Context: an optimization exercise on an open-source flow, tuned for small area, a short achievable clock period and few clock cycles. The choices shown serve that exercise and are no tape-out recipe. Function was checked by simulation only, so behaviour that the tests miss may differ from the original. The series may have gaps, and a smaller design here may also do less where the tests do not look. Power is estimated from default activity; no workload was simulated.

<file path="design/flow/design.v">
package typedefs_pkg;
    typedef enum logic [3:0] {
        AND, OR, ADD, SUB, XOR, SLT, SLTU, SLL, SRL, SRA
    } aluop_sel_t;
    typedef struct packed {
        logic [6:0] funct7;
        logic [4:0] rs2;
        logic [4:0] rs1;
        logic [2:0] funct3;
        logic [4:0] rd;
        logic [6:0] opcode;
    } R_instr;
    typedef struct packed {
        logic [11:0] imm;
        logic [4:0]  rs1;
        logic [2:0]  funct3;
        logic [4:0]  rd;
        logic [6:0]  opcode;
    } I_instr;
    typedef struct packed {
        logic [6:0] imm_up;
        logic [4:0] rs2;
        logic [4:0] rs1;
        logic [2:0] funct3;
        logic [4:0] imm_dn;
        logic [6:0] opcode;
    } S_instr;
    typedef struct packed {
        logic       imm_12;
        logic [5:0] imm_10_5;
        logic [4:0] rs2;
        logic [4:0] rs1;
        logic [2:0] funct3;
        logic [3:0] imm_4_1;
        logic       imm_11;
        logic [6:0] opcode;
    } B_instr;
    typedef struct packed {
        logic [19:0] imm;
        logic [4:0]  rd;
        logic [6:0]  opcode;
    } U_instr;
    typedef struct packed {
        logic       imm_20;
        logic [9:0] imm_10_1;
        logic       imm_11;
        logic [7:0] imm_19_12;
        logic [4:0] rd;
        logic [6:0] opcode;
    } J_instr;
    typedef union packed {
        R_instr R;
        I_instr I;
        S_instr S;
        B_instr B;
        U_instr U;
        J_instr J;
    } instr_t;
    localparam logic [6:0] OP     = 7'b011_0011, OP_IMM = 7'b001_0011, LOAD = 7'b000_0011, STORE = 7'b010_0011,
                           BRANCH = 7'b110_0011, JAL    = 7'b110_1111, JALR = 7'b110_0111, LUI   = 7'b011_0111,
                           AUIPC  = 7'b001_0111;
endpackage 
module core (
    input  logic clk,
    input  logic rst_n,
    input  logic [31:0] dmem_rdata,
    output logic [31:0] dmem_wdata,
    output logic [31:0] dmem_addr,
    output logic        dmem_wen,
    output logic  [3:0] dmem_wr_mask,
    input  logic [31:0] imem_rdata,
    output logic [31:0] imem_addr
);
logic [31:0] pc_f;           
logic [31:0] a_e;            
logic [31:0] b_e;            
logic [31:0] c_e;            
logic  [4:0] rd_e;
logic  [2:0] f3_e;
logic        sub_e, sra_e, st_fwd_e;
logic        r_add_e, r_and_e, r_or_e, r_xor_e, r_sll_e, r_sr_e, r_slt_e, r_sltu_e, r_c_e;
logic        we_e, ld_e, st_e, jalr_e, br_e, pred_e;
logic        beq_e, bne_e, blt_e, bge_e, bltu_e, bgeu_e;
logic [31:0] res_m;          
logic [31:0] wd_m;           
logic  [4:0] rd_m;
logic  [2:0] f3_m;
logic        we_m, ld_m, st_m;
logic [32:0] sum33;
logic [31:0] sum, x_ab;
logic        eq, ltu, lt, taken;
assign sum33 = {1'b0, a_e} + {1'b0, b_e} + {32'b0, sub_e};
assign sum   = sum33[31:0];
assign x_ab  = a_e ^ b_e;
assign eq    = &x_ab;                        
assign ltu   = ~sum33[32];
assign lt    = (a_e[31] == b_e[31]) ? a_e[31] : ltu;
logic [31:0] sh_in, sh_out, sh_rev;
logic [32:0] sh_ext;
logic signed [32:0] sh_src;
always_comb begin
    for (int i = 0; i < 32; i++) sh_in[i] = r_sll_e ? a_e[31-i] : a_e[i];
end
assign sh_src = {sra_e & a_e[31], sh_in};
assign sh_ext = sh_src >>> b_e[4:0];
assign sh_out = sh_ext[31:0];
always_comb begin
    for (int i = 0; i < 32; i++) sh_rev[i] = sh_out[31-i];
end
logic [31:0] res_e;
assign res_e = ({32{r_add_e}}  & sum)
             | ({32{r_and_e}}  & (a_e & b_e))
             | ({32{r_or_e}}   & (a_e | b_e))
             | ({32{r_xor_e}}  & x_ab)
             | ({32{r_sll_e}}  & sh_rev)
             | ({32{r_sr_e}}   & sh_out)
             | {31'b0, (r_slt_e & lt) | (r_sltu_e & ltu)}
             | ({32{r_c_e}}    & c_e);
assign taken = (beq_e & eq) | (bne_e & ~eq) | (blt_e & lt) | (bge_e & ~lt)
             | (bltu_e & ltu) | (bgeu_e & ~ltu);
logic        redirect;
logic [31:0] redirect_pc;
assign redirect    = jalr_e | (br_e & (taken ^ pred_e));
assign redirect_pc = jalr_e ? sum : c_e;
logic [31:0] ld;
logic        ld_sgn;
assign ld_sgn = ~f3_m[2];
assign ld[7:0]   = dmem_rdata[7:0];
assign ld[15:8]  = (f3_m[1:0] == 2'b00) ? {8{ld_sgn & dmem_rdata[7]}} : dmem_rdata[15:8];
assign ld[31:16] = f3_m[1] ? dmem_rdata[31:16] :
                   f3_m[0] ? {16{ld_sgn & dmem_rdata[15]}} : {16{ld_sgn & dmem_rdata[7]}};
logic [31:0] wb_m;
assign wb_m = ld_m ? ld : res_m;
assign dmem_addr    = res_m;
assign dmem_wen     = st_m;
assign dmem_wdata   = wd_m;
assign dmem_wr_mask = {f3_m[1], f3_m[1], f3_m[1] | f3_m[0], 1'b1};
logic [31:0] rf [1:31];
always_ff @(posedge clk) begin
    for (int i = 1; i < 32; i++)
        if (we_m && rd_m == 5'(i)) rf[i] <= wb_m;
end
logic [31:0] ins;
assign ins = imem_rdata;
assign imem_addr = pc_f;
logic [4:0] opc, rs1, rs2, rd;
logic [2:0] f3;
assign opc = ins[6:2];
assign rd  = ins[11:7];
assign f3  = ins[14:12];
assign rs1 = ins[19:15];
assign rs2 = ins[24:20];
logic is_op, is_opi, is_ld, is_st, is_br, is_jal, is_jalr, is_lui, is_auipc;
assign is_op    = (opc == 5'b01100);
assign is_opi   = (opc == 5'b00100);
assign is_ld    = (opc == 5'b00000);
assign is_st    = (opc == 5'b01000);
assign is_br    = (opc == 5'b11000);
assign is_jal   = (opc == 5'b11011);
assign is_jalr  = (opc == 5'b11001);
assign is_lui   = (opc == 5'b01101);
assign is_auipc = (opc == 5'b00101);
logic [31:0] imm_i, imm_s, imm_b, imm_u, imm_j;
assign imm_i = {{20{ins[31]}}, ins[31:20]};
assign imm_s = {{20{ins[31]}}, ins[31:25], ins[11:7]};
assign imm_b = {{20{ins[31]}}, ins[7], ins[30:25], ins[11:8], 1'b0};
assign imm_u = {ins[31:12], 12'b0};
assign imm_j = {{12{ins[31]}}, ins[19:12], ins[20], ins[30:21], 1'b0};
logic [31:0] pc4_d, tgt_d, tgt_j, tgt_b;
logic        pred_d;
assign pc4_d  = pc_f + 32'd4;
assign tgt_j  = pc_f + imm_j;
assign tgt_b  = pc_f + imm_b;
assign tgt_d  = ins[3] ? tgt_j : tgt_b;
assign pred_d  = is_jal | (is_br & ins[31]);
logic [31:0] rv1, rv2;
always_comb begin
    rv1 = '0;
    rv2 = '0;
    for (int i = 1; i < 32; i++) begin
        rv1 = rv1 | ({32{rs1 == 5'(i)}} & rf[i]);
        rv2 = rv2 | ({32{rs2 == 5'(i)}} & rf[i]);
    end
end
logic use1, use2, fwd_e, e1, e2, m1, m2;
assign use1  = ~(is_lui | is_auipc | is_jal);
assign use2  = is_op | is_st | is_br;
assign fwd_e = we_e & ~ld_e;
assign e1 = fwd_e & use1 & (rd_e == rs1);
assign e2 = fwd_e & (rd_e == rs2);
assign m1 = we_m & use1 & (rd_m == rs1);
assign m2 = we_m & (rd_m == rs2);
logic [31:0] s1, s2, s2_st;
assign s1    = e1 ? res_e : m1 ? wb_m : is_auipc ? pc_f : rv1;
assign s2    = e2 ? res_e : m2 ? wb_m : rv2;
assign s2_st = m2 ? wb_m : rv2;
logic stall, bubble;
assign stall  = we_e & ld_e & ((use1 & (rd_e == rs1)) | ((is_op | is_br) & (rd_e == rs2)));
assign bubble = redirect | stall;
logic arith, d_sub, uses_imm;
assign arith    = is_op | is_opi;
assign d_sub    = (is_op & ins[30] & (f3 == 3'd0)) | (arith & (f3[2:1] == 2'b01)) | is_br;
assign uses_imm = is_opi | is_ld | is_st | is_jalr | is_auipc;
always_ff @(posedge clk) begin
    a_e  <= s1;
    b_e  <= (uses_imm ? (is_st ? imm_s : is_auipc ? imm_u : imm_i) : s2) ^ {32{d_sub}};
    c_e  <= is_st ? s2_st : is_lui ? imm_u : (is_br & ~ins[31]) ? tgt_b : pc4_d;
    st_fwd_e <= we_e & (rd_e == rs2);
    rd_e <= rd;
    f3_e <= f3;
    sub_e    <= d_sub;
    sra_e    <= ins[30];
    r_add_e  <= (arith & (f3 == 3'd0)) | is_ld | is_st | is_auipc;
    r_sll_e  <= arith & (f3 == 3'd1);
    r_slt_e  <= arith & (f3 == 3'd2);
    r_sltu_e <= arith & (f3 == 3'd3);
    r_xor_e  <= arith & (f3 == 3'd4);
    r_sr_e   <= arith & (f3 == 3'd5);
    r_or_e   <= arith & (f3 == 3'd6);
    r_and_e  <= arith & (f3 == 3'd7);
    r_c_e    <= is_lui | is_jal | is_jalr;
    res_m <= res_e;
    wd_m  <= st_fwd_e ? wb_m : c_e;
    rd_m  <= rd_e;
    f3_m  <= f3_e;
    ld_m  <= ld_e;
end
always_ff @(posedge clk or negedge rst_n) begin
    if (!rst_n) begin
        pc_f   <= 32'd0;
        we_e   <= 1'b0;
        ld_e   <= 1'b0;
        st_e   <= 1'b0;
        jalr_e <= 1'b0;
        br_e   <= 1'b0;
        pred_e <= 1'b0;
        beq_e  <= 1'b0;
        bne_e  <= 1'b0;
        blt_e  <= 1'b0;
        bge_e  <= 1'b0;
        bltu_e <= 1'b0;
        bgeu_e <= 1'b0;
        we_m   <= 1'b0;
        st_m   <= 1'b0;
    end else begin
        pc_f   <= redirect ? redirect_pc : stall ? pc_f : pred_d ? tgt_d : pc4_d;
        we_e   <= ~bubble & (arith | is_ld | is_jal | is_jalr | is_lui | is_auipc) & (rd != 5'd0);
        ld_e   <= ~bubble & is_ld;
        st_e   <= ~bubble & is_st;
        jalr_e <= ~bubble & is_jalr;
        br_e   <= ~bubble & is_br;
        pred_e <= ~bubble & pred_d;
        beq_e  <= ~bubble & is_br & (f3 == 3'd0);
        bne_e  <= ~bubble & is_br & (f3 == 3'd1);
        blt_e  <= ~bubble & is_br & (f3 == 3'd4);
        bge_e  <= ~bubble & is_br & (f3 == 3'd5);
        bltu_e <= ~bubble & is_br & (f3 == 3'd6);
        bgeu_e <= ~bubble & is_br & (f3 == 3'd7);
        we_m   <= we_e;
        st_m   <= st_e;
    end
end
endmodule
</file>
<file path="design/flow/flow/run.sh">
#!/bin/bash
# Layout flow: the standard ORFS flow (standard.sh, unchanged synthesis) with
# stronger timing repair. Extra make variables:
#   SETUP_SLACK_MARGIN  repair setup slack beyond the clock period's (target below)
#   MATCH_CELL_FOOTPRINT=0  let repair resize cells across footprints
#   BUFFER_PORTS_ARGS   buffer every port with a plain buffer cell
# Each tool's output goes to the ORFS logs under orfs/logs; make's own output to flow_make.log.
set -euo pipefail
MARGIN=$(cat flow/margin.txt)
EXTRA="SETUP_SLACK_MARGIN=$MARGIN MATCH_CELL_FOOTPRINT=0 'BUFFER_PORTS_ARGS=-buffer_cell sky130_fd_sc_hd__buf_4'"
sed -e "s|CLKGATE_MAP_FILE= |CLKGATE_MAP_FILE= $EXTRA |" standard.sh > flow_standard.sh
grep -q "SETUP_SLACK_MARGIN=$MARGIN" flow_standard.sh
bash flow_standard.sh > flow_make.log 2>&1
test -f out/final.def
</file>
<file path="design/flow/flow/margin.txt">
7.5
</file>
<file path="design/flow/standard.sh">
#!/bin/bash
# synth_recipe.tcl (not shown) runs the flow's synth.tcl, then flattens the netlist and writes it again
# the make line also repeats each setting of config.mk as NAME=value (left out here)
make -C /OpenROAD-flow-scripts/flow DESIGN_CONFIG=/design/flow/config.mk WORK_HOME=/design/flow/orfs CLKGATE_MAP_FILE= SYNTH_SCRIPT=/design/flow/synth_recipe.tcl "${@:-finish}"
</file>
<file path="design/flow/config.mk">
export PLATFORM = sky130hd
export DESIGN_NAME = core
export DESIGN_NICKNAME = core
export VERILOG_FILES = /design/flow/design.v
export SDC_FILE = /design/flow/constraint.sdc
export NUM_CORES = 4
export LEC_CHECK = 0
export CAP_MARGIN = 20
export CORE_MARGIN = 2
export CORE_UTILIZATION = 40
export SLEW_MARGIN = 20
</file>
<file path="design/flow/constraint.sdc">
create_clock -name core_clock -period 12.0 [get_ports {clk}]
set_input_delay 2.4000 -clock core_clock [delete_from_list [all_inputs] [get_ports {clk}]]
set_output_delay 2.4000 -clock core_clock [all_outputs]
set_load 0.01 [all_outputs]
</file>
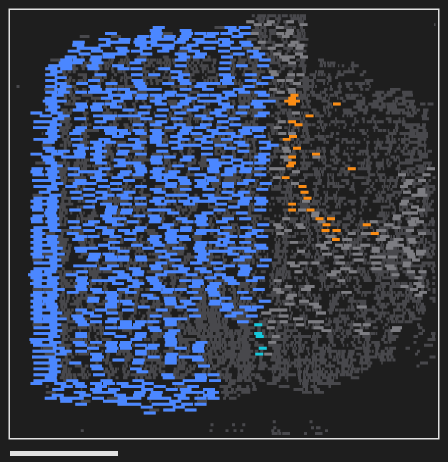
Run 1: sequential cells coloured by netlist name
Bar = 100 um. Other sequential cells in the stronger grey, the rest of the logic in the fainter grey.
[cyan] rd_m | placed flops: 5 | where: south
[orange] b_e | placed flops: 32
[blue] rf | placed flops: 992
not coloured: 198
Core Util, Final: 48.2%
Register Area: 34700 um^2
sequential cell power: 5.64 mW
Seq area share: 47.3%

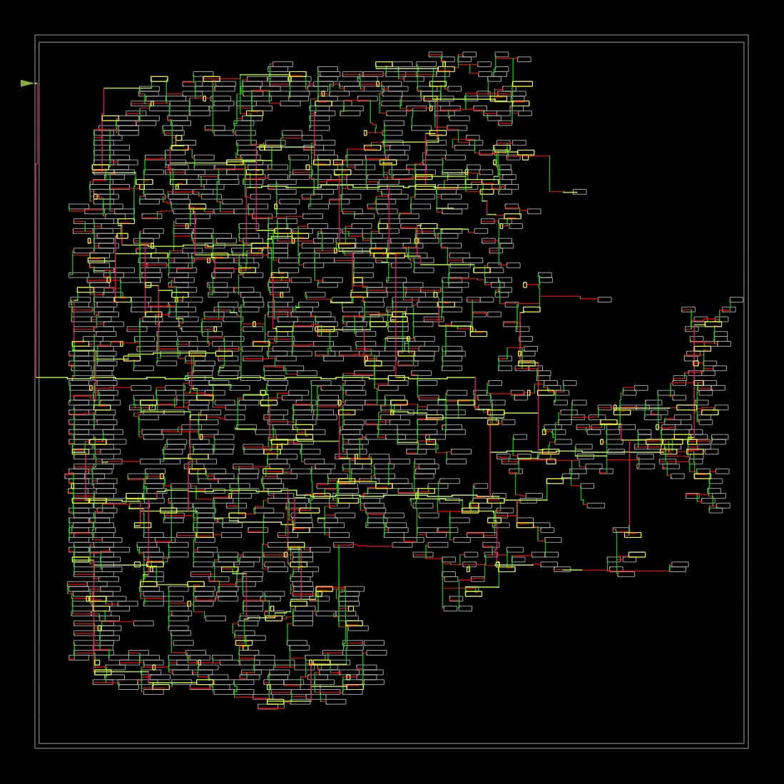
Run 1: clock wiring as the flow saved it
num sequential: 1227
clock buffers: 169

==> summary.txt, run 1 <==
fmax=215 MHz; largest net degree at the start of global routing=65; Layout Skew=61.4 ps; H-tree depth=4; CTS buffer count=131; Chip Width=396 um; Pwr Density=189 nW/um^2; Cell variety after synth=98; top post-synthesis cells by area=edfxtp_1 (49%), a22oi_1 (8.2%), dfxtp_1 (6.2%); Post-synth EDFFs=992; Req. time, crit path=12620 ps; DRC Markers=0; worst min path class=register to register; worst slew pin tran=1250 ps; cell taking the most area after synthesis=edfxtp_1; clock power share=29.4%; Worst setup SP type=primary input; Fin Hold WS=326 ps; number of routed nets with antenna violations=0; ys async rst share=3.75%; routability cong.=1.04; P_int=8.74 mW; R2R Path Start=b_e[4]; initial DRC count=13.3k; worst skew pair latency=820 ps; synth-to-layout area growth=19.6%; hpwl dp=199000 um; Clock Tree Root=clkbuf_16; area of the mapped netlist=61400 um^2; Synth top area share=48.5%; Yosys reg bits=1227; CTS max path bufs=3; Main synth FF type=edfxtp_1; Slew Limit Fails=0; clk slew on worst S/H paths=60 ps; CP Cell Sequence=buf_6 > or3_4 > nor2_4 > buf_6 > a22oi_1 > nand4_1 > o32ai_4 > nor2_1 > a21oi_1 > o21ai_0; starting density of the core=40.4%; GRT Total Usage=40.6%; Setup crit end kind=register; grt total ovfl=0; # IOs=167; Syn Inst Count=5326; Switching Share=37.0%; Worst Hold Path EP=f3_m[2]; combinational share of power=29.9%; reg2reg setup slack=7570 ps; max cap viols=0; Arrival @ worst endpoint=5270 ps; Syn Area/Cell=11.5 um^2; outcome=complete, no violations; sequential power share=40.6%; commonest non-fill, non-tap cell in the layout=edfxtp_1; fin crit period=4640 ps; Fin. Hold Viols=0; Peak VDD IR=0.146 mV; kind of critical path=primary input to register; Die H=396 um; first-pass GRT wire length=439000 um; Final WS setup=7360 ps; die area=157000 um^2; Syn. warnings=2; Vias per Instance=7.52; setup slack at placement=5290 ps; post-layout instance area=73400 um^2; Post-Place Cell Area=66100 um^2; Syn Nets=5504; clk sink count=1227; Placeable Area=152000 um^2; Period Utilization, post-route=38.7%; Leak=25.1 nW; share of layout cells above drive strength 1=20.3%; RSZ-0062 raised after global routing=true; Worst Hold Launch=f3_e[2]; DRT Pass-1 Iters=11; vias in the first global route=52.9k; sequential-to-total area share from yosys stat=56.6%; most used cell, CP=buf_6; CP max-delay cell=buf_6; filler instances=13.5k; Setup TNS=0 ps; Port Buffers=163; initial antenna violation count=28; r2r endpoint=b_e[29]; DR WL/cell=43.1 um; Slew HR=16.7%; commonest cells after routing, fill and taps aside=edfxtp_1 (992), a22oi_1 (666), buf_4 (356); Psw=5.13 mW; CTS tree=yes; Final setup viols=0; final net count=5681; CP max FO=25; worst hold stages=0; Max stage delay on crit path=500 ps; R2R cell count=13
Testbench counts for the RTL of run 1, summed over its fixed seeds: cycles 77,252.
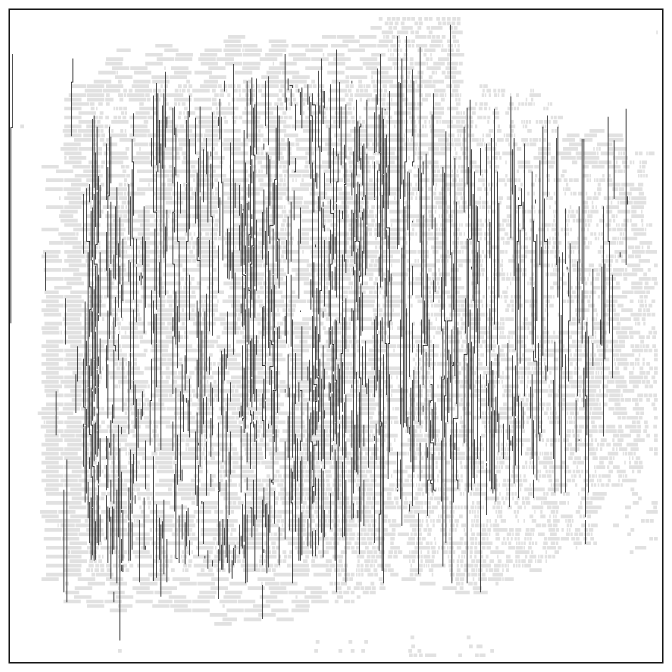
Run 1: metal 4
Cells faint in the background.
longest straight run: 186 um
share of all routed wire: 9.8%
wire length on this layer: 32.3 mm
main direction: vertical
nets with wire on the layer: 389
Post-Route WL: 330000 um
via count: 57.5k

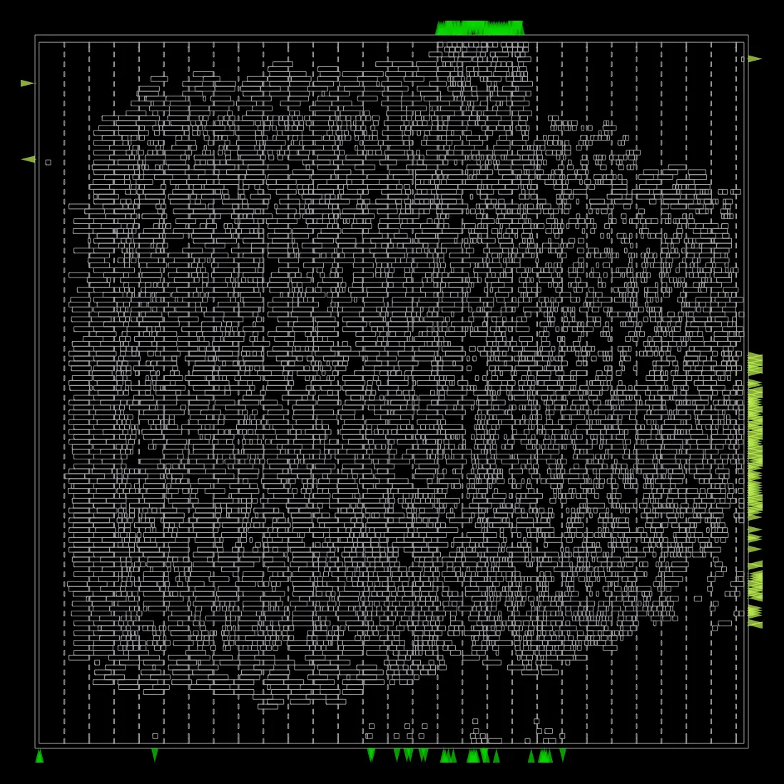
Run 1: cell placement
Well Taps: 2030
# rows: 143
Final Non-Filler Cells: 7654

[run 1: cell type report]
class | instances | area, um^2 | area share (%)
inverters | 123 | 473 | 0.645
repair buffers | 458 | 4190 | 5.72
repair inverters | 1 | 5.00 | 0.00682
diodes | 19 | 47.5 | 0.0648
well taps | 2030 | 2540 | 3.46
multi-input cells | 3561 | 27100 | 37.0
clock buffers | 169 | 3560 | 4.86
clock inverters | 66 | 681 | 0.928
flip-flops and latches | 1227 | 34700 | 47.3
[run 1: power groups by stage]
| stage | Clock [mW] | Sequential, mW | Combinational, mW |
|---|---|---|---|
| global route | 4.23 | 5.61 | 4.29 |
| detailed placement | 0 | 5.64 | 3.61 |
| global placement | 0 | 5.64 | 3.61 |
| finish | 4.08 | 5.64 | 4.15 |
| floorplan | 0 | 5.31 | 2.12 |
| CTS | 4.06 | 5.57 | 3.78 |
[run 1: Yosys cell counts, types with 10 or more instances]
cell	number
a211o_1	11
a211oi_1	58
a21o_1	39
a21oi_1	305
a221o_1	15
a221oi_1	153
a222oi_1	35
a22o_1	145
a22oi_1	668
a31oi_1	53
and2_1	17
and3_1	16
buf_1	22
buf_2	15
clkbuf_1	364
dfrtp_1	46
dfxtp_1	189
edfxtp_1	992
ha_1	108
inv_1	116
mux2_2	69
mux2i_1	61
mux4_1	12
mux4_2	34
nand2_1	352
nand2b_1	21
nand3_1	106
nand4_1	169
nor2_1	386
nor2b_1	18
nor3_1	81
nor4_1	15
o2111ai_1	11
o211ai_1	21
o21a_1	16
o21ai_0	186
o21ai_1	10
o221ai_1	12
o22ai_1	14
o32ai_1	32
or3_1	12
xnor2_1	103
xor2_1	52
[run 1: stage by stage]
stage               power [mW]  utilization [%]  cells
detailed placement        9.25             43.4   7300
floorplan                 7.42                -   5326
global placement          9.25             43.4   7300
CTS                       13.4             47.4   7592
finish                    13.9             48.2   7654
global route              14.1             48.2   7637
[run 1: kinds of logic (layout without fill, tap and decap cells)]
family | after synthesis | after routing | share of synthesized area, %
compound gates | 1873 | 1873 | 21.9
simple gates | 1243 | 1243 | 9.43
flops | 1227 | 1227 | 56.6
buf+inv | 538 | 817 | 3.45
mux | 177 | 177 | 4.05
xor+xnor | 155 | 155 | 2.21
fa+ha+maj | 112 | 112 | 2.33
other cells | 1 | 20 | 0.00611
[run 1: worst max-delay path, delay by kind of cell]
family | cells | cell delay (ps)
AO/OA/AOI/OAI | 4 | 850
buffers and inverters | 2 | 660
AND/OR/NAND/NOR | 4 | 1310
[run 1: state kept, by name, summed over array words and instances (netlist names), 3 cells and up]
name   cells
a_e       32
b_e       32
c_e       32
f3_e       3
f3_m       3
pc_f      32
rd_e       5
rd_m       5
res_m     32
rf       992
wd_m      32
[run 1: how the worst max path moves through the flow]
| stage | depth (start not counted) | endpoint | slack (ps) | startpoint |
|---|---|---|---|---|
| floorplan | 13 | pc_f[31] | 7210 | imem_rdata[21] |
| global placement | 12 | b_e[28] | 5260 | imem_rdata[22] |
| detailed placement | 12 | b_e[28] | 5290 | imem_rdata[22] |
| CTS | 16 | pc_f[14] | 7440 | b_e[0] |
| global route | 13 | pc_f[28] | 7370 | imem_rdata[10] |
| finish | 10 | a_e[6] | 7360 | imem_rdata[17] |
[run 1: layer usage]
layer | global-route usage, % | part of all wire, % | vias to the layer above
met5 | 0.739 | 0.10 | -
met1 | 48.0 | 33 | 27600
li1 | - | - | 21600
met4 | 31.0 | 9.8 | 32
met2 | 56.2 | 40 | 6366
met3 | 19.7 | 18 | 1978
[run 1: repair_timing]
item	4_1_cts	5_1_grt
cloned	2	0
endpoints found under the setup margin	147	114
hold endpoints to repair	0	0
hold buffers	0	0
pin swaps	42	64
buffers inserted	55	43
gates resized for setup	256	192
==> run 1 -> run 2 <==
--- a/design/flow/design.v
+++ b/design/flow/design.v
@@ -167,5 +167,5 @@
 assign imm_u = {ins[31:12], 12'b0};
 assign imm_j = {{12{ins[31]}}, ins[19:12], ins[20], ins[30:21], 1'b0};
-logic [31:0] pc4_d, tgt_d, tgt_j, tgt_b;
+logic [31:0] pc4_d, tgt_d, tgt_j, tgt_b, pc_nt;
 logic        pred_d;
 assign pc4_d  = pc_f + 32'd4;
@@ -174,4 +174,5 @@
 assign tgt_d  = ins[3] ? tgt_j : tgt_b;
 assign pred_d  = is_jal | (is_br & ins[31]);
+assign pc_nt   = redirect ? redirect_pc : stall ? pc_f : pc4_d;
 logic [31:0] rv1, rv2;
 always_comb begin
@@ -244,5 +245,5 @@
         st_m   <= 1'b0;
     end else begin
-        pc_f   <= redirect ? redirect_pc : stall ? pc_f : pred_d ? tgt_d : pc4_d;
+        pc_f   <= (pred_d & ~redirect & ~stall) ? tgt_d : pc_nt;
         we_e   <= ~bubble & (arith | is_ld | is_jal | is_jalr | is_lui | is_auipc) & (rd != 5'd0);
         ld_e   <= ~bubble & is_ld;
==> design/flow/flow/run.sh (replaced) <==
#!/bin/bash
# Layout flow: the standard ORFS flow (standard.sh, unchanged synthesis) with
# stronger timing repair and a smaller clock tree. Extra make variables:
#   SETUP_SLACK_MARGIN  repair setup slack beyond the clock period's (flow/margin.txt)
#   MATCH_CELL_FOOTPRINT=0  let repair resize cells across footprints
#   BUFFER_PORTS_ARGS   buffer every port with a plain buffer cell
#   CTS_ARGS            larger sink clusters, no dummy loads
# Each tool's output goes to the ORFS logs under orfs/logs; make's own output to flow_make.log.
set -euo pipefail
MARGIN=$(cat flow/margin.txt)
EXTRA="SETUP_SLACK_MARGIN=$MARGIN MATCH_CELL_FOOTPRINT=0 'BUFFER_PORTS_ARGS=-buffer_cell sky130_fd_sc_hd__buf_4'"
EXTRA="$EXTRA 'CTS_ARGS=-sink_clustering_enable -repair_clock_nets -dont_use_dummy_load -sink_clustering_size 40 -sink_clustering_max_diameter 60'"
sed -e "s|CLKGATE_MAP_FILE= |CLKGATE_MAP_FILE= $EXTRA |" standard.sh > flow_standard.sh
grep -q "SETUP_SLACK_MARGIN=$MARGIN" flow_standard.sh
bash flow_standard.sh > flow_make.log 2>&1
test -f out/final.def
==> run 2 against run 1 <==
Net effect:
- core utilization shrank 0.23 points
- total power decreased by 7.7%
- first-iteration DRC count decreased by 0.38%
- still clean
- synthesized cell count is 3.4% lower
==> summary.txt, run 2 <==
R2R cell count=14 (+1); DRC Markers=0 (unchanged); Max stage delay on crit path=380 ps (-120 ps); commonest cells after routing, fill and taps aside=edfxtp_1 (992), buf_4 (396), a22oi_1 (394); Period Utilization, post-route=39.1% (+0.39 points); Clock Tree Root=clkbuf_16; M1 WL=107000 um (-0.88%); Arrival @ worst endpoint=5200 ps (-70 ps); Core Util, Final=48.0% (-0.23 points); Slew Limit Fails=0 (unchanged); Post-synth top cells=edfxtp_1 (992), a22oi_1 (395), nor2_1 (387); vias in the first global route=51.3k (-3.0%); Peak VDD IR=0.118 mV (-19%); Worst Hold Launch=f3_e[2]; Post-synth EDFFs=992 (unchanged); clk slew on worst S/H paths=60 ps (about the same); Syn Inst Count=5143 (-3.4%); Final setup viols=0 (unchanged); initial DRC count=13.2k (-0.38%); ys async rst share=3.75% (unchanged); Switching Share=37.5% (+0.55 points); Yosys reg bits=1227 (unchanged); Post-Route WL=337000 um (+2.1%); r2r endpoint=b_e[26]; P_int=8.00 mW (-8.5%); number of routed nets with antenna violations=0 (unchanged); Worst setup SP type=primary input; worst slew pin tran=1420 ps (+176 ps); Psw=4.81 mW (-6.3%); sequential power share=43.7% (+3.1 points); first-pass GRT wire length=437000 um (-0.47%); Slew HR=4.65% (-12 points); synth-to-layout area growth=19.0%; worst setup path startpoint=imem_rdata[21]; hpwl dp=195000 um (-1.9%); most numerous cell in the Yosys netlist=edfxtp_1; top post-synthesis cells by area=edfxtp_1 (49%), dfxtp_1 (6.3%), a22oi_1 (4.9%); # IOs=167 (unchanged); Setup crit end kind=register; CP Cell Sequence=buf_12 > nor2_1 > nand2_2 > buf_4 > nor2_4 > buf_6 > buf_6 > a221oi_1 > nand4_1 > nor3_2 > a21oi_2 > nor2_1 > nor2_2 > o31ai_1 > xnor2_1; CP max FO=22 (-12%); reg2reg setup slack=7340 ps (-230 ps); largest net degree at the start of global routing=65 (unchanged); CP max-delay cell=buf_6; CTS max path bufs=3 (unchanged); RSZ-0062 raised after global routing=true; clock power share=23.3% (-6.1 points); Syn Area/Cell=11.8 um^2 (+2.1%); worst hold stages=0 (unchanged); Pwr Density=178 nW/um^2 (-6.0%); metal3 WL=61900 um (+6.5%); Setup TNS=0 ps (unchanged); Main synth FF type=edfxtp_1; max cap viols=0 (unchanged); routability cong.=1.05 (+0.43%); Chip Width=393 um (-0.70%); Met2 Wirelength=133000 um (+0.76%); grt total ovfl=0 (unchanged); max reg flops=992 (unchanged); via count=57.1k (-0.66%); family with the most delay on the worst path=simple AND/OR/NAND/NOR gates; DRT Pass-1 Iters=10 (-1); sequential-to-total area share from yosys stat=57.4% (+0.81 points); final net count=5561 (-2.1%); initial antenna violation count=24 (-14%); Leak=24.5 nW (-2.5%); fmax=213 MHz (-1.0%); Syn Nets=5321 (-3.3%); die area=154000 um^2 (-1.4%); Cell variety after synth=90 (-8.2%); Fin. Hold Viols=0 (unchanged); share of layout cells above drive strength 1=21.1% (+0.79 points); starting density of the core=40.4% (about the same); Req. time, crit path=12510 ps (-110 ps); GRT Total Usage=41.6% (+1.0 points); area of the mapped netlist=60500 um^2 (-1.4%); kind of critical path=primary input to register; cell taking the most area after synthesis=edfxtp_1; Synth top area share=49.2% (+0.69 points); H-tree depth=3 (-1); outcome=complete, no violations; fin crit period=4690 ps (+47.0 ps); Vias per Instance=7.71 (+2.6%); Largest Register=rf; Top Layer Used=met5; Syn. warnings=2 (unchanged); Post-Place Cell Area=65200 um^2 (-1.4%); DR WL/cell=45.5 um (+5.5%); R2R Path Start=a_e[0]; CTS tree=yes; worst min path class=register to register; buffers and inverters on the worst path=4 (+2); Worst Hold Path EP=f3_m[2]; post-layout instance area=72000 um^2 (-1.9%); combinational share of power=33.0% (+3.1 points); commonest non-fill, non-tap cell in the layout=edfxtp_1
Testbench counts for the RTL of run 2, summed over its fixed seeds: cycles 77,252.
## run 2: worst max-delay path by stage
| stage | end | slack, ps | cells past startpoint |
|---|---|---|---|
| after floorplan | pc_f[27] | 7040 | 13 |
| after global placement | b_e[0] | 5410 | 10 |
| after detailed placement | b_e[0] | 5400 | 10 |
| after CTS | pc_f[27] | 7410 | 14 |
| after global routing | pc_f[28] | 7330 | 14 |
| final | b_e[30] | 7310 | 15 |
## run 2: final cells by class
type,instances,area [um^2]
fillers,13300,78000
flip-flops and latches,1227,34700
multi-input cells,3411,26600
repair buffers,523,5140
clock buffers,101,2530
well taps,2016,2520
inverters,119,455
diodes,15,37.5
## run 2: cells by family (layout without fill, tap and decap cells)
| kind of cell | count (synthesis) | count (layout) | share of synthesized area, % |
|---|---|---|---|
| multiplexers | 139 | 140 | 3.13 |
| XOR/XNOR | 161 | 161 | 2.33 |
| buffers and inverters | 519 | 743 | 3.36 |
| adder cells (fa/ha/maj) | 112 | 112 | 2.37 |
| other | 1 | 16 | 0.00620 |
| flip-flops | 1227 | 1227 | 57.4 |
| AND/OR/NAND/NOR | 1138 | 1151 | 8.90 |
| AO/OA/AOI/OAI | 1846 | 1846 | 22.5 |
## run 2: repair_timing
item	in CTS	in global routing
pin swaps	83	113
gates cloned	10	14
hold endpoints to repair	0	0
buffers inserted	91	60
gates resized for setup	357	202
endpoints found under the setup margin	148	111
hold buffers	0	0
## run 2: layer usage
layer / vias up / global-route usage [%]
li1: 21100 / -
met1: 27400 / 48.2
met2: 6608 / 58.2
met3: 2058 / 20.7
met4: 35 / 31.8
met5: - / 1.85
## run 2: metrics by stage
step | cells | hold WS [ps] | total power, mW | setup WS (ps)
floorplan | 5143 | 310 | 7.42 | 7040
global placement | 7120 | 313 | 9.23 | 5410
detailed placement | 7120 | 314 | 9.22 | 5400
CTS | 7322 | 329 | 12.4 | 7410
global route | 7398 | 333 | 13.0 | 7330
finish | 7412 | 328 | 12.8 | 7310
## run 2: power groups by stage
| stage | clock [mW] | combinational [mW] | sequential, mW |
|---|---|---|---|
| finish | 2.98 | 4.23 | 5.60 |
| global route | 3.10 | 4.34 | 5.57 |
| floorplan | 0 | 2.06 | 5.36 |
| detailed placement | 0 | 3.61 | 5.62 |
| CTS | 2.95 | 3.86 | 5.54 |
| global placement | 0 | 3.61 | 5.62 |
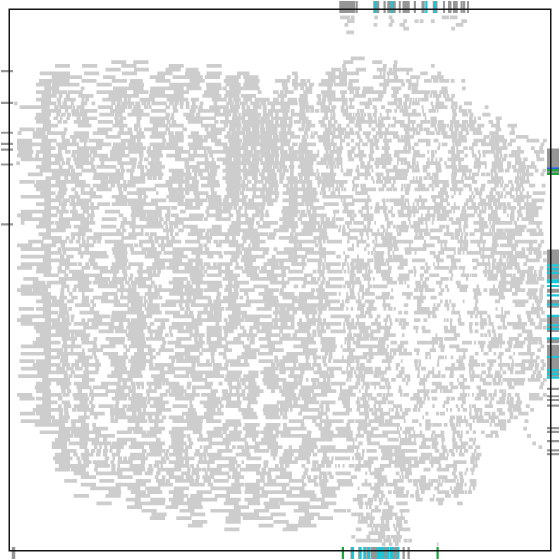
Run 2: I/O pins on the die edge
Pins as bars across the die edge, other pins in grey.
[green] dmem_wr_mask | pins: 4 | direction: output | edge: 2 south, 2 east
[cyan] dmem_addr | pins: 32 | direction: output | edge: 16 east, 12 south, 4 north
[blue] dmem_wen | pins: 1 | direction: output | edge: east
all pins by edge: 79 east, 46 north, 35 south, 7 west
Die H: 393 um
Port Buffers: 163

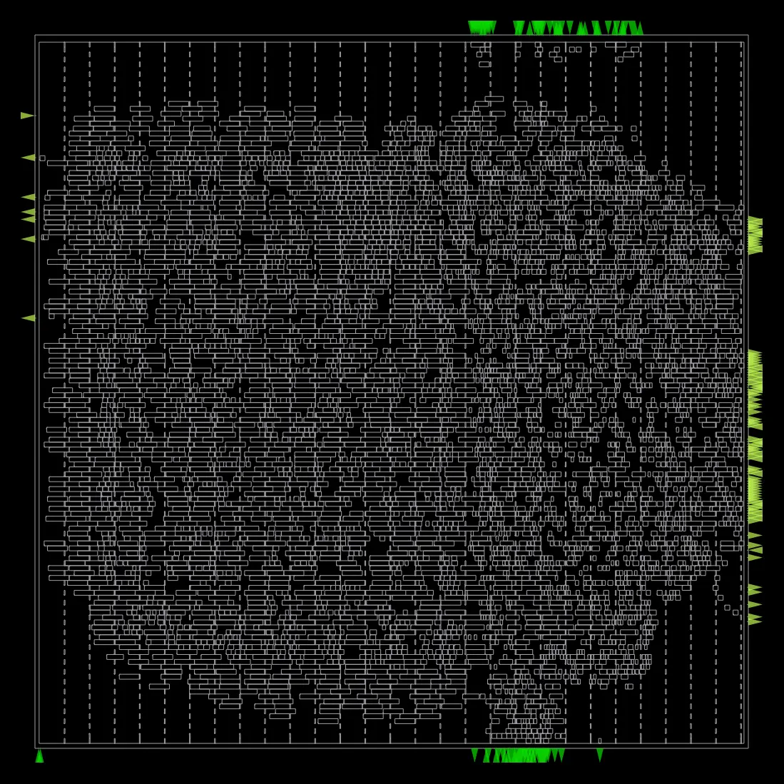
Run 2: cell placement
Placeable Area: 150000 um^2
Well Taps: 2016
# rows: 142
Final Non-Filler Cells: 7412
Seq area share: 48.2%

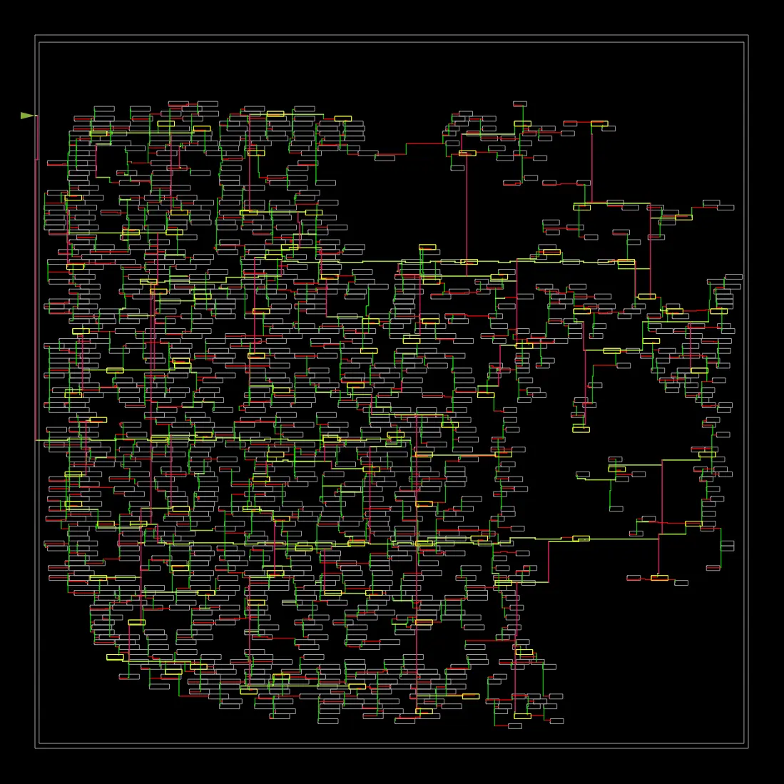
Run 2: clock wiring as the flow saved it
clk sink count: 1227
Layout Skew: 121 ps
CTS buffer count: 101
clk pwr: 2.98 mW
worst skew pair latency: 800 ps

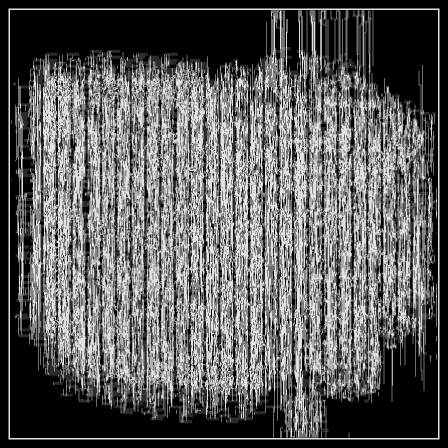
Run 2: met2 routing
Cells faint in the background.
nets with wire on the layer: 4776
main direction: vertical
wire length on this layer: 133 mm

==> run 2 -> run 3 <==
--- a/design/flow/design.v
+++ b/design/flow/design.v
@@ -120,7 +120,5 @@
              | (bltu_e & ltu) | (bgeu_e & ~ltu);
 logic        redirect;
-logic [31:0] redirect_pc;
 assign redirect    = jalr_e | (br_e & (taken ^ pred_e));
-assign redirect_pc = jalr_e ? sum : c_e;
 logic [31:0] ld;
 logic        ld_sgn;
@@ -167,12 +165,18 @@
 assign imm_u = {ins[31:12], 12'b0};
 assign imm_j = {{12{ins[31]}}, ins[19:12], ins[20], ins[30:21], 1'b0};
-logic [31:0] pc4_d, tgt_d, tgt_j, tgt_b, pc_nt;
-logic        pred_d;
-assign pc4_d  = pc_f + 32'd4;
-assign tgt_j  = pc_f + imm_j;
-assign tgt_b  = pc_f + imm_b;
-assign tgt_d  = ins[3] ? tgt_j : tgt_b;
-assign pred_d  = is_jal | (is_br & ins[31]);
-assign pc_nt   = redirect ? redirect_pc : stall ? pc_f : pc4_d;
+logic [31:0] pc4_d, tgt_j, tgt_b, pc_pred, pc_next;
+logic        pred_b, pred_d, sel_j, sel_b, sel_4;
+assign pc4_d   = pc_f + 32'd4;
+assign tgt_j   = pc_f + imm_j;
+assign tgt_b   = pc_f + imm_b;
+assign pred_b  = ins[31] | (f3 == 3'd1);       
+assign pred_d  = is_jal | (is_br & pred_b);
+assign sel_j   = is_jal & ~stall;
+assign sel_b   = is_br & pred_b & ~stall;
+assign sel_4   = ~stall & ~pred_d;
+assign pc_pred = ({32{sel_j}} & tgt_j) | ({32{sel_b}} & tgt_b)
+               | ({32{sel_4}} & pc4_d) | ({32{stall}} & pc_f);
+assign pc_next = ({32{jalr_e}} & sum) | ({32{redirect & ~jalr_e}} & c_e)
+               | ({32{~redirect}} & pc_pred);
 logic [31:0] rv1, rv2;
 always_comb begin
@@ -193,6 +197,7 @@
 assign m2 = we_m & (rd_m == rs2);
 logic [31:0] s1, s2, s2_st;
-assign s1    = e1 ? res_e : m1 ? wb_m : is_auipc ? pc_f : rv1;
-assign s2    = e2 ? res_e : m2 ? wb_m : rv2;
+assign s1    = ({32{e1}} & res_e) | ({32{m1 & ~e1}} & wb_m) | ({32{is_auipc}} & pc_f)
+             | ({32{~e1 & ~m1 & ~is_auipc}} & rv1);
+assign s2    = ({32{e2}} & res_e) | ({32{m2 & ~e2}} & wb_m) | ({32{~e2 & ~m2}} & rv2);
 assign s2_st = m2 ? wb_m : rv2;
 logic stall, bubble;
@@ -206,5 +211,6 @@
     a_e  <= s1;
     b_e  <= (uses_imm ? (is_st ? imm_s : is_auipc ? imm_u : imm_i) : s2) ^ {32{d_sub}};
-    c_e  <= is_st ? s2_st : is_lui ? imm_u : (is_br & ~ins[31]) ? tgt_b : pc4_d;
+    c_e  <= ({32{is_st}} & s2_st) | ({32{is_lui}} & imm_u) | ({32{is_br & ~pred_b}} & tgt_b)
+          | ({32{~is_st & ~is_lui & ~(is_br & ~pred_b)}} & pc4_d);
     st_fwd_e <= we_e & (rd_e == rs2);
     rd_e <= rd;
@@ -245,5 +251,5 @@
         st_m   <= 1'b0;
     end else begin
-        pc_f   <= (pred_d & ~redirect & ~stall) ? tgt_d : pc_nt;
+        pc_f   <= pc_next;
         we_e   <= ~bubble & (arith | is_ld | is_jal | is_jalr | is_lui | is_auipc) & (rd != 5'd0);
         ld_e   <= ~bubble & is_ld;
==> run 3 against run 2 <==
Net effect:
- total power decreased by 0.99%
- clock power increased by 2%
- combinational power decreased by 4%
- critical path type unchanged
- largest cell class unchanged
==> summary.txt, run 3 <==
worst slew pin tran=1340 ps (-81.9 ps); vias in the first global route=52.1k (+1.6%); CP max FO=9 (-59%); cell taking the most area after synthesis=edfxtp_1; R2R cell count=16 (+2); outcome=complete, no violations; RSZ-0062 raised after global routing=true; Largest Register=rf; clock power share=23.9% (+0.6 points); DRC Markers=0 (unchanged); Die H=395 um (+0.53%); Psw=4.67 mW (-2.9%); Arrival @ worst endpoint=5230 ps (+30 ps); critical path endpoint=a_e[4]; max cap viols=0 (unchanged); Peak VDD IR=0.123 mV (+4.1%); max reg flops=992 (unchanged); P_int=8.01 mW (+0.15%); number of routed nets with antenna violations=0 (unchanged); reg2reg setup slack=7600 ps (+260 ps); commonest non-fill, non-tap cell in the layout=edfxtp_1; initial DRC count=13.5k (+1.9%); routability cong.=1.00 (-4.6%); overall power=12.7 mW (-0.99%); Clock Tree Root=clkbuf_16; Final setup viols=0 (unchanged); Post-synth EDFFs=992 (unchanged); largest net degree at the start of global routing=60 (-7.7%); sequential power share=43.9% (+0.2 points); Post-synth top cells=edfxtp_1 (992), a22oi_1 (593), nand2_1 (347); Post-Place Cell Area=65700 um^2 (+0.85%); # IOs=167 (unchanged); Leak=24.8 nW (+1.5%); Chip Width=395 um (+0.53%); final net count=5607 (+0.83%); DR WL/cell=45.2 um (-0.70%); clk sink count=1227 (unchanged); top post-synthesis cells by area=edfxtp_1 (49%), a22oi_1 (7.3%), dfxtp_1 (6.2%); GRT Total Usage=40.9% (-0.66 points); grt total ovfl=0 (unchanged); Syn Nets=5389 (+1.3%); initial antenna violation count=17 (-29%); kind of critical path=primary input to register; post-layout instance area=72400 um^2 (+0.49%); starting density of the core=40.3% (-0.094 points); Yosys reg bits=1227 (unchanged); first-pass GRT wire length=441000 um (+0.94%); fin crit period=4680 ps (-8.97 ps); Worst setup SP type=primary input; share of layout cells above drive strength 1=20.1% (-1.0 points); area of the mapped netlist=61200 um^2 (+1.1%); hpwl dp=188000 um (-3.8%); Vias per Instance=7.67 (-0.46%); DRT Pass-1 Iters=14 (+4); r2r endpoint=ld_e; Setup TNS=0 ps (unchanged); commonest cells after routing, fill and taps aside=edfxtp_1 (992), a22oi_1 (587), buf_4 (371); worst setup path startpoint=imem_rdata[18]; Fin. Hold Viols=0 (unchanged); Syn Area/Cell=11.7 um^2 (-0.25%); Req. time, crit path=12550 ps (+40 ps); Layout Skew=128 ps (+6.93 ps); synth-to-layout area growth=18.3%; Setup crit end kind=register; CTS max path bufs=3 (unchanged); die area=156000 um^2 (+1.1%); Main synth FF type=edfxtp_1; Port Buffers=163 (unchanged); Slew Limit Fails=0 (unchanged); most numerous cell in the Yosys netlist=edfxtp_1; Syn Inst Count=5211 (+1.3%); H-tree depth=3 (unchanged); Placeable Area=152000 um^2 (+1.3%); clk slew on worst S/H paths=70 ps (about the same); Pwr Density=175 nW/um^2 (-1.5%); Switching Share=36.8% (-0.72 points); Period Utilization, post-route=39.0% (-0.075 points); Synth top area share=48.7% (-0.52 points); ys async rst share=3.75% (unchanged); CTS tree=yes; worst min path class=register to register; Cell variety after synth=92 (+2.2%); sequential-to-total area share from yosys stat=56.8% (-0.60 points); Slew HR=9.82% (+5.2 points); R2R Path Start=b_e[2]; Hold-fix buffers, CTS=0 (unchanged); fmax=214 MHz (+0.19%); combinational share of power=32.2% (-0.8 points); Syn. warnings=2 (unchanged); CTS buffer count=104 (+3.0%)
Testbench counts for the RTL of run 3, summed over its fixed seeds: cycles 76,389.
run 3: cell count changes after synthesis, sizes merged, moves of 64 or more:
cell	before	now
a22oi	395	593
a21oi	313	196
a22o	281	176
a221oi	295	207
nand2	260	347
nor2	388	319
a222oi	34	98
run 3: layout make-up:
type	instances	area, um^2
fillers	13600	79600
flip-flops and latches	1227	34700
multi-input cells	3460	26600
repair buffers	509	5350
clock buffers	104	2600
well taps	2030	2540
inverters	126	483
diodes	17	42.5
repair inverters	1	5.00
run 3: cells by family (layout without fill, tap and decap cells):
logic type,count (synthesis),count (layout),share of synthesized area (%)
fa+ha+maj,112,112,2.34
mux,177,177,4.10
compound gates,1804,1804,21.9
buf+inv,529,740,3.37
simple gates,1211,1216,9.30
xor+xnor,150,150,2.15
other cells,1,18,0.00613
flops,1227,1227,56.8
run 3: power by group through the flow:
stage | logic [mW] | registers [mW] | clock network, mW
3_3_place_gp | 3.57 | 5.62 | 0
2_1_floorplan | 2.17 | 5.33 | 0
4_1_cts | 3.72 | 5.52 | 3.00
5_1_grt | 4.22 | 5.54 | 3.16
6_report | 4.08 | 5.56 | 3.03
3_5_place_dp | 3.60 | 5.61 | 0
run 3: what timing repair did:
item / CTS / global route
pin swaps: 41 / 94
gates cloned: 13 / 15
resized for setup: 319 / 187
endpoints found under the setup margin: 141 / 89
buffers inserted: 58 / 92
run 3: how the worst min path moves through the flow:
stage / start / endpoint / slack [ps] / cells after the start
floorplan: f3_e[0] / f3_m[0] / 310 / 0
global placement: f3_e[2] / f3_m[2] / 310 / 0
detailed placement: f3_e[0] / f3_m[0] / 310 / 0
CTS: f3_e[2] / f3_m[2] / 330 / 0
global route: f3_e[1] / f3_m[1] / 350 / 0
finish: f3_e[2] / f3_m[2] / 330 / 0
run 3: per-layer routing:
layer / track usage (%) / vias to the layer above / share of wire, %
met1: 48.4 / 27900 / 32
met5: 0 / - / 0.078
met4: 30.9 / 20 / 10
met3: 18.7 / 1883 / 17
met2: 57.9 / 6271 / 40
li1: - / 21300 / -
run 3: worst max-delay path, cell delays in order:
cell and delay (ps):
buf_16 130, nand2b_4 180, buf_4 120, buf_12 100, nor2_4 40, buf_4 230, a222oi_1 410, nand3_1 140
or4_4 500, a222oi_1 740, o21ai_1 200
run 3: stage by stage:
step           hold WS (ps)  setup WS (ps)  cells  util [%]
4_1_cts                 328           7440   7348      46.3
2_1_floorplan           310           7130   5211         -
3_3_place_gp            310           5490   7173      43.3
3_5_place_dp            312           5530   7173      43.3
5_1_grt                 351           7370   7457      47.6
6_report                329           7320   7474      47.6
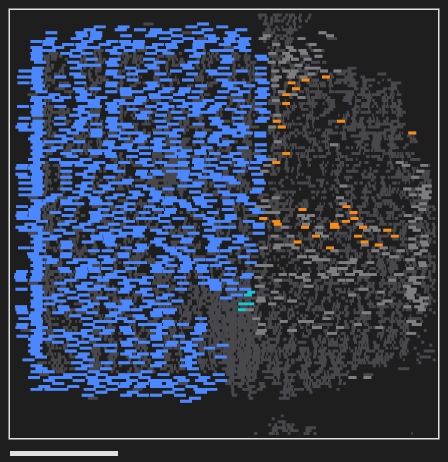
Run 3: sequential cells coloured by netlist name
Bar = 100 um. Other sequential cells in the stronger grey, the rest of the logic in the fainter grey.
[orange] b_e | placed flops: 32 | where: east
[blue] rf | placed flops: 992
[cyan] rd_m | placed flops: 5

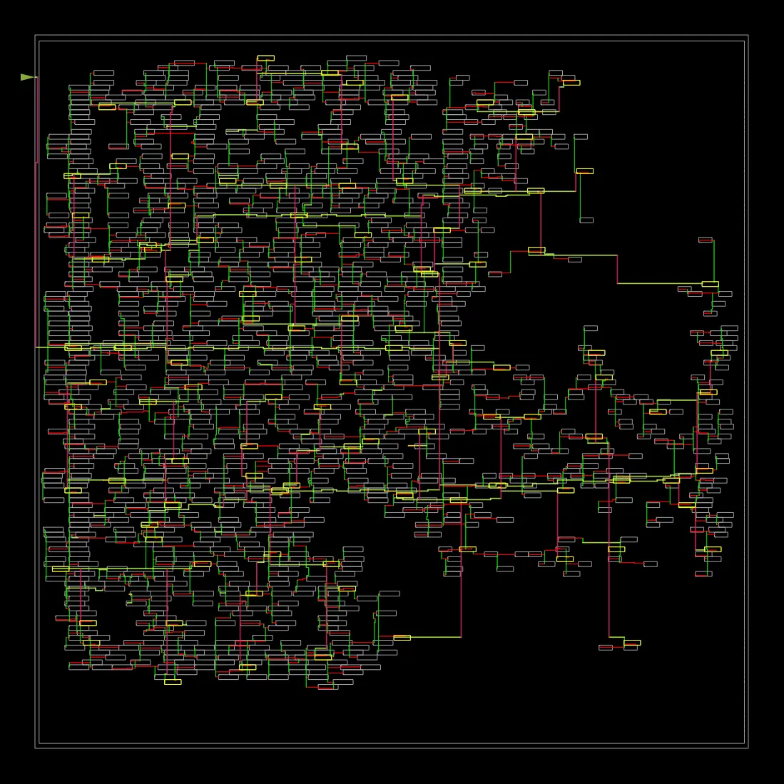
Run 3: clock wiring as the flow saved it
worst skew pair latency: 790 ps
clk pwr: 3.03 mW

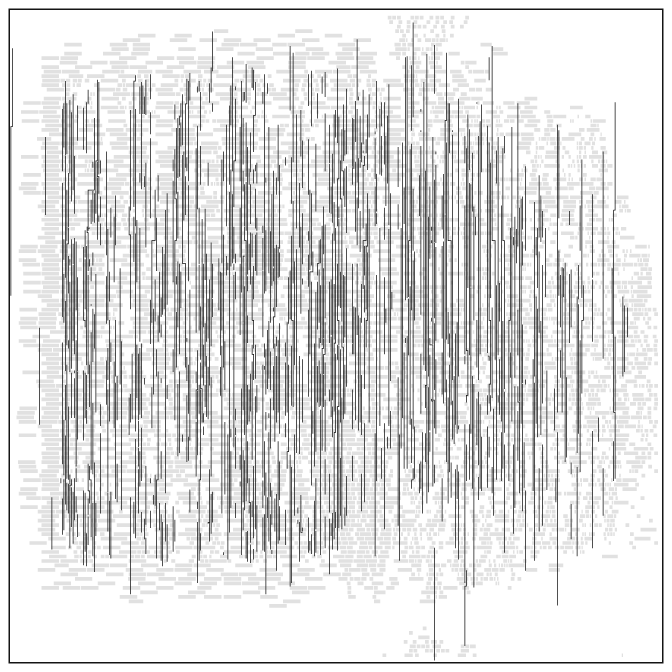
Run 3: metal 4
Cells faint in the background.
nets with wire on the layer: 384
longest straight run: 206 um
wire length on this layer: 34.5 mm
main direction: vertical
Post-Route WL: 338000 um
via count: 57.4k

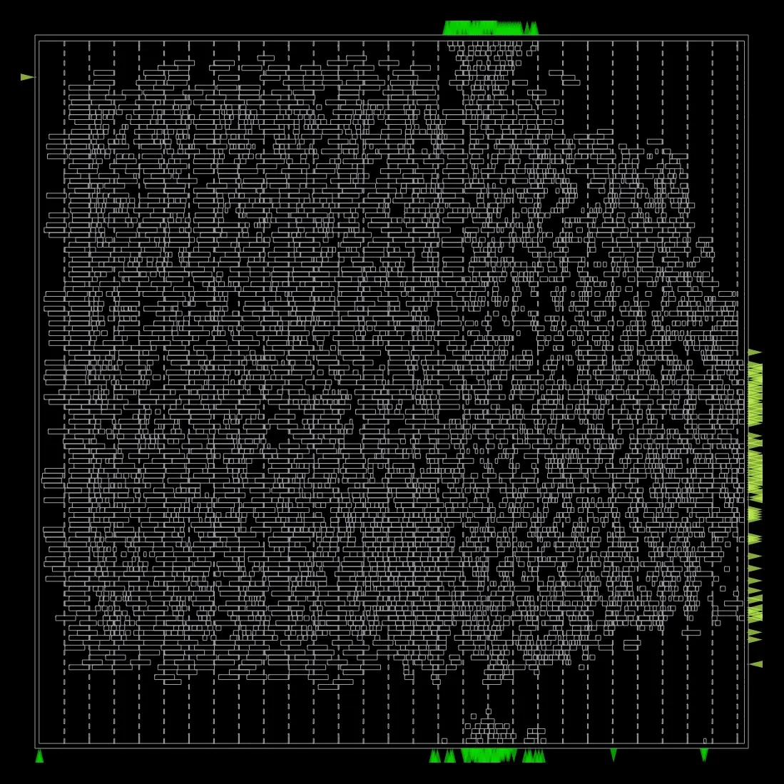
Run 3: cell placement
# rows: 143
filler instances: 13.6k
Final Non-Filler Cells: 7474

==> run 3 -> run 4 <==
--- a/design/flow/config.mk
+++ b/design/flow/config.mk
@@ -8,4 +8,4 @@
 export CAP_MARGIN = 20
 export CORE_MARGIN = 2
-export CORE_UTILIZATION = 40
+export CORE_UTILIZATION = 50
 export SLEW_MARGIN = 20
==> run 4 against run 3 <==
Net effect:
- synthesized cell count did not move
- wire length down 1.4%
- sequential power increased by 0.9%
- register-to-register slack worse by 240 ps
- sequential cell count did not move
- die area down 20%
- global-route usage up 9.8 points
==> summary.txt, run 4 <==
clk slew on worst S/H paths=60 ps (about the same); Syn Inst Count=5211 (unchanged); filler instances=9768 (-28%); Setup TNS=0 ps (unchanged); Fin. Hold Viols=0 (unchanged); outcome=complete, no violations; cell taking the most area after synthesis=edfxtp_1; Pwr Density=176 nW/um^2 (+0.41%); GRT Total Usage=50.7% (+9.8 points); r2r endpoint=b_e[27]; worst skew pair latency=780 ps (about the same); largest net degree at the start of global routing=47 (-22%); initial DRC count=14.1k (+5.0%); Clock Tree Root=clkbuf_16; fmax=200 MHz (-6.4%); CTS max path bufs=3 (unchanged); H-tree depth=3 (unchanged); Yosys reg bits=1227 (unchanged); number of routed nets with antenna violations=0 (unchanged); synth-to-layout area growth=18.7%; DRC Markers=0 (unchanged); CTS buffer count=101 (-2.9%); Max stage delay on crit path=1030 ps (+290 ps); R2R Path Start=b_e[1]; Cells after DPL=6766 (-5.7%); top post-synthesis cells by area=edfxtp_1 (49%), a22oi_1 (7.3%), dfxtp_1 (6.2%); most numerous cell in the Yosys netlist=edfxtp_1; Slew HR=17.4% (+7.6 points); max cap viols=0 (unchanged); grt total ovfl=0 (unchanged); setup slack at placement=5180 ps (-350 ps); Multi-input gate area=26900 um^2 (+0.99%); Peak VDD IR=0.169 mV (+38%); commonest non-fill, non-tap cell in the layout=edfxtp_1; ys async rst share=3.75% (unchanged); share of layout cells above drive strength 1=21.5% (+1.4 points); sequential-to-total area share from yosys stat=56.8% (unchanged); Post-synth EDFFs=992 (unchanged); Syn Area/Cell=11.7 um^2 (unchanged); kind of critical path=primary input to register; Slew Limit Fails=0 (unchanged); Arrival @ worst endpoint=5530 ps (+300 ps); family with the most delay on the worst path=compound AO/OA/AOI/OAI gates; initial antenna violation count=24 (+7); clk sink count=1227 (unchanged); Port Buffers=163 (unchanged); Setup crit end kind=register; overall power=12.8 mW (+0.72%); Req. time, crit path=12520 ps (-30 ps); Register Area=34700 um^2 (about the same); CP max-delay cell=a222oi_1; reg2reg setup slack=7360 ps (-240 ps); worst hold stages=0 (unchanged); DRT Pass-1 Iters=15 (+1); max reg flops=992 (unchanged); Worst setup SP type=primary input; Main synth FF type=edfxtp_1; die area=125000 um^2 (-20%); Post-synth top cells=edfxtp_1 (992), a22oi_1 (593), nand2_1 (347); RSZ-0062 raised after global routing=true; routability cong.=1.06 (+5.8%); Synth top area share=48.7% (unchanged); buffers and inverters on the worst path=3 (-1); Worst Hold Launch=f3_e[1]; R2R cell count=13 (-3); Vias per Instance=8.12 (+5.8%); starting density of the core=50.3% (+10 points); Period Utilization, post-route=41.7% (+2.7 points); fin crit period=5000 ps (+321 ps); CP Cell Sequence=buf_16 > buf_4 > nand2_2 > nor2_4 > buf_8 > a221oi_2 > nand3_1 > or4_4 > a222oi_1 > o21ai_1; CP max FO=29 (+20); worst min path class=register to register; # IOs=167 (unchanged); Largest Register=rf; CTS tree=yes; Cell variety after synth=92 (unchanged); DR WL/cell=46.8 um (+3.5%); Chip Width=354 um (-10%); area of the mapped netlist=61200 um^2 (unchanged); Final setup viols=0 (unchanged); first-pass GRT wire length=435000 um (-1.3%); final net count=5655 (+0.86%); vias in the first global route=52.1k (-0.027%); worst slew pin tran=1240 ps (-104 ps); Final WS setup=7000 ps (-321 ps); Layout Skew=90.9 ps (-36.7 ps); Die H=354 um (-10%); hpwl dp=184000 um (-1.9%); Leak=25.2 nW (+1.5%); Syn Nets=5389 (unchanged); Syn. warnings=2 (unchanged)
## run 4: cell count changes in the layout (fill, tap and decap cells not counted), moves of 6 or more
cell | before | now
a221oi_1 | 183 | 171
clkbuf_16 | 126 | 119
buf_6 | 23 | 45
o21ai_0 | 139 | 145
buf_4 | 371 | 411
buf_12 | 61 | 71
a221oi_2 | 23 | 32
buf_8 | 24 | 12
ha_1 | 84 | 77
nor4_2 | 3 | 9
## run 4: timing repair
action / CTS / global route
hold buffers: 0 / 0
setup endpoints to repair: 144 / 90
resized for setup: 338 / 247
gates cloned: 8 / 10
pin swaps: 64 / 115
buffers inserted: 102 / 113
## run 4: area by class of cell
type,count,share of cell area [%]
sequential,1227,47.9
clock buffer,101,3.48
antenna,21,0.0724
tap,1625,2.80
multi-input combinational,3455,37.0
timing repair buffer,566,8.10
inverter,126,0.664
## run 4: cell families after synthesis
kind of cell,synth area share [%]
compound gates,21.9
other cells,0.00613
flops,56.8
simple gates,9.30
mux,4.10
fa+ha+maj,2.34
xor+xnor,2.15
buf+inv,3.37
## run 4: where the power goes
part           total, mW  leakage, nW  switching, mW  internal (mW)
clock               2.97         1.24           1.50           1.47
sequential          5.61         11.3          0.616           4.99
combinational       4.19         12.7           2.62           1.57
## run 4: routing by layer
layer  vias to the layer above  GRT usage [%]  share of wire, %  wire length (um)
li1                      21400              -                 -                 -
met2                      6538           71.5                40            134000
met1                     27700           59.5                31            105000
met4                        31           41.9                11             37100
met5                         -          0.868              0.20               664
met3                      2093           22.5                17             56700
## run 4: metrics by stage
step                hold slack, ps  util, %  cell area (um^2)
CTS                            324     57.7             70200
global placement               311     53.6             65200
global route                   325     59.7             72500
finish                         321     59.7             72600
detailed placement             316     53.6             65200
floorplan                      310        -             61600
## run 4: how the worst max path moves through the flow
stage / from / to / cells after the start
after floorplan: imem_rdata[21] / pc_f[25] / 12
after global placement: imem_rdata[20] / b_e[9] / 12
after detailed placement: imem_rdata[20] / b_e[9] / 12
after CTS: imem_rdata[21] / pc_f[25] / 13
after global routing: imem_rdata[18] / a_e[28] / 12
final: imem_rdata[15] / a_e[25] / 10
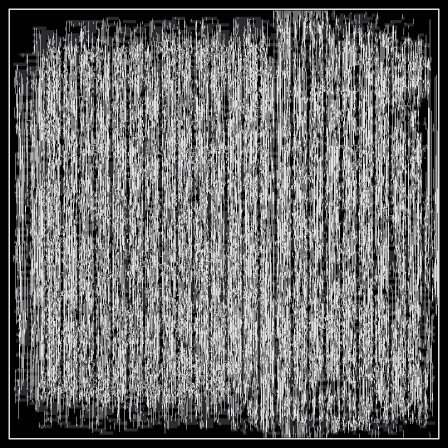
Run 4: met2 routing
Cells faint in the background.
wire length on this layer: 134 mm
longest straight run: 182 um
Post-Route WL: 333000 um
via count: 57.8k

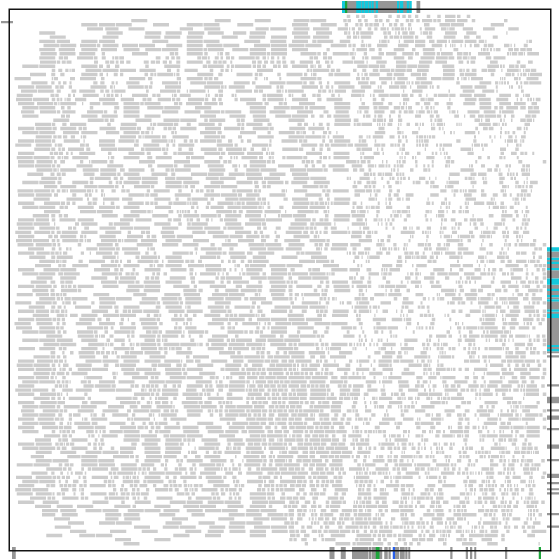
Run 4: I/O pins on the die edge
Pins as bars across the die edge, other pins in grey.
[cyan] dmem_addr | pins: 32 | direction: output | edge: 16 east, 16 north
[blue] dmem_wen | pins: 1 | direction: output | edge: south
[green] dmem_wr_mask | pins: 4 | direction: output | edge: 3 south, 1 north
all pins by edge: 70 east, 51 north, 45 south, 1 west

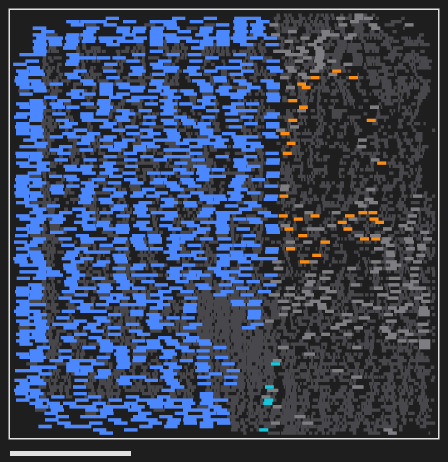
Run 4: sequential cells coloured by netlist name
Bar = 100 um. Other sequential cells in the stronger grey, the rest of the logic in the fainter grey.
[orange] b_e | placed flops: 32
[cyan] rd_m | placed flops: 5 | where: south
[blue] rf | placed flops: 992

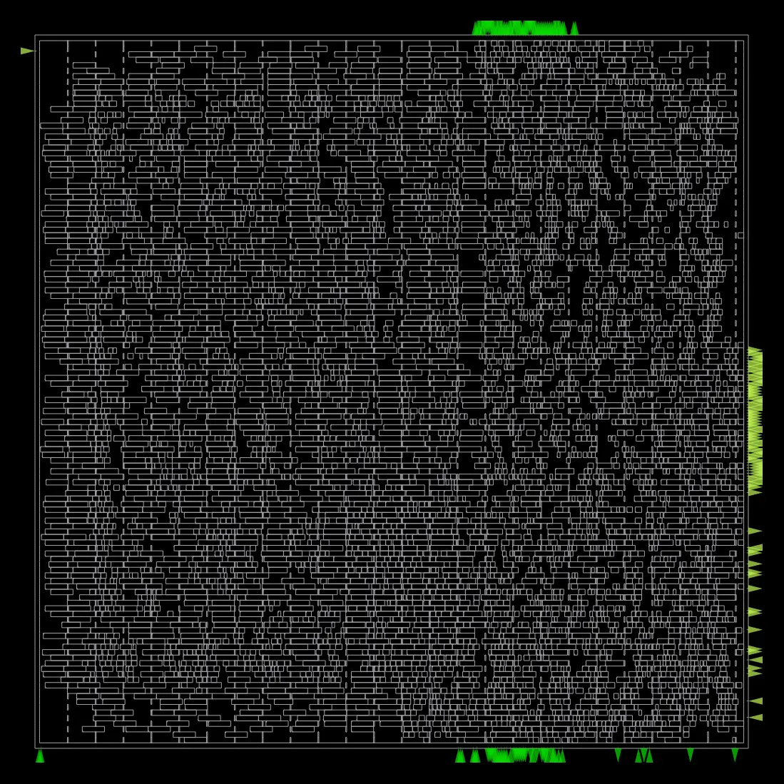
Run 4: cell placement
# rows: 128
Well Taps: 1625
Final Non-Filler Cells: 7121
Placeable Area: 122000 um^2
Core Util, Final: 59.7%

==> run 4 -> run 5 <==
--- a/design/flow/config.mk
+++ b/design/flow/config.mk
@@ -8,4 +8,4 @@
 export CAP_MARGIN = 20
 export CORE_MARGIN = 2
-export CORE_UTILIZATION = 50
+export CORE_UTILIZATION = 33
 export SLEW_MARGIN = 20
==> run 5 against run 4 <==
Net effect:
- register-to-register slack gained 140 ps
- non-clock buffer count down 19
- still clean
- global-route usage fell by 16 points
- die area grew 51%
- final cell count grew 11%
- total power fell by 0.45%
- count of clock-buffer cells in the layout is 8 lower
- critical path depth is the same
- maximum frequency up 4.0%
==> summary.txt, run 5 <==
worst slew pin tran=1230 ps (-9.70 ps); Synth top area share=48.7% (unchanged); worst min path class=register to register; Syn Area/Cell=11.7 um^2 (unchanged); top post-synthesis cells by area=edfxtp_1 (49%), a22oi_1 (7.3%), dfxtp_1 (6.2%); r2r endpoint=a_e[30]; via count=58.2k (+0.65%); Post-synth EDFFs=992 (unchanged); Slew Limit Fails=0 (unchanged); Setup crit end kind=register; outcome=complete, no violations; kind of critical path=primary input to register; DRC Markers=0 (unchanged); buffers and inverters on the worst path=3 (unchanged); Cell variety after synth=92 (unchanged); Worst setup SP type=primary input; Arrival @ worst endpoint=5360 ps (-170 ps); max reg flops=992 (unchanged); DRT Pass-1 Iters=14 (-1); Syn Inst Count=5211 (unchanged); Hold-fix buffers, CTS=0 (unchanged); die area=189000 um^2 (+51%); Post-synth top cells=edfxtp_1 (992), a22oi_1 (593), nand2_1 (347); initial DRC count=14.2k (+0.80%); share of layout cells above drive strength 1=20.9% (-0.61 points); CP Cell Sequence=buf_16 > nand2b_4 > buf_12 > nor2_4 > buf_12 > a221oi_2 > nand3_1 > or4_4 > a222oi_1 > o21ai_1; hpwl dp=194000 um (+5.4%); Largest Register=rf; Clock Tree Root=clkbuf_16; H-tree depth=3 (unchanged); Vias per Instance=7.33 (-9.7%); GRT Total Usage=34.6% (-16 points); synth-to-layout area growth=19.8%; clk slew on worst S/H paths=90 ps (+30 ps); fmax=208 MHz (+4.0%); clk sink count=1227 (unchanged); reg2reg setup slack=7500 ps (+140 ps); worst hold stages=0 (unchanged); max cap viols=0 (unchanged); Yosys reg bits=1227 (unchanged); Max stage delay on crit path=960 ps (-70 ps); CTS max path bufs=3 (unchanged); sequential-to-total area share from yosys stat=56.8% (unchanged); # rows=157 (+23%); fin crit period=4810 ps (-193 ps); Final setup viols=0 (unchanged); DR WL/cell=43.4 um (-7.2%); RSZ-0062 raised after global routing=true; Period Utilization, post-route=40.1% (-1.6 points); CP max-delay cell=a222oi_1; cell taking the most area after synthesis=edfxtp_1; Layout Skew=129 ps (+38.4 ps); starting density of the core=33.3% (-17 points); grt total ovfl=0 (unchanged); Syn. warnings=2 (unchanged); most numerous cell in the Yosys netlist=edfxtp_1; Leak=24.9 nW (-1.1%); R2R Path Start=b_e[4]; Slew HR=18.1% (+0.65 points); routability cong.=1.03 (-3.0%); Fin. Hold Viols=0 (unchanged); first-pass GRT wire length=447000 um (+2.7%); Main synth FF type=edfxtp_1; Req. time, crit path=12550 ps (+30 ps); Port Buffers=163 (unchanged); Setup TNS=0 ps (unchanged); CP max FO=32 (+10%); ys async rst share=3.75% (unchanged)
[run 5: worst max path at each step]
stage	from	end	slack, ps	cells past startpoint
5_1_grt	imem_rdata[17]	a_e[4]	7290	10
2_1_floorplan	imem_rdata[21]	pc_f[25]	7130	12
3_5_place_dp	imem_rdata[20]	b_e[28]	5400	11
4_1_cts	imem_rdata[21]	pc_f[25]	7440	13
6_report	imem_rdata[18]	a_e[4]	7190	10
3_3_place_gp	imem_rdata[20]	b_e[28]	5410	11
[run 5: repair_timing]
item / in CTS / in global routing
setup buffers: 74 / 114
pin swaps: 39 / 94
gates resized for setup: 340 / 228
gates cloned: 6 / 14
endpoints found under the setup margin: 143 / 99
[run 5: final cells by class]
cell class                 count  area, um^2
tap                         2464        3080
inverter                     126         487
timing repair buffer         547        5730
fill                       17300      110000
multi-input combinational   3459       26800
antenna                       20        50.0
sequential                  1227       34700
clock buffer                  93        2330
timing repair inverter         1        5.00
[run 5: through the flow]
| step | util [%] | worst slack, ps | cell area, um^2 | hold slack, ps | cells |
|---|---|---|---|---|---|
| finish | 39.9 | 7190 | 73300 | 335 | 7937 |
| detailed placement | 36.1 | 5400 | 66400 | 315 | 7614 |
| global route | 39.9 | 7290 | 73200 | 345 | 7918 |
| CTS | 38.6 | 7440 | 70800 | 335 | 7787 |
| floorplan | - | 7130 | 61600 | 310 | 5211 |
| global placement | 36.1 | 5410 | 66300 | 312 | 7613 |
[run 5: metal layers]
layer	global-route usage, %	up-vias	share of wire, %
li1	-	21400	-
met1	41.0	28200	32
met2	48.9	6578	40
met3	16.7	1985	18
met4	24.4	32	10
met5	0	-	0.11
[run 5: worst reg2reg max path, delay by kind of cell (launching register included)]
kind,cells,cell delay [ps]
adders and majority gates,1,450
and+or+nand+nor,2,370
AOI/OAI and AO/OA,8,2500
DFF,1,340
buffers and inverters,2,660
[run 5: report_power, final]
part	internal (mW)	switching [mW]
combinational	1.56	2.62
clock	1.36	1.51
sequential	4.99	0.670
total	7.91	4.80
[run 5: cell families (layout without fill, tap and decap cells)]
group                      count (synthesis)  in the layout  synth area share (%)
other                                      1             21               0.00613
muxes                                    177            177                  4.10
DFF                                     1227           1227                  56.8
xor gates and xnor gates                 150            150                  2.15
buffers and inverters                    529            767                  3.37
and+or+nand+nor                         1211           1215                  9.30
adders and majority gates                112            112                  2.34
AOI/OAI and AO/OA                       1804           1804                  21.9
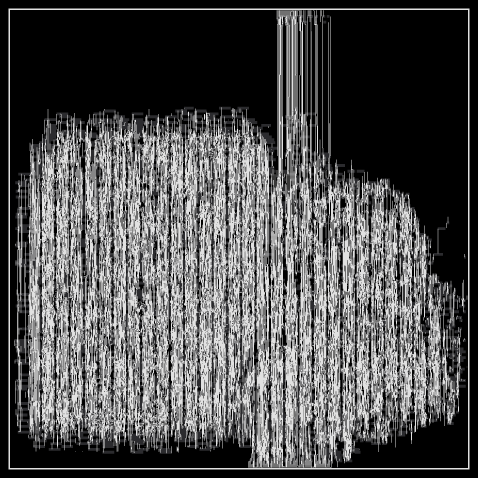
Run 5: met2 routing
Cells faint in the background.
main direction: vertical
longest straight run: 157 um

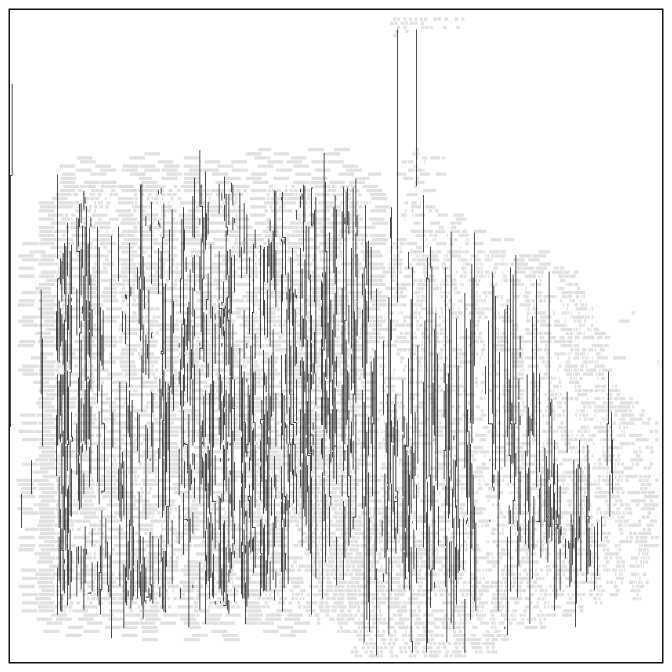
Run 5: metal 4
Cells faint in the background.
longest straight run: 268 um
main direction: vertical
nets with wire on the layer: 393

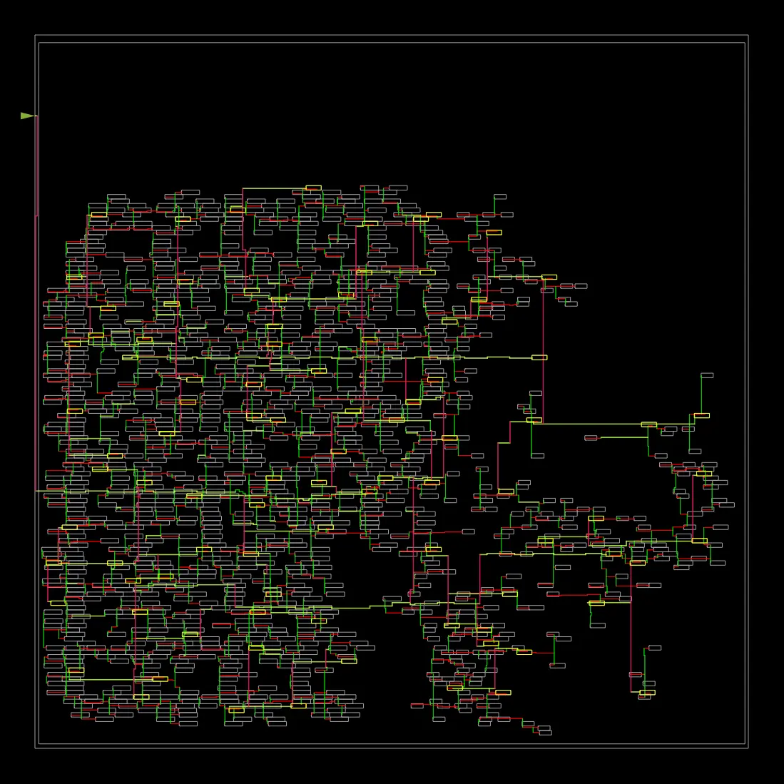
Run 5: clock wiring as the flow saved it
clock buffers: 93
CTS buffer count: 93
clk pwr: 2.87 mW
worst skew pair latency: 810 ps

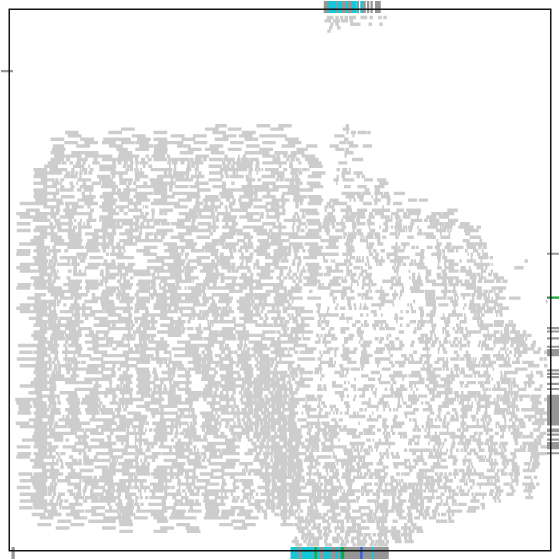
Run 5: I/O pins on the die edge
Pins as bars across the die edge, other pins in grey.
[cyan] dmem_addr | pins: 32 | direction: output | edge: 19 south, 13 north
[green] dmem_wr_mask | pins: 4 | direction: output | edge: 3 south, 1 east
[blue] dmem_wen | pins: 1 | direction: output | edge: south
all pins by edge: 87 south, 42 east, 37 north, 1 west
Die H: 434 um
Chip Width: 434 um

==> run 5 -> run 6 <==
--- a/design/flow/flow/run.sh
+++ b/design/flow/flow/run.sh
@@ -9,5 +9,5 @@
 set -euo pipefail
 MARGIN=$(cat flow/margin.txt)
-EXTRA="SETUP_SLACK_MARGIN=$MARGIN MATCH_CELL_FOOTPRINT=0 'BUFFER_PORTS_ARGS=-buffer_cell sky130_fd_sc_hd__buf_4'"
+EXTRA="SETUP_SLACK_MARGIN=$MARGIN MATCH_CELL_FOOTPRINT=0 'BUFFER_PORTS_ARGS=-buffer_cell sky130_fd_sc_hd__buf_2'"
 EXTRA="$EXTRA 'CTS_ARGS=-sink_clustering_enable -repair_clock_nets -dont_use_dummy_load -sink_clustering_size 40 -sink_clustering_max_diameter 60'"
 sed -e "s|CLKGATE_MAP_FILE= |CLKGATE_MAP_FILE= $EXTRA |" standard.sh > flow_standard.sh
--- a/design/flow/config.mk
+++ b/design/flow/config.mk
@@ -8,4 +8,4 @@
 export CAP_MARGIN = 20
 export CORE_MARGIN = 2
-export CORE_UTILIZATION = 33
+export CORE_UTILIZATION = 40
 export SLEW_MARGIN = 20
==> run 6 against run 5 <==
Net effect:
- still clean on timing, DRC and antenna
- synthesized cell count stayed put
- final cell count is 5.4% lower
- sequential cell count stayed put
- area after synthesis stayed put
- first-iteration DRC count is 5.9% lower
- cell area is 1.1% lower
- via count is 0.59% lower
- count of clock-buffer cells in the layout is 11 higher
- highest routed layer unchanged
==> summary.txt, run 6 <==
Cell variety after synth=92 (unchanged); initial antenna violation count=26; critical path depth in cells=11 (+1); Worst Hold Path EP=f3_m[0]; Final Non-Filler Cells=7508 (-5.4%); DRT Pass-1 Iters=13 (-1); Fin. Hold Viols=0 (unchanged); Slew HR=15.9% (-2.2 points); Register Area=34700 um^2 (unchanged); Synth top area share=48.7% (unchanged); DR WL/cell=44.6 um (+2.7%); Fin Hold WS=308 ps (-26.6 ps); cell taking the most area after synthesis=edfxtp_1; Cells after DPL=7176 (-5.8%); fin crit period=4640 ps (-171 ps); vias in the first global route=52.2k; Leak=25.0 nW (about the same); RSZ-0062 raised after global routing=true; Syn Inst Count=5211 (unchanged); fmax=216 MHz (+3.7%); ys async rst share=3.75% (unchanged); Worst setup SP type=primary input; share of layout cells above drive strength 1=20.7% (-0.16 points); R2R Path Start=b_e[4]; most numerous cell in the Yosys netlist=edfxtp_1; area of the mapped netlist=61200 um^2; die area=156000 um^2 (-17%); Vias per Instance=7.71 (+5.1%); Post-synth EDFFs=992 (unchanged); worst slew pin tran=1260 ps (+28.7 ps); clk slew on worst S/H paths=70 ps (-20 ps); first-pass GRT wire length=433000 um (-3.2%); Arrival @ worst endpoint=5220 ps (-140 ps); final net count=5637; Layout Skew=131 ps (+1.45 ps); Post-synth top cells=edfxtp_1 (992), a22oi_1 (593), nand2_1 (347); largest net degree at the start of global routing=60; synth-to-layout area growth=18.5%; Syn Nets=5389; most used cell, CP=buf_12; Yosys reg bits=1227 (unchanged); Pwr Density=175 nW/um^2; max cap viols=0 (unchanged); Setup crit end kind=register; initial DRC count=13.4k (-5.9%); r2r endpoint=pc_f[8]; CTS tree=yes; routability cong.=1.04 (+1.6%); Largest Register=rf; worst min path class=register to register; top post-synthesis cells by area=edfxtp_1 (49%), a22oi_1 (7.3%), dfxtp_1 (6.2%); R2R cell count=14; CP Cell Sequence=buf_12 > or2_4 > buf_4 > buf_12 > nor2_4 > buf_12 > a222oi_1 > nand3_1 > or4_4 > a222oi_1 > o21ai_1; Port Buffers=163 (unchanged); worst hold stages=0 (unchanged); starting density of the core=40.3% (+7.0 points); outcome=complete, no violations; Hold-fix buffers, CTS=0 (unchanged); family with the most delay on the worst path=compound AO/OA/AOI/OAI gates; reg2reg setup slack=7500 ps (about the same); Req. time, crit path=12580 ps (+30 ps); Slew Limit Fails=0 (unchanged); commonest cells after routing, fill and taps aside=edfxtp_1 (992), a22oi_1 (592), nand2_1 (338); Syn Area/Cell=11.7 um^2 (unchanged); sequential-to-total area share from yosys stat=56.8% (unchanged); H-tree depth=3 (unchanged); Syn. warnings=2 (unchanged); number of routed nets with antenna violations=0; kind of critical path=primary input to register; Final setup viols=0 (unchanged); CTS max path bufs=3 (unchanged); commonest non-fill, non-tap cell in the layout=edfxtp_1; clk sink count=1227 (unchanged); max reg flops=992 (unchanged); GRT Total Usage=40.0% (+5.4 points); Period Utilization, post-route=38.7% (-1.4 points); CP max-delay cell=a222oi_1; grt total ovfl=0 (unchanged); worst skew pair latency=820 ps (about the same); Placeable Area=152000 um^2; Main synth FF type=edfxtp_1; Peak VDD IR=0.144 mV; CP max FO=11 (-66%); hpwl dp=183000 um (-5.9%); Max stage delay on crit path=780 ps (-180 ps); buffers and inverters on the worst path=4 (+1); Setup TNS=0 ps (unchanged); Clock Tree Root=clkbuf_16; Worst Hold Launch=f3_e[0]; # IOs=167; Multi-input gate area=26800 um^2 (-0.19%); DRC Markers=0 (unchanged)
==> run 6: cell counts after synthesis <==
No cell type changed its count.
==> run 6: metal layers <==
metal / global-route usage [%] / up-vias / wire length (um)
met3: 19.1 / 2021 / 60500
met1: 47.3 / 27900 / 106000
met4: 30.2 / 26 / 35000
met5: 0.400 / - / 385
met2: 56.0 / 6536 / 133000
li1: - / 21400 / -
==> run 6: stage by stage <==
stage                     power [mW]  area, um^2  setup WS, ps
after floorplan                 7.50       61600          7130
after global placement          9.07       65300          5000
after detailed placement        9.10       65300          4970
after CTS                       12.2       70000          7440
after global routing            12.9       72400          7350
final                           12.7       72500          7360
==> run 6: logic make-up after synthesis <==
kind of cell    share of synthesized area [%]
compound gates                           21.9
xor+xnor                                 2.15
fa+ha+maj                                2.34
buf+inv                                  3.37
flops                                    56.8
mux                                      4.10
other cells                           0.00613
simple gates                             9.30
==> run 6: worst max path at each step <==
| stage | from | slack, ps | to |
|---|---|---|---|
| finish | imem_rdata[19] | 7360 | a_e[2] |
| global route | imem_rdata[24] | 7350 | c_e[30] |
| CTS | imem_rdata[17] | 7440 | a_e[2] |
| detailed placement | imem_rdata[21] | 4970 | b_e[9] |
| global placement | imem_rdata[21] | 5000 | b_e[9] |
| floorplan | imem_rdata[21] | 7130 | pc_f[25] |
==> run 6: cell type report <==
class	count	share of cell area (%)
sequential	1227	47.9
multi-input combinational	3459	37.0
timing repair buffer	541	7.26
clock buffer	104	3.59
tap	2030	3.51
inverter	126	0.665
antenna	21	0.0725
==> run 6: report_power, final <==
group	internal, mW	switching, mW	leakage (nW)	total (mW)
Sequential	4.99	0.585	11.3	5.58
Clock	1.51	1.53	1.28	3.04
Combinational	1.48	2.58	12.4	4.06
Total	7.99	4.70	25.0	12.7
==> run 6: worst reg2reg max path: stages, from the launching register on <==
cell	delay [ps]
dfxtp_1	320
buf_4	400
clkinvlp_4	320
ha_1	400
o21a_1	140
o31a_1	150
o311ai_4	430
a31o_4	290
o21ai_1	160
a211oi_4	380
mux2i_1	270
buf_6	250
nand2_2	280
o22ai_1	470
a21oi_1	80
==> run 6: repair_timing <==
item,in CTS,in global routing
gates resized for setup,354,231
gates cloned,4,23
pin swaps,42,114
setup buffers,67,112
setup endpoints to repair,138,108
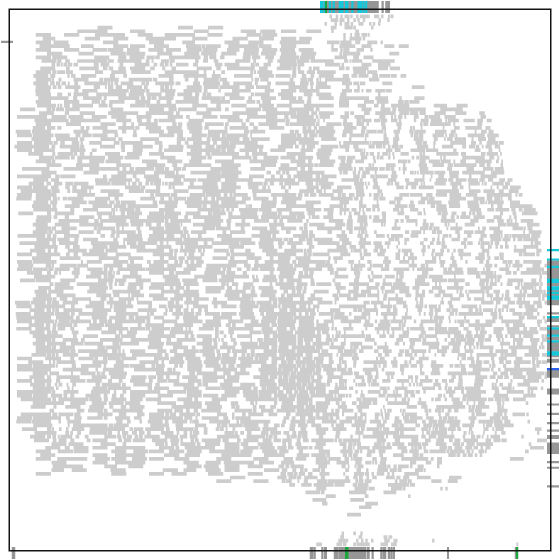
Run 6: I/O pins on the die edge
Pins as bars across the die edge, other pins in grey.
[blue] dmem_wen | pins: 1 | direction: output | edge: east
[cyan] dmem_addr | pins: 32 | direction: output | edge: 16 east, 16 north
[green] dmem_wr_mask | pins: 4 | direction: output | edge: 3 south, 1 north
all pins by edge: 72 east, 50 north, 44 south, 1 west
Die H: 395 um
Chip Width: 395 um

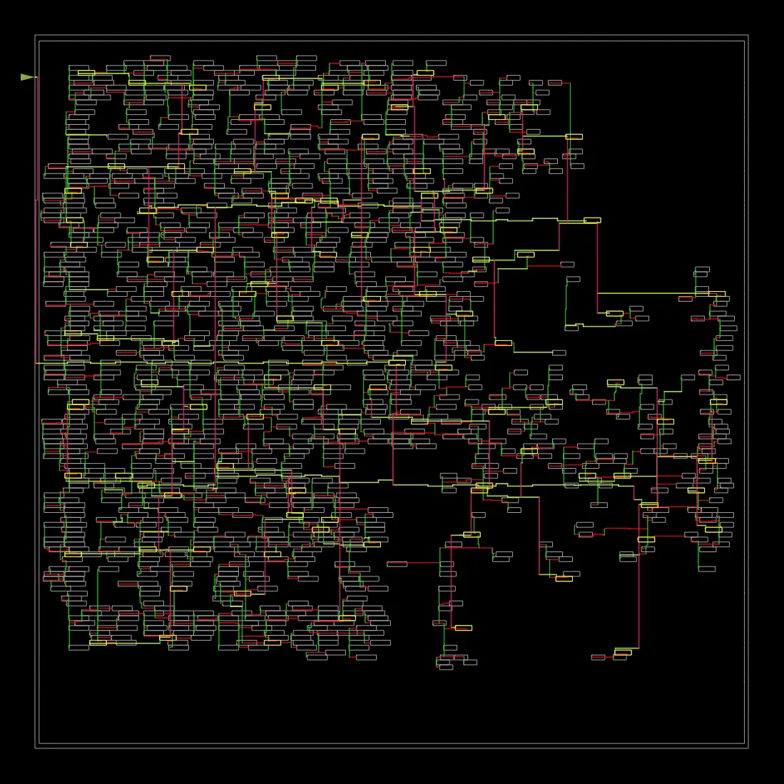
Run 6: clock wiring as the flow saved it
clk pwr: 3.04 mW
CTS buffer count: 104

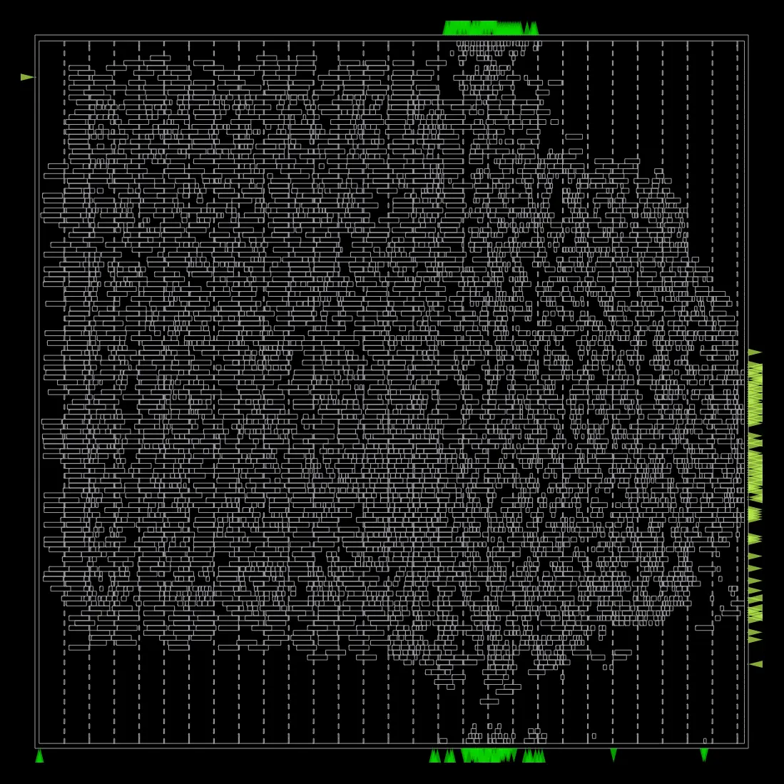
Run 6: cell placement
filler instances: 13.4k
# rows: 143
Core Util, Final: 47.7%

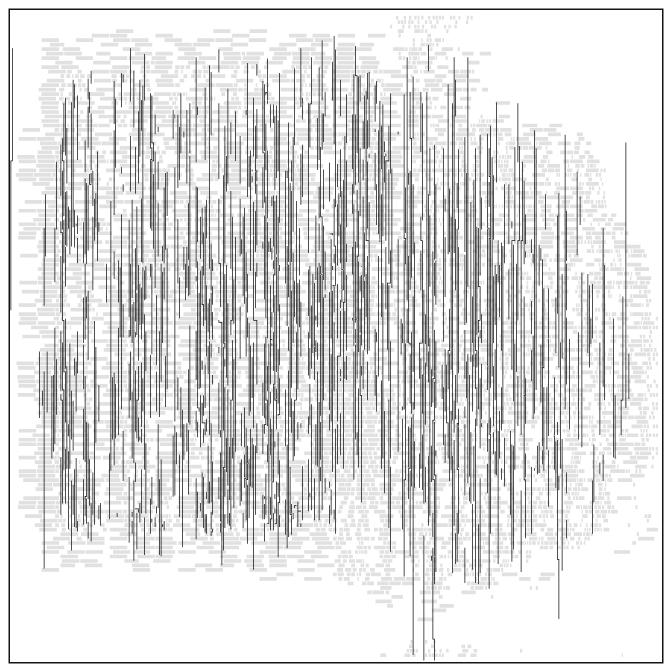
Run 6: metal 4
Cells faint in the background.
longest straight run: 192 um
nets with wire on the layer: 418
Post-Route WL: 334000 um
via count: 57.9k

==> run 6 -> run 7 <==
--- a/design/flow/design.v
+++ b/design/flow/design.v
@@ -90,10 +90,12 @@
 logic [31:0] sum, x_ab;
 logic        eq, ltu, lt, taken;
-assign sum33 = {1'b0, a_e} + {1'b0, b_e} + {32'b0, sub_e};
+logic [31:0] b;
+assign b     = b_e ^ {32{sub_e}};
+assign sum33 = {1'b0, a_e} + {1'b0, b} + {32'b0, sub_e};
 assign sum   = sum33[31:0];
-assign x_ab  = a_e ^ b_e;
+assign x_ab  = a_e ^ b;
 assign eq    = &x_ab;                        
 assign ltu   = ~sum33[32];
-assign lt    = (a_e[31] == b_e[31]) ? a_e[31] : ltu;
+assign lt    = (a_e[31] == b[31]) ? a_e[31] : ltu;
 logic [31:0] sh_in, sh_out, sh_rev;
 logic [32:0] sh_ext;
@@ -110,6 +112,6 @@
 logic [31:0] res_e;
 assign res_e = ({32{r_add_e}}  & sum)
-             | ({32{r_and_e}}  & (a_e & b_e))
-             | ({32{r_or_e}}   & (a_e | b_e))
+             | ({32{r_and_e}}  & (a_e & b))
+             | ({32{r_or_e}}   & (a_e | b))
              | ({32{r_xor_e}}  & x_ab)
              | ({32{r_sll_e}}  & sh_rev)
@@ -210,5 +212,5 @@
 always_ff @(posedge clk) begin
     a_e  <= s1;
-    b_e  <= (uses_imm ? (is_st ? imm_s : is_auipc ? imm_u : imm_i) : s2) ^ {32{d_sub}};
+    b_e  <= uses_imm ? (is_st ? imm_s : is_auipc ? imm_u : imm_i) : s2;
     c_e  <= ({32{is_st}} & s2_st) | ({32{is_lui}} & imm_u) | ({32{is_br & ~pred_b}} & tgt_b)
           | ({32{~is_st & ~is_lui & ~(is_br & ~pred_b)}} & pc4_d);
--- a/design/flow/flow/run.sh
+++ b/design/flow/flow/run.sh
@@ -9,5 +9,5 @@
 set -euo pipefail
 MARGIN=$(cat flow/margin.txt)
-EXTRA="SETUP_SLACK_MARGIN=$MARGIN MATCH_CELL_FOOTPRINT=0 'BUFFER_PORTS_ARGS=-buffer_cell sky130_fd_sc_hd__buf_2'"
+EXTRA="SETUP_SLACK_MARGIN=$MARGIN MATCH_CELL_FOOTPRINT=0 'BUFFER_PORTS_ARGS=-buffer_cell sky130_fd_sc_hd__buf_4'"
 EXTRA="$EXTRA 'CTS_ARGS=-sink_clustering_enable -repair_clock_nets -dont_use_dummy_load -sink_clustering_size 40 -sink_clustering_max_diameter 60'"
 sed -e "s|CLKGATE_MAP_FILE= |CLKGATE_MAP_FILE= $EXTRA |" standard.sh > flow_standard.sh
==> run 7 against run 6 <==
Net effect:
- maximum frequency is 0.87% lower
- die area is 0.35% higher
- sequential cell count stayed put
- register-to-register slack better by 20 ps
- still clean on timing, DRC and antenna
- largest cell class unchanged
==> summary.txt, run 7 <==
outcome=complete, no violations; Max stage delay on crit path=570 ps (-210 ps); Post-synth EDFFs=992 (unchanged); GRT Total Usage=40.2% (+0.17 points); buffers and inverters on the worst path=2 (-2); Register Area=34700 um^2 (about the same); top post-synthesis cells by area=edfxtp_1 (49%), a22oi_1 (7.3%), dfxtp_1 (6.2%); post-layout instance area=71500 um^2 (-1.3%); Slew HR=18.9% (+3.0 points); Peak VDD IR=0.139 mV (-3.5%); ys async rst share=3.75% (unchanged); DRT Pass-1 Iters=17 (+4); number of routed nets with antenna violations=0 (unchanged); Yosys reg bits=1227 (unchanged); DR WL/cell=44.6 um (about the same); kind of critical path=primary input to register; Syn Inst Count=5216 (+0.096%); worst hold stages=0 (unchanged); Worst setup SP type=primary input; share of layout cells above drive strength 1=19.5% (-1.2 points); die area=157000 um^2 (+0.35%); worst slew pin tran=1210 ps (-45.5 ps); max cap viols=0 (unchanged); filler instances=13.6k (+1.1%); family with the most delay on the worst path=compound AO/OA/AOI/OAI gates; r2r endpoint=b_e[28]; Cells after DPL=7188 (+0.17%); clk sink count=1227 (unchanged); Largest Register=rf; Setup TNS=0 ps (unchanged); worst skew pair latency=790 ps (-30 ps); sequential-to-total area share from yosys stat=56.6% (-0.20 points); CTS max path bufs=3 (unchanged); CTS tree=yes; Req. time, crit path=12650 ps (+70 ps); commonest cells after routing, fill and taps aside=edfxtp_1 (992), a22oi_1 (591), buf_4 (366); Slew Limit Fails=0 (unchanged); CP max FO=27 (+16); Leak=24.7 nW (-1.2%); R2R cell count=10 (-4); Setup crit end kind=register; Syn Area/Cell=11.8 um^2 (+0.25%); Main synth FF type=edfxtp_1; # IOs=167 (unchanged); hpwl dp=190000 um (+4.3%); starting density of the core=40.3% (+0.093 points); Post-Place Cell Area=65900 um^2 (+0.90%); # rows=143 (unchanged); overall power=12.3 mW (-3.2%); Syn. warnings=2 (unchanged); CP Cell Sequence=buf_8 > nor3b_4 > and2_2 > clkbuf_8 > a22oi_1 > nand3_1 > nor2_1 > a31oi_2 > a221o_1 > a21o_1; Worst Hold Path EP=f3_m[2]; Chip Width=396 um (+0.17%); most numerous cell in the Yosys netlist=edfxtp_1; first-pass GRT wire length=435000 um (+0.66%); H-tree depth=3 (unchanged); Pwr Density=172 nW/um^2 (-2.0%); DRC Markers=0 (unchanged); Final setup viols=0 (unchanged); Core Util, Final=47.0% (-0.66 points); Synth top area share=48.5% (-0.17 points); Vias per Instance=7.71 (about the same); Period Utilization, post-route=39.0% (+0.34 points); Clock Tree Root=clkbuf_16; routability cong.=1.00 (-3.6%); Post-Route WL=331000 um (-1.0%); Syn Nets=5393 (+0.074%); R2R Path Start=r_sll_e; grt total ovfl=0 (unchanged); final net count=5560 (-1.4%); fmax=214 MHz (-0.87%); Post-synth top cells=edfxtp_1 (992), a22oi_1 (593), nor2_1 (359); max reg flops=992 (unchanged); Worst Hold Launch=f3_e[2]; area of the mapped netlist=61400 um^2 (+0.35%); Multi-input gate area=26800 um^2 (about the same); synth-to-layout area growth=16.6%; RSZ-0062 raised after global routing=true; fin crit period=4680 ps (+40.7 ps); largest net degree at the start of global routing=57 (-5.0%); Port Buffers=163 (unchanged); Cell variety after synth=99 (+7.6%); via count=57.2k (-1.1%); reg2reg setup slack=7520 ps (+20 ps); commonest non-fill, non-tap cell in the layout=edfxtp_1; cell taking the most area after synthesis=edfxtp_1; Die H=396 um (+0.17%); initial antenna violation count=22 (-15%); clk slew on worst S/H paths=60 ps (about the same); vias in the first global route=52.5k (+0.60%); CTS buffer count=97 (-6.7%); Fin. Hold Viols=0 (unchanged); Arrival @ worst endpoint=5330 ps (+110 ps); initial DRC count=12.8k (-4.4%); CP max-delay cell=a31oi_2; worst min path class=register to register
Testbench counts for the RTL of run 7, summed over its fixed seeds: cycles 76,389.
-- run 7: power breakdown --
part | switching [mW] | internal (mW)
Sequential | 0.534 | 4.97
Clock | 1.50 | 1.41
Combinational | 2.46 | 1.40
-- run 7: cell type report --
class | count | share of cell area, %
Sequential cell | 1227 | 48.5
Multi-Input combinational cell | 3455 | 37.4
Timing Repair Buffer | 476 | 6.38
Tap cell | 2030 | 3.55
Clock buffer | 97 | 3.39
Inverter | 126 | 0.661
Antenna cell | 13 | 0.0455
-- run 7: routing by layer --
metal	track usage (%)	share of wire, %
met1	46.4	32
met4	31.1	11
met2	57.0	40
met5	0.308	0.053
met3	19.5	17
-- run 7: cells by family (layout without fill, tap and decap cells) --
logic type	count (synthesis)	count (layout)	share of synthesized area (%)
AOI/OAI and AO/OA	1828	1828	22.4
DFF	1227	1227	56.6
and+or+nand+nor	1212	1214	9.31
buffers and inverters	536	699	3.45
muxes	155	155	3.85
xor gates and xnor gates	146	146	2.08
adders and majority gates	111	111	2.30
other	1	14	0.00611
-- run 7: per-stage QoR --
stage / worst slack [ps] / hold slack [ps]
finish: 7320 / 328
detailed placement: 5640 / 315
global route: 7430 / 341
CTS: 7470 / 330
global placement: 5640 / 311
floorplan: 7230 / 310
-- run 7: what timing repair did --
item | 4_1_cts | 5_1_grt
endpoints found under the hold margin | 0 | 0
setup buffers | 60 | 56
resized for setup | 256 | 210
cloned | 4 | 6
setup endpoints to repair | 142 | 118
hold buffers | 0 | 0
pin swaps | 29 | 57
-- run 7: worst max path at each step --
stage                         startpoint       end  slack (ps)  cells past startpoint
after floorplan            imem_rdata[8]  pc_f[23]        7230                     11
after global placement     imem_rdata[6]    a_e[2]        5640                     10
after detailed placement  imem_rdata[20]   b_e[27]        5640                     11
after CTS                 imem_rdata[20]   b_e[26]        7470                     11
after global routing      imem_rdata[18]   a_e[28]        7430                     11
final                     imem_rdata[22]   b_e[24]        7320                     10
-- run 7: worst reg2reg max path: cells and delay by family, from the launching register on --
kind	cells	cell delay [ps]
AOI/OAI and AO/OA	6	1930
buffers and inverters	1	670
and+or+nand+nor	1	240
DFF	1	470
muxes	2	1050
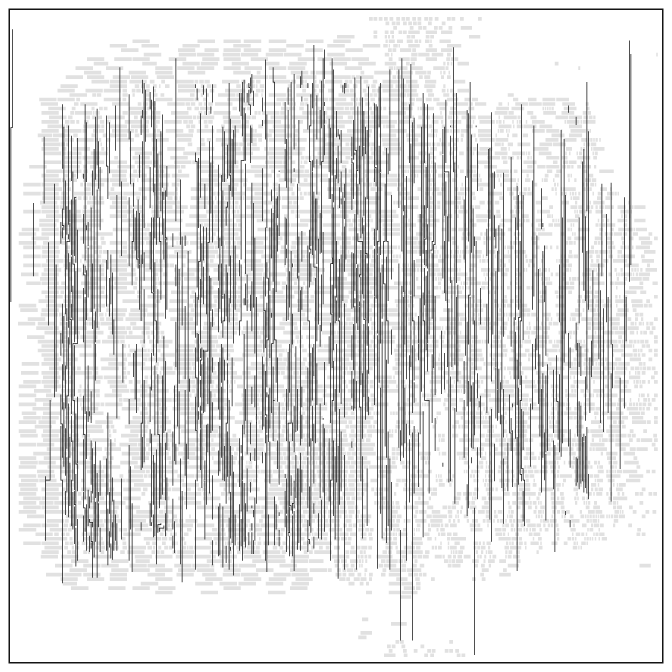
Run 7: metal 4
Cells faint in the background.
nets with wire on the layer: 414
main direction: vertical
share of all routed wire: 11%
longest straight run: 198 um

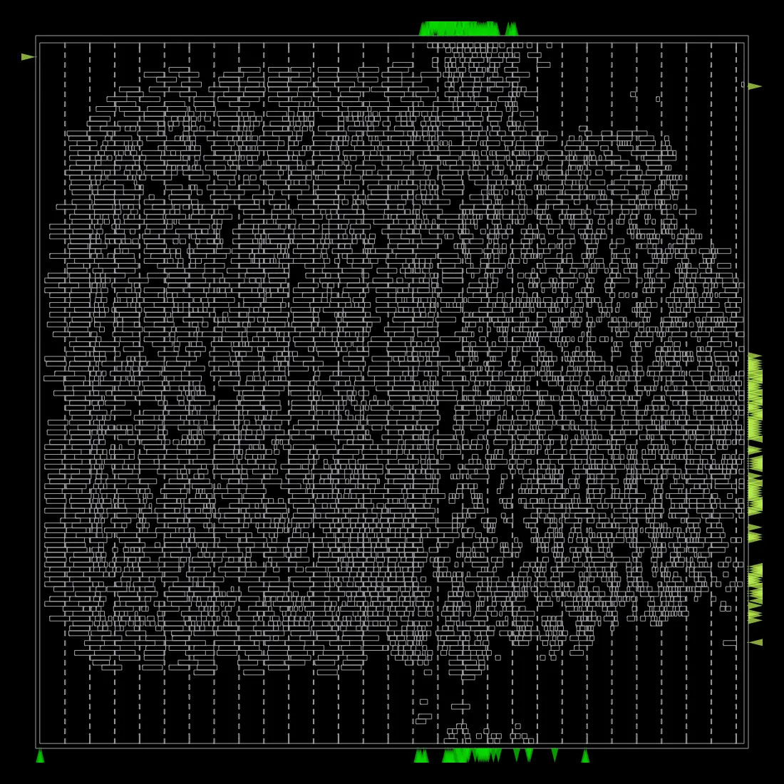
Run 7: cell placement
Final Non-Filler Cells: 7424
Well Taps: 2030
Placeable Area: 152000 um^2

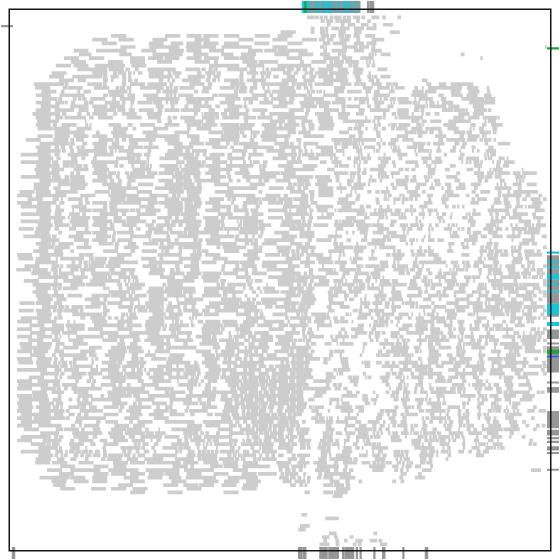
Run 7: I/O pins on the die edge
Pins as bars across the die edge, other pins in grey.
[cyan] dmem_addr | pins: 32 | direction: output | edge: 16 north, 16 east
[green] dmem_wr_mask | pins: 4 | direction: output | edge: 3 east, 1 north
[blue] dmem_wen | pins: 1 | direction: output | edge: east
all pins by edge: 79 east, 50 north, 37 south, 1 west

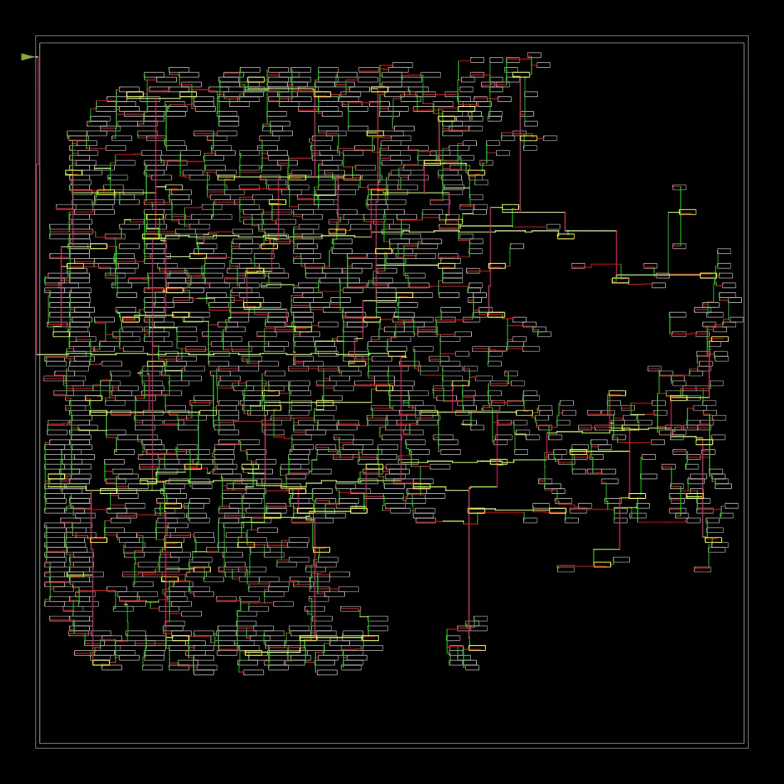
Run 7: clock wiring as the flow saved it
Layout Skew: 141 ps
clk pwr: 2.91 mW

==> run 7 -> run 8 <==
==> design/flow/flow/margin.txt (replaced) <==
7.65
==> run 8 against run 7 <==
Net effect:
- cell area grew 4.9%
- core utilization rose by 2.3 points
- clock skew down 16 ps
- area after synthesis unchanged
- critical path depth up 1
- critical endpoint is now a_e[16]
- total power increased by 2.1%
- clock power about the same
- combinational power grew 5.7%
- critical path type unchanged
- wire length is 5.0% higher
- via count increased by 3.5%
- sequential cell count unchanged
- maximum frequency is 3.6% higher
==> summary.txt, run 8 <==
# IOs=167 (unchanged); R2R Path Start=r_sll_e; CP max FO=13 (-52%); H-tree depth=3 (unchanged); fin crit period=4520 ps (-162 ps); Period Utilization, post-route=37.7% (-1.4 points); final net count=5760 (+3.6%); area of the mapped netlist=61400 um^2 (unchanged); # rows=143 (unchanged); most numerous cell in the Yosys netlist=edfxtp_1; commonest cells after routing, fill and taps aside=edfxtp_1 (992), a22oi_1 (587), buf_4 (478); Cells after DPL=7182 (-0.083%); die area=157000 um^2 (unchanged); max reg flops=992 (unchanged); clk sink count=1227 (unchanged); worst slew pin tran=1270 ps (+53.0 ps); worst hold stages=0 (unchanged); DRC Markers=0 (unchanged); Synth top area share=48.5% (unchanged); Chip Width=396 um (unchanged); Die H=396 um (unchanged); Setup TNS=0 ps (unchanged); RSZ-0062 raised after global routing=true; vias in the first global route=52.6k (+0.14%); Vias per Instance=7.76 (+0.59%); Placeable Area=152000 um^2 (unchanged); first-pass GRT wire length=440000 um (+1.1%); Leak=26.2 nW (+6.3%); number of routed nets with antenna violations=0 (unchanged); worst min path class=register to register; commonest non-fill, non-tap cell in the layout=edfxtp_1; cell taking the most area after synthesis=edfxtp_1; initial antenna violation count=37 (+68%); hpwl dp=189000 um (-0.52%); Fin. Hold Viols=0 (unchanged); fmax=221 MHz (+3.6%); Peak VDD IR=0.140 mV (+0.78%); Clock Tree Root=clkbuf_16; setup slack at placement=5480 ps (-161 ps); initial DRC count=13.4k (+4.7%); Syn. warnings=2 (unchanged); Hold-fix buffers, CTS=0 (unchanged); Syn Inst Count=5216 (unchanged); Final WS setup=7480 ps (+162 ps); Slew Limit Fails=0 (unchanged); Pwr Density=167 nW/um^2 (-2.7%); DRT Pass-1 Iters=12 (-5); CTS max path bufs=3 (unchanged); Port Buffers=163 (unchanged); Final setup viols=0 (unchanged); Syn Nets=5393 (unchanged); Fin Hold WS=325 ps (-2.16 ps); Req. time, crit path=12600 ps (-50 ps); routability cong.=1.01 (+0.99%); Largest Register=rf; Slew HR=15.7% (-3.2 points); share of layout cells above drive strength 1=23.8% (+4.3 points); kind of critical path=primary input to register; CTS tree=yes; Setup crit end kind=register; top post-synthesis cells by area=edfxtp_1 (49%), a22oi_1 (7.3%), dfxtp_1 (6.2%); Core Util, Final=49.4% (+2.3 points); Worst setup SP type=primary input; CTS buffer count=99 (+2.1%); R2R cell count=8 (-2); Syn Area/Cell=11.8 um^2 (unchanged); DR WL/cell=45.5 um (+2.1%); Arrival @ worst endpoint=5120 ps (-210 ps); largest net degree at the start of global routing=55 (-3.5%); worst skew pair latency=810 ps (+20 ps); Post-synth top cells=edfxtp_1 (992), a22oi_1 (593), nor2_1 (359); grt total ovfl=0 (unchanged); synth-to-layout area growth=22.3%; ys async rst share=3.75% (unchanged); Worst Hold Launch=f3_e[1]; GRT Total Usage=40.7% (+0.49 points); Cell variety after synth=99 (unchanged); clk slew on worst S/H paths=100 ps (+40 ps); outcome=complete, no violations; filler instances=13.3k (-2.3%); worst setup path startpoint=imem_rdata[15]; Post-synth EDFFs=992 (unchanged); Final Non-Filler Cells=7636 (+2.9%); max cap viols=0 (unchanged)
[run 8: final timing paths]
kind                            end  slack (ps)
max in group asynchronous     beq_e        9630
hold / removal              f3_m[1]         330
setup reg to reg             b_e[1]        7630
min in group asynchronous  pc_f[10]        1780
hold reg to reg             f3_m[1]         330
setup / recovery            a_e[16]        7480
[run 8: worst max-delay path, stage by stage]
cell and delay, ps:
buf_12 140, nand3b_1 180, buf_6 160, nor2_4 110, buf_12 170, buf_4 160
a22oi_1 210, nand3_1 100, or4_4 690, a222oi_1 610, o21ai_1 170
[run 8: what timing repair did]
| action | CTS | global route |
|---|---|---|
| gates cloned | 8 | 32 |
| pin swaps | 67 | 148 |
| gates resized for setup | 412 | 278 |
| setup buffers | 90 | 200 |
| endpoints found under the setup margin | 148 | 116 |
[run 8: final cells by class]
cell class / instances / area (um^2) / area share, %
Multi-Input combinational cell: 3454 / 27400 / 36.5
Clock buffer: 99 / 2480 / 3.30
Antenna cell: 25 / 62.6 / 0.0833
Timing Repair Buffer: 675 / 7360 / 9.80
Tap cell: 2030 / 2540 / 3.38
Sequential cell: 1227 / 34700 / 46.3
Inverter: 126 / 473 / 0.630
[run 8: metal layers]
metal / global-route usage (%) / vias to the layer above / part of all wire (%)
li1: - / 21800 / -
met1: 47.5 / 28500 / 31
met2: 57.4 / 6740 / 39
met3: 18.2 / 2239 / 18
met4: 33.2 / 34 / 11
met5: 0.924 / - / 0.12
[run 8: cell families after synthesis]
group,count (synthesis),share of synthesized area (%)
adders and majority gates,111,2.30
AOI/OAI and AO/OA,1828,22.4
DFF,1227,56.6
xor gates and xnor gates,146,2.08
muxes,155,3.85
other,1,0.00611
and+or+nand+nor,1212,9.31
buffers and inverters,536,3.45
[run 8: through the flow]
stage	total power [mW]	instance area (um^2)
2_1_floorplan	7.44	62100
3_3_place_gp	9.05	66100
3_5_place_dp	9.07	66100
4_1_cts	12.1	71200
5_1_grt	12.8	75000
6_report	12.5	75100
[run 8: power breakdown]
group	internal [mW]	total [mW]	leakage, nW	switching [mW]
sequential	4.97	5.53	11.3	0.553
combinational	1.53	4.08	13.7	2.55
clock	1.44	2.93	1.22	1.49
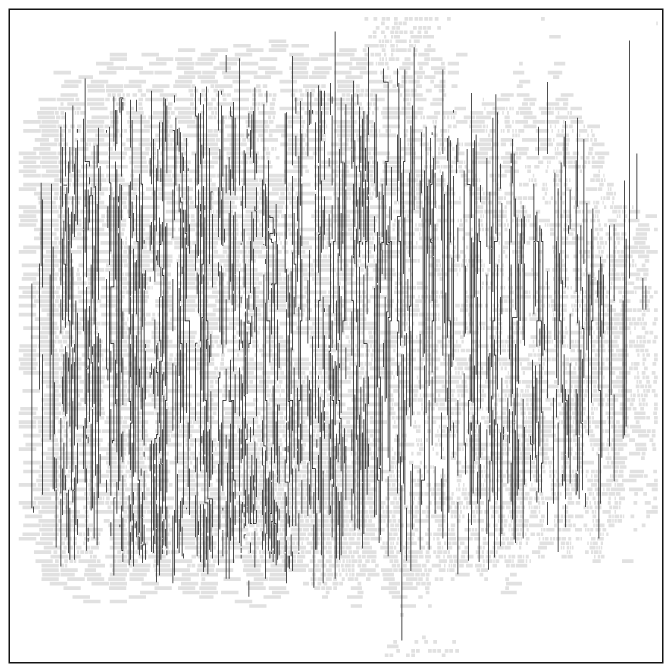
Run 8: metal 4
Cells faint in the background.
nets with wire on the layer: 490
main direction: vertical
longest straight run: 188 um
Post-Route WL: 348000 um
via count: 59.2k

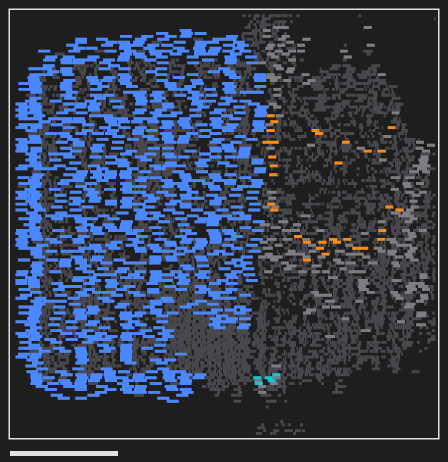
Run 8: sequential cells coloured by netlist name
Bar = 100 um. Other sequential cells in the stronger grey, the rest of the logic in the fainter grey.
[blue] rf | placed flops: 992
[orange] b_e | placed flops: 32 | where: east
[cyan] rd_m | placed flops: 5 | where: south
not coloured: 198

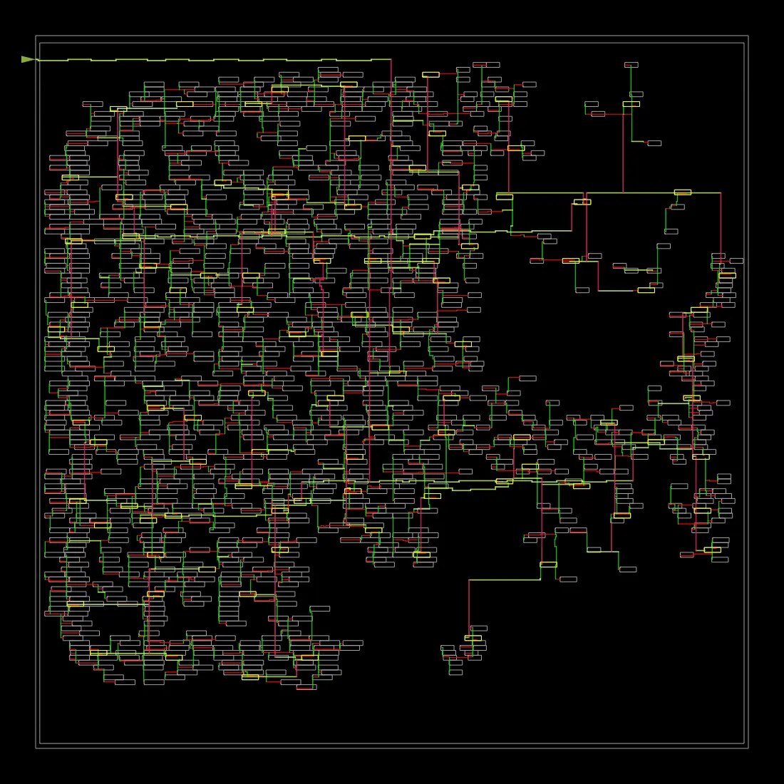
Run 8: clock wiring as the flow saved it
clock buffers: 99
Layout Skew: 125 ps

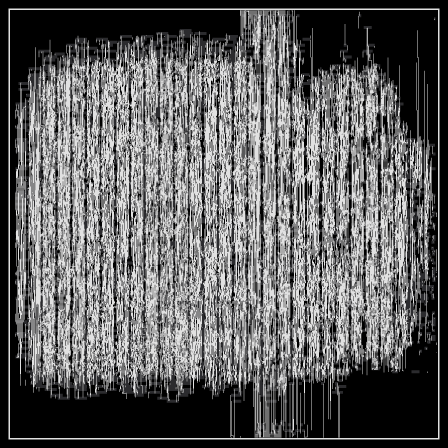
Run 8: met2 routing
Cells faint in the background.
longest straight run: 163 um
main direction: vertical
wire length on this layer: 137 mm
share of all routed wire: 40%
nets with wire on the layer: 4989
grt met2 use: 57.4%

==> run 8 -> run 9 <==
==> design/flow/flow/margin.txt (replaced) <==
7.5
--- a/design/flow/config.mk
+++ b/design/flow/config.mk
@@ -8,4 +8,4 @@
 export CAP_MARGIN = 20
 export CORE_MARGIN = 2
-export CORE_UTILIZATION = 40
+export CORE_UTILIZATION = 45
 export SLEW_MARGIN = 20
==> run 9 against run 8 <==
Net effect:
- sequential power barely moved
- critical path type unchanged
- area after synthesis stayed put
- die area decreased by 11%
- register-to-register slack lost 20 ps
- still clean
- combinational power fell by 4.9%
- sequential cell count is the same
- highest routed layer unchanged
- wire length decreased by 5.2%
==> summary.txt, run 9 <==
outcome=complete, no violations; sequential cell power=5.52 mW (about the same); Peak VDD IR=0.138 mV (-1.2%); most numerous cell in the Yosys netlist=edfxtp_1; Clock Tree Root=clkbuf_16; reg2reg setup slack=7610 ps (-20 ps); Port Buffers=163 (unchanged); vias in the first global route=52.6k (-0.017%); Largest Register=rf; R2R cell count=9 (+1); max cap viols=0 (unchanged); CTS max path bufs=3 (unchanged); Met2 Wirelength=133000 um (-3.2%); Syn. warnings=2 (unchanged); kind of critical path=primary input to register; Switching Share=36.5% (-0.15 points); routability cong.=1.02 (+0.14%); Comb. pwr=3.88 mW (-4.9%); metal3 WL=54900 um (-10%); Req. time, crit path=12560 ps (-40 ps); CP max FO=13 (unchanged); R2R Path Start=r_sll_e; layer with the highest usage=met2; GRT Total Usage=45.1% (+4.4 points); Period Utilization, post-route=39.0% (+1.3 points); clock power share=24.3% (+0.9 points); worst slew pin tran=1180 ps (-83.6 ps); Pwr Density=173 nW/um^2 (+3.6%); Setup crit end kind=register; top post-synthesis cells by area=edfxtp_1 (49%), a22oi_1 (7.3%), dfxtp_1 (6.2%); area of the mapped netlist=61400 um^2 (unchanged); grt met2 use=63.8% (+6.4 points); Top pwr grp=sequential cells; Worst setup SP type=primary input; cell taking the most area after synthesis=edfxtp_1; combinational share of power=31.3% (-1.2 points); final net count=5591 (-2.9%)
-- run 9: kinds of logic (layout without fill, tap and decap cells) --
kind of cell | Yosys count | in the layout | share of synthesized area, %
AOI/OAI and AO/OA | 1828 | 1828 | 22.4
DFF | 1227 | 1227 | 56.6
and+or+nand+nor | 1212 | 1213 | 9.31
buffers and inverters | 536 | 731 | 3.45
muxes | 155 | 155 | 3.85
xor gates and xnor gates | 146 | 146 | 2.08
adders and majority gates | 111 | 111 | 2.30
other | 1 | 19 | 0.00611
-- run 9: how the worst min path moves through the flow --
stage                  from      end  slack [ps]  cells past startpoint
finish              f3_e[2]  f3_m[2]         310                      0
global route        f3_e[2]  f3_m[2]         320                      0
global placement    f3_e[2]  f3_m[2]         310                      0
detailed placement  f3_e[1]  f3_m[1]         310                      0
floorplan           f3_e[0]  f3_m[0]         310                      0
CTS                 f3_e[2]  f3_m[2]         310                      0
-- run 9: what timing repair did --
item	CTS	global route
pin swaps	38	68
gates resized for setup	322	168
cloned	6	11
endpoints found under the setup margin	144	103
setup buffers	60	82
-- run 9: metrics by stage --
stage	utilization (%)	cell area (um^2)	setup slack [ps]	total power, mW	std cells
after global routing	53.0	71800	7330	12.7	7194
after detailed placement	48.4	65500	5380	9.02	6931
after CTS	51.7	70000	7440	12.0	7100
after floorplan	-	61800	7230	7.39	5216
final	53.0	71800	7320	12.4	7211
after global placement	48.4	65500	5400	8.99	6931
-- run 9: final cells by class --
| class | count | area, um^2 |
|---|---|---|
| inverter | 126 | 473 |
| antenna | 18 | 45.0 |
| tap | 1781 | 2230 |
| multi-input combinational | 3454 | 26700 |
| fill | 11600 | 63600 |
| sequential | 1227 | 34700 |
| clock buffer | 103 | 2580 |
| timing repair buffer | 502 | 5030 |
-- run 9: worst max-delay path: stages --
cell and delay (ps):
buf_12 140, or3b_4 330, nor2_4 140, buf_12 190, a22o_1 250, a221oi_2 180
nand3_1 100, or4_4 640, a222oi_1 690, o21ai_1 150
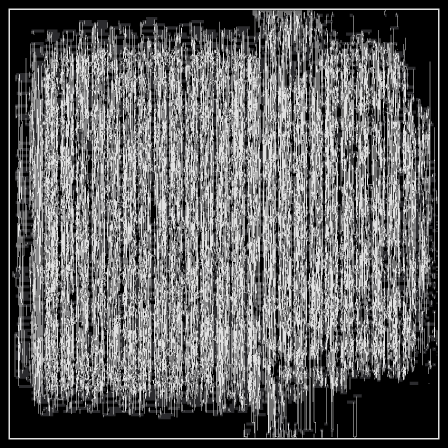
Run 9: met2 routing
Cells faint in the background.
share of all routed wire: 40%
main direction: vertical
wire length on this layer: 133 mm
nets with wire on the layer: 4856
longest straight run: 143 um

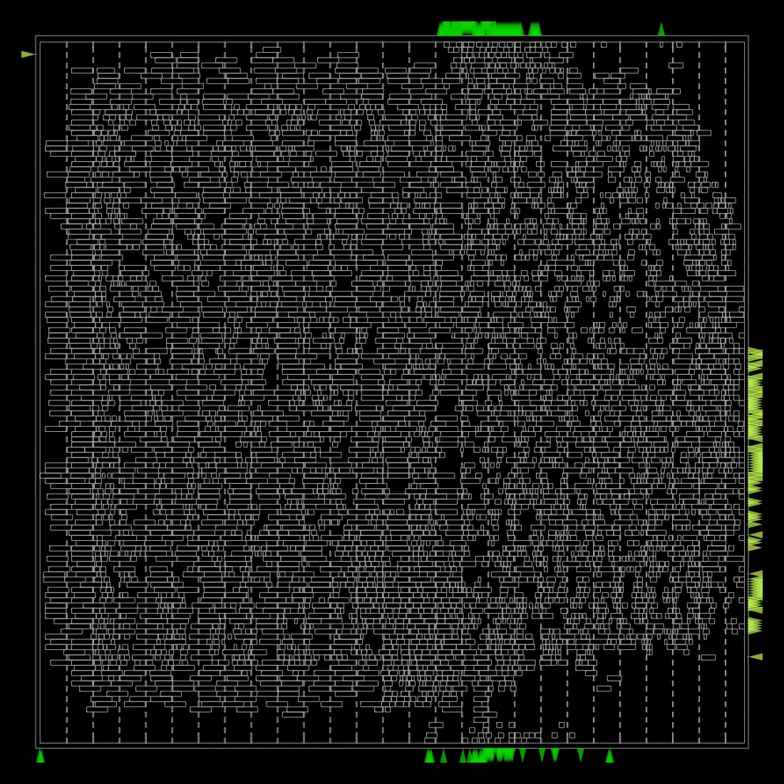
Run 9: cell placement
Well Taps: 1781
Seq area share: 48.4%
Placeable Area: 135000 um^2
filler instances: 11.6k
Core Util, Final: 53.0%

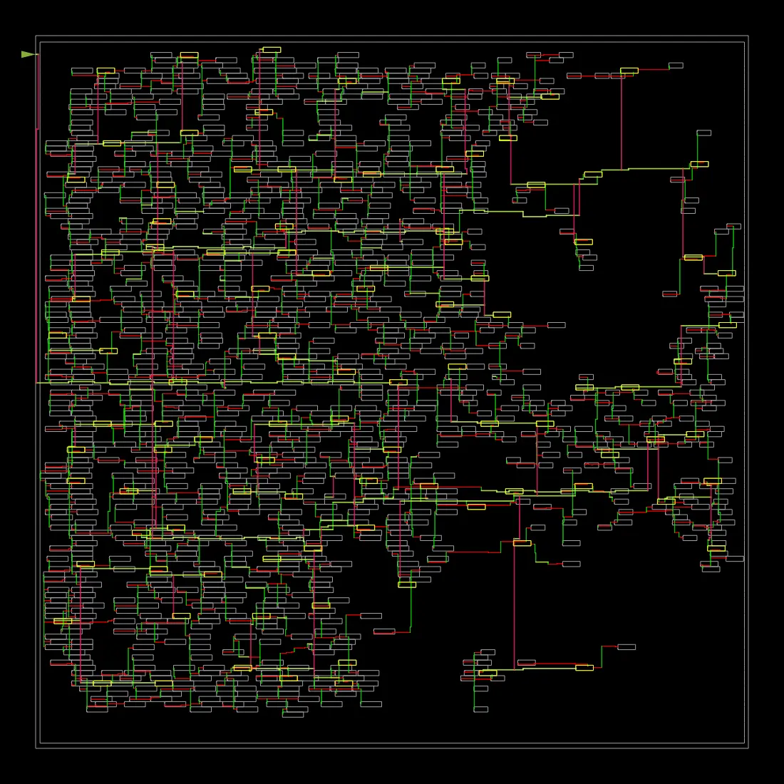
Run 9: clock wiring as the flow saved it
worst skew pair latency: 820 ps
clock buffers: 103
CTS buffer count: 103
clk pwr: 3.01 mW
Layout Skew: 139 ps

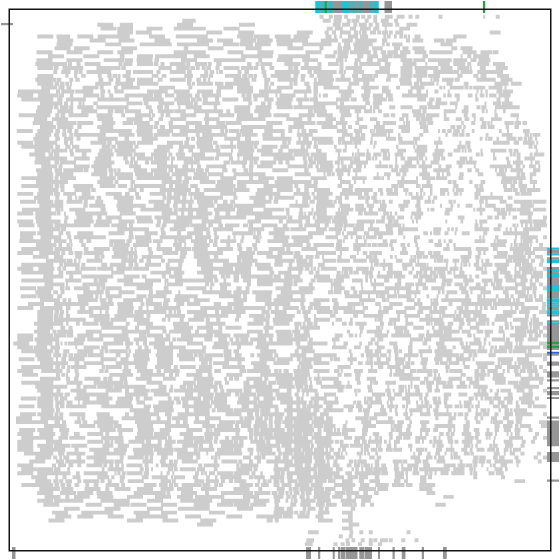
Run 9: I/O pins on the die edge
Pins as bars across the die edge, other pins in grey.
[green] dmem_wr_mask | pins: 4 | direction: output | edge: 2 north, 2 east
[cyan] dmem_addr | pins: 32 | direction: output | edge: 16 east, 16 north
[blue] dmem_wen | pins: 1 | direction: output | edge: east
all pins by edge: 79 east, 53 north, 34 south, 1 west
Die H: 373 um
Chip Width: 373 um


==> layout pictures side by side <==
Sequential cells coloured by netlist name.
Bar = 100 um. Other sequential cells in the stronger grey, the rest of the logic in the fainter grey.
picture 1
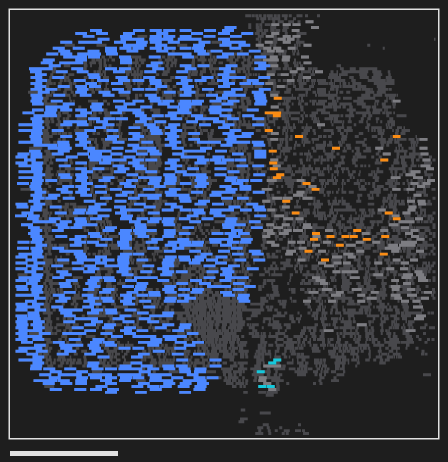
picture 2
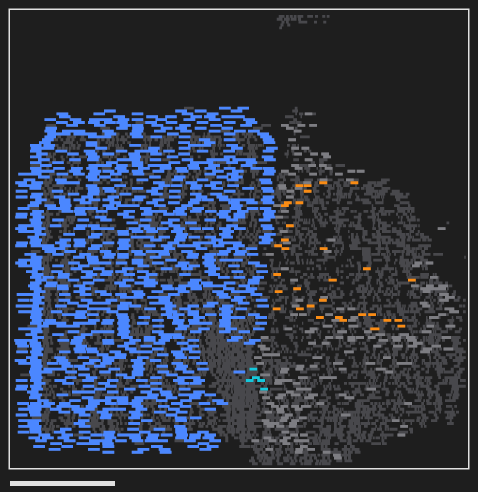
picture 3
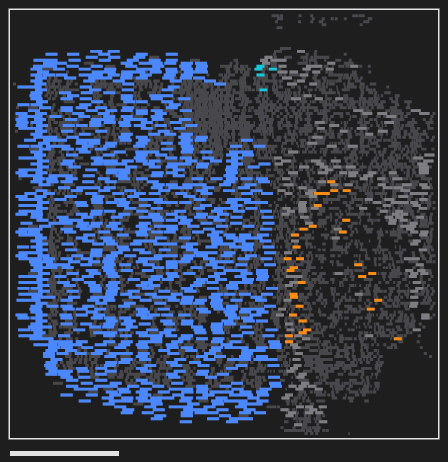
Of these, largest die: picture 2
| from | picture |
|---|---|
| run 7 | picture 1 |
| run 2 | picture 3 |
| run 5 | picture 2 |

Key to picture 2:
[blue] rf | placed flops: 992
[orange] b_e | placed flops: 32
[cyan] rd_m | placed flops: 5 | where: south
not coloured: 198

what the ideal ports hide:
How much do the figures lean on ideal ports? The routed layouts below were timed once more, with nothing changed but the port constraints.
Step 1 (the two cells are an assumption about what drives the block):
set clk [get_ports {clk}]
set_driving_cell -lib_cell sky130_fd_sc_hd__clkbuf_16 $clk
set_driving_cell -lib_cell sky130_fd_sc_hd__buf_2 [delete_from_list [all_inputs] $clk]
Step 2 adds t to the input delays and takes it off the output delays; t is the mean of the earliest and latest rising clock arrival at the registers after step 1. Input paths then give back, and output paths get back, about the clock's delay inside the block.
a / b / c = no drivers / after step 1 / after step 2; a / b = the first two.
run | t, ns | setup WS [ns] | latest minus earliest clock arrival (ns) | worst register clock-pin slew, ns
run 1 | 0.861 | 7.355 / 7.400 / 6.539 | 0.064 / 0.064 | 0.07 / 0.07
run 2 | 0.816 | 7.308 / 7.329 / 6.514 | 0.139 / 0.139 | 0.11 / 0.11
run 3 | 0.805 | 7.317 / 7.305 / 6.500 | 0.129 / 0.128 | 0.09 / 0.09
run 4 | 0.801 | 6.996 / 6.938 / 6.137 | 0.109 / 0.110 | 0.11 / 0.11
run 5 | 0.831 | 7.189 / 7.044 / 6.213 | 0.129 / 0.130 | 0.10 / 0.10
run 6 | 0.838 | 7.360 / 7.305 / 6.467 | 0.135 / 0.135 | 0.10 / 0.10
run 7 | 0.806 | 7.320 / 7.345 / 6.539 | 0.149 / 0.149 | 0.10 / 0.10
run 8 | 0.817 | 7.482 / 7.412 / 6.595 | 0.151 / 0.151 | 0.10 / 0.10
run 9 | 0.826 | 7.324 / 7.327 / 6.501 | 0.140 / 0.140 | 0.09 / 0.09
After both steps setup and hold are still met in every run listed. The setup slack of run 5, which loses most, moves by -0.145 ns with the drivers and by -0.976 ns with both steps.
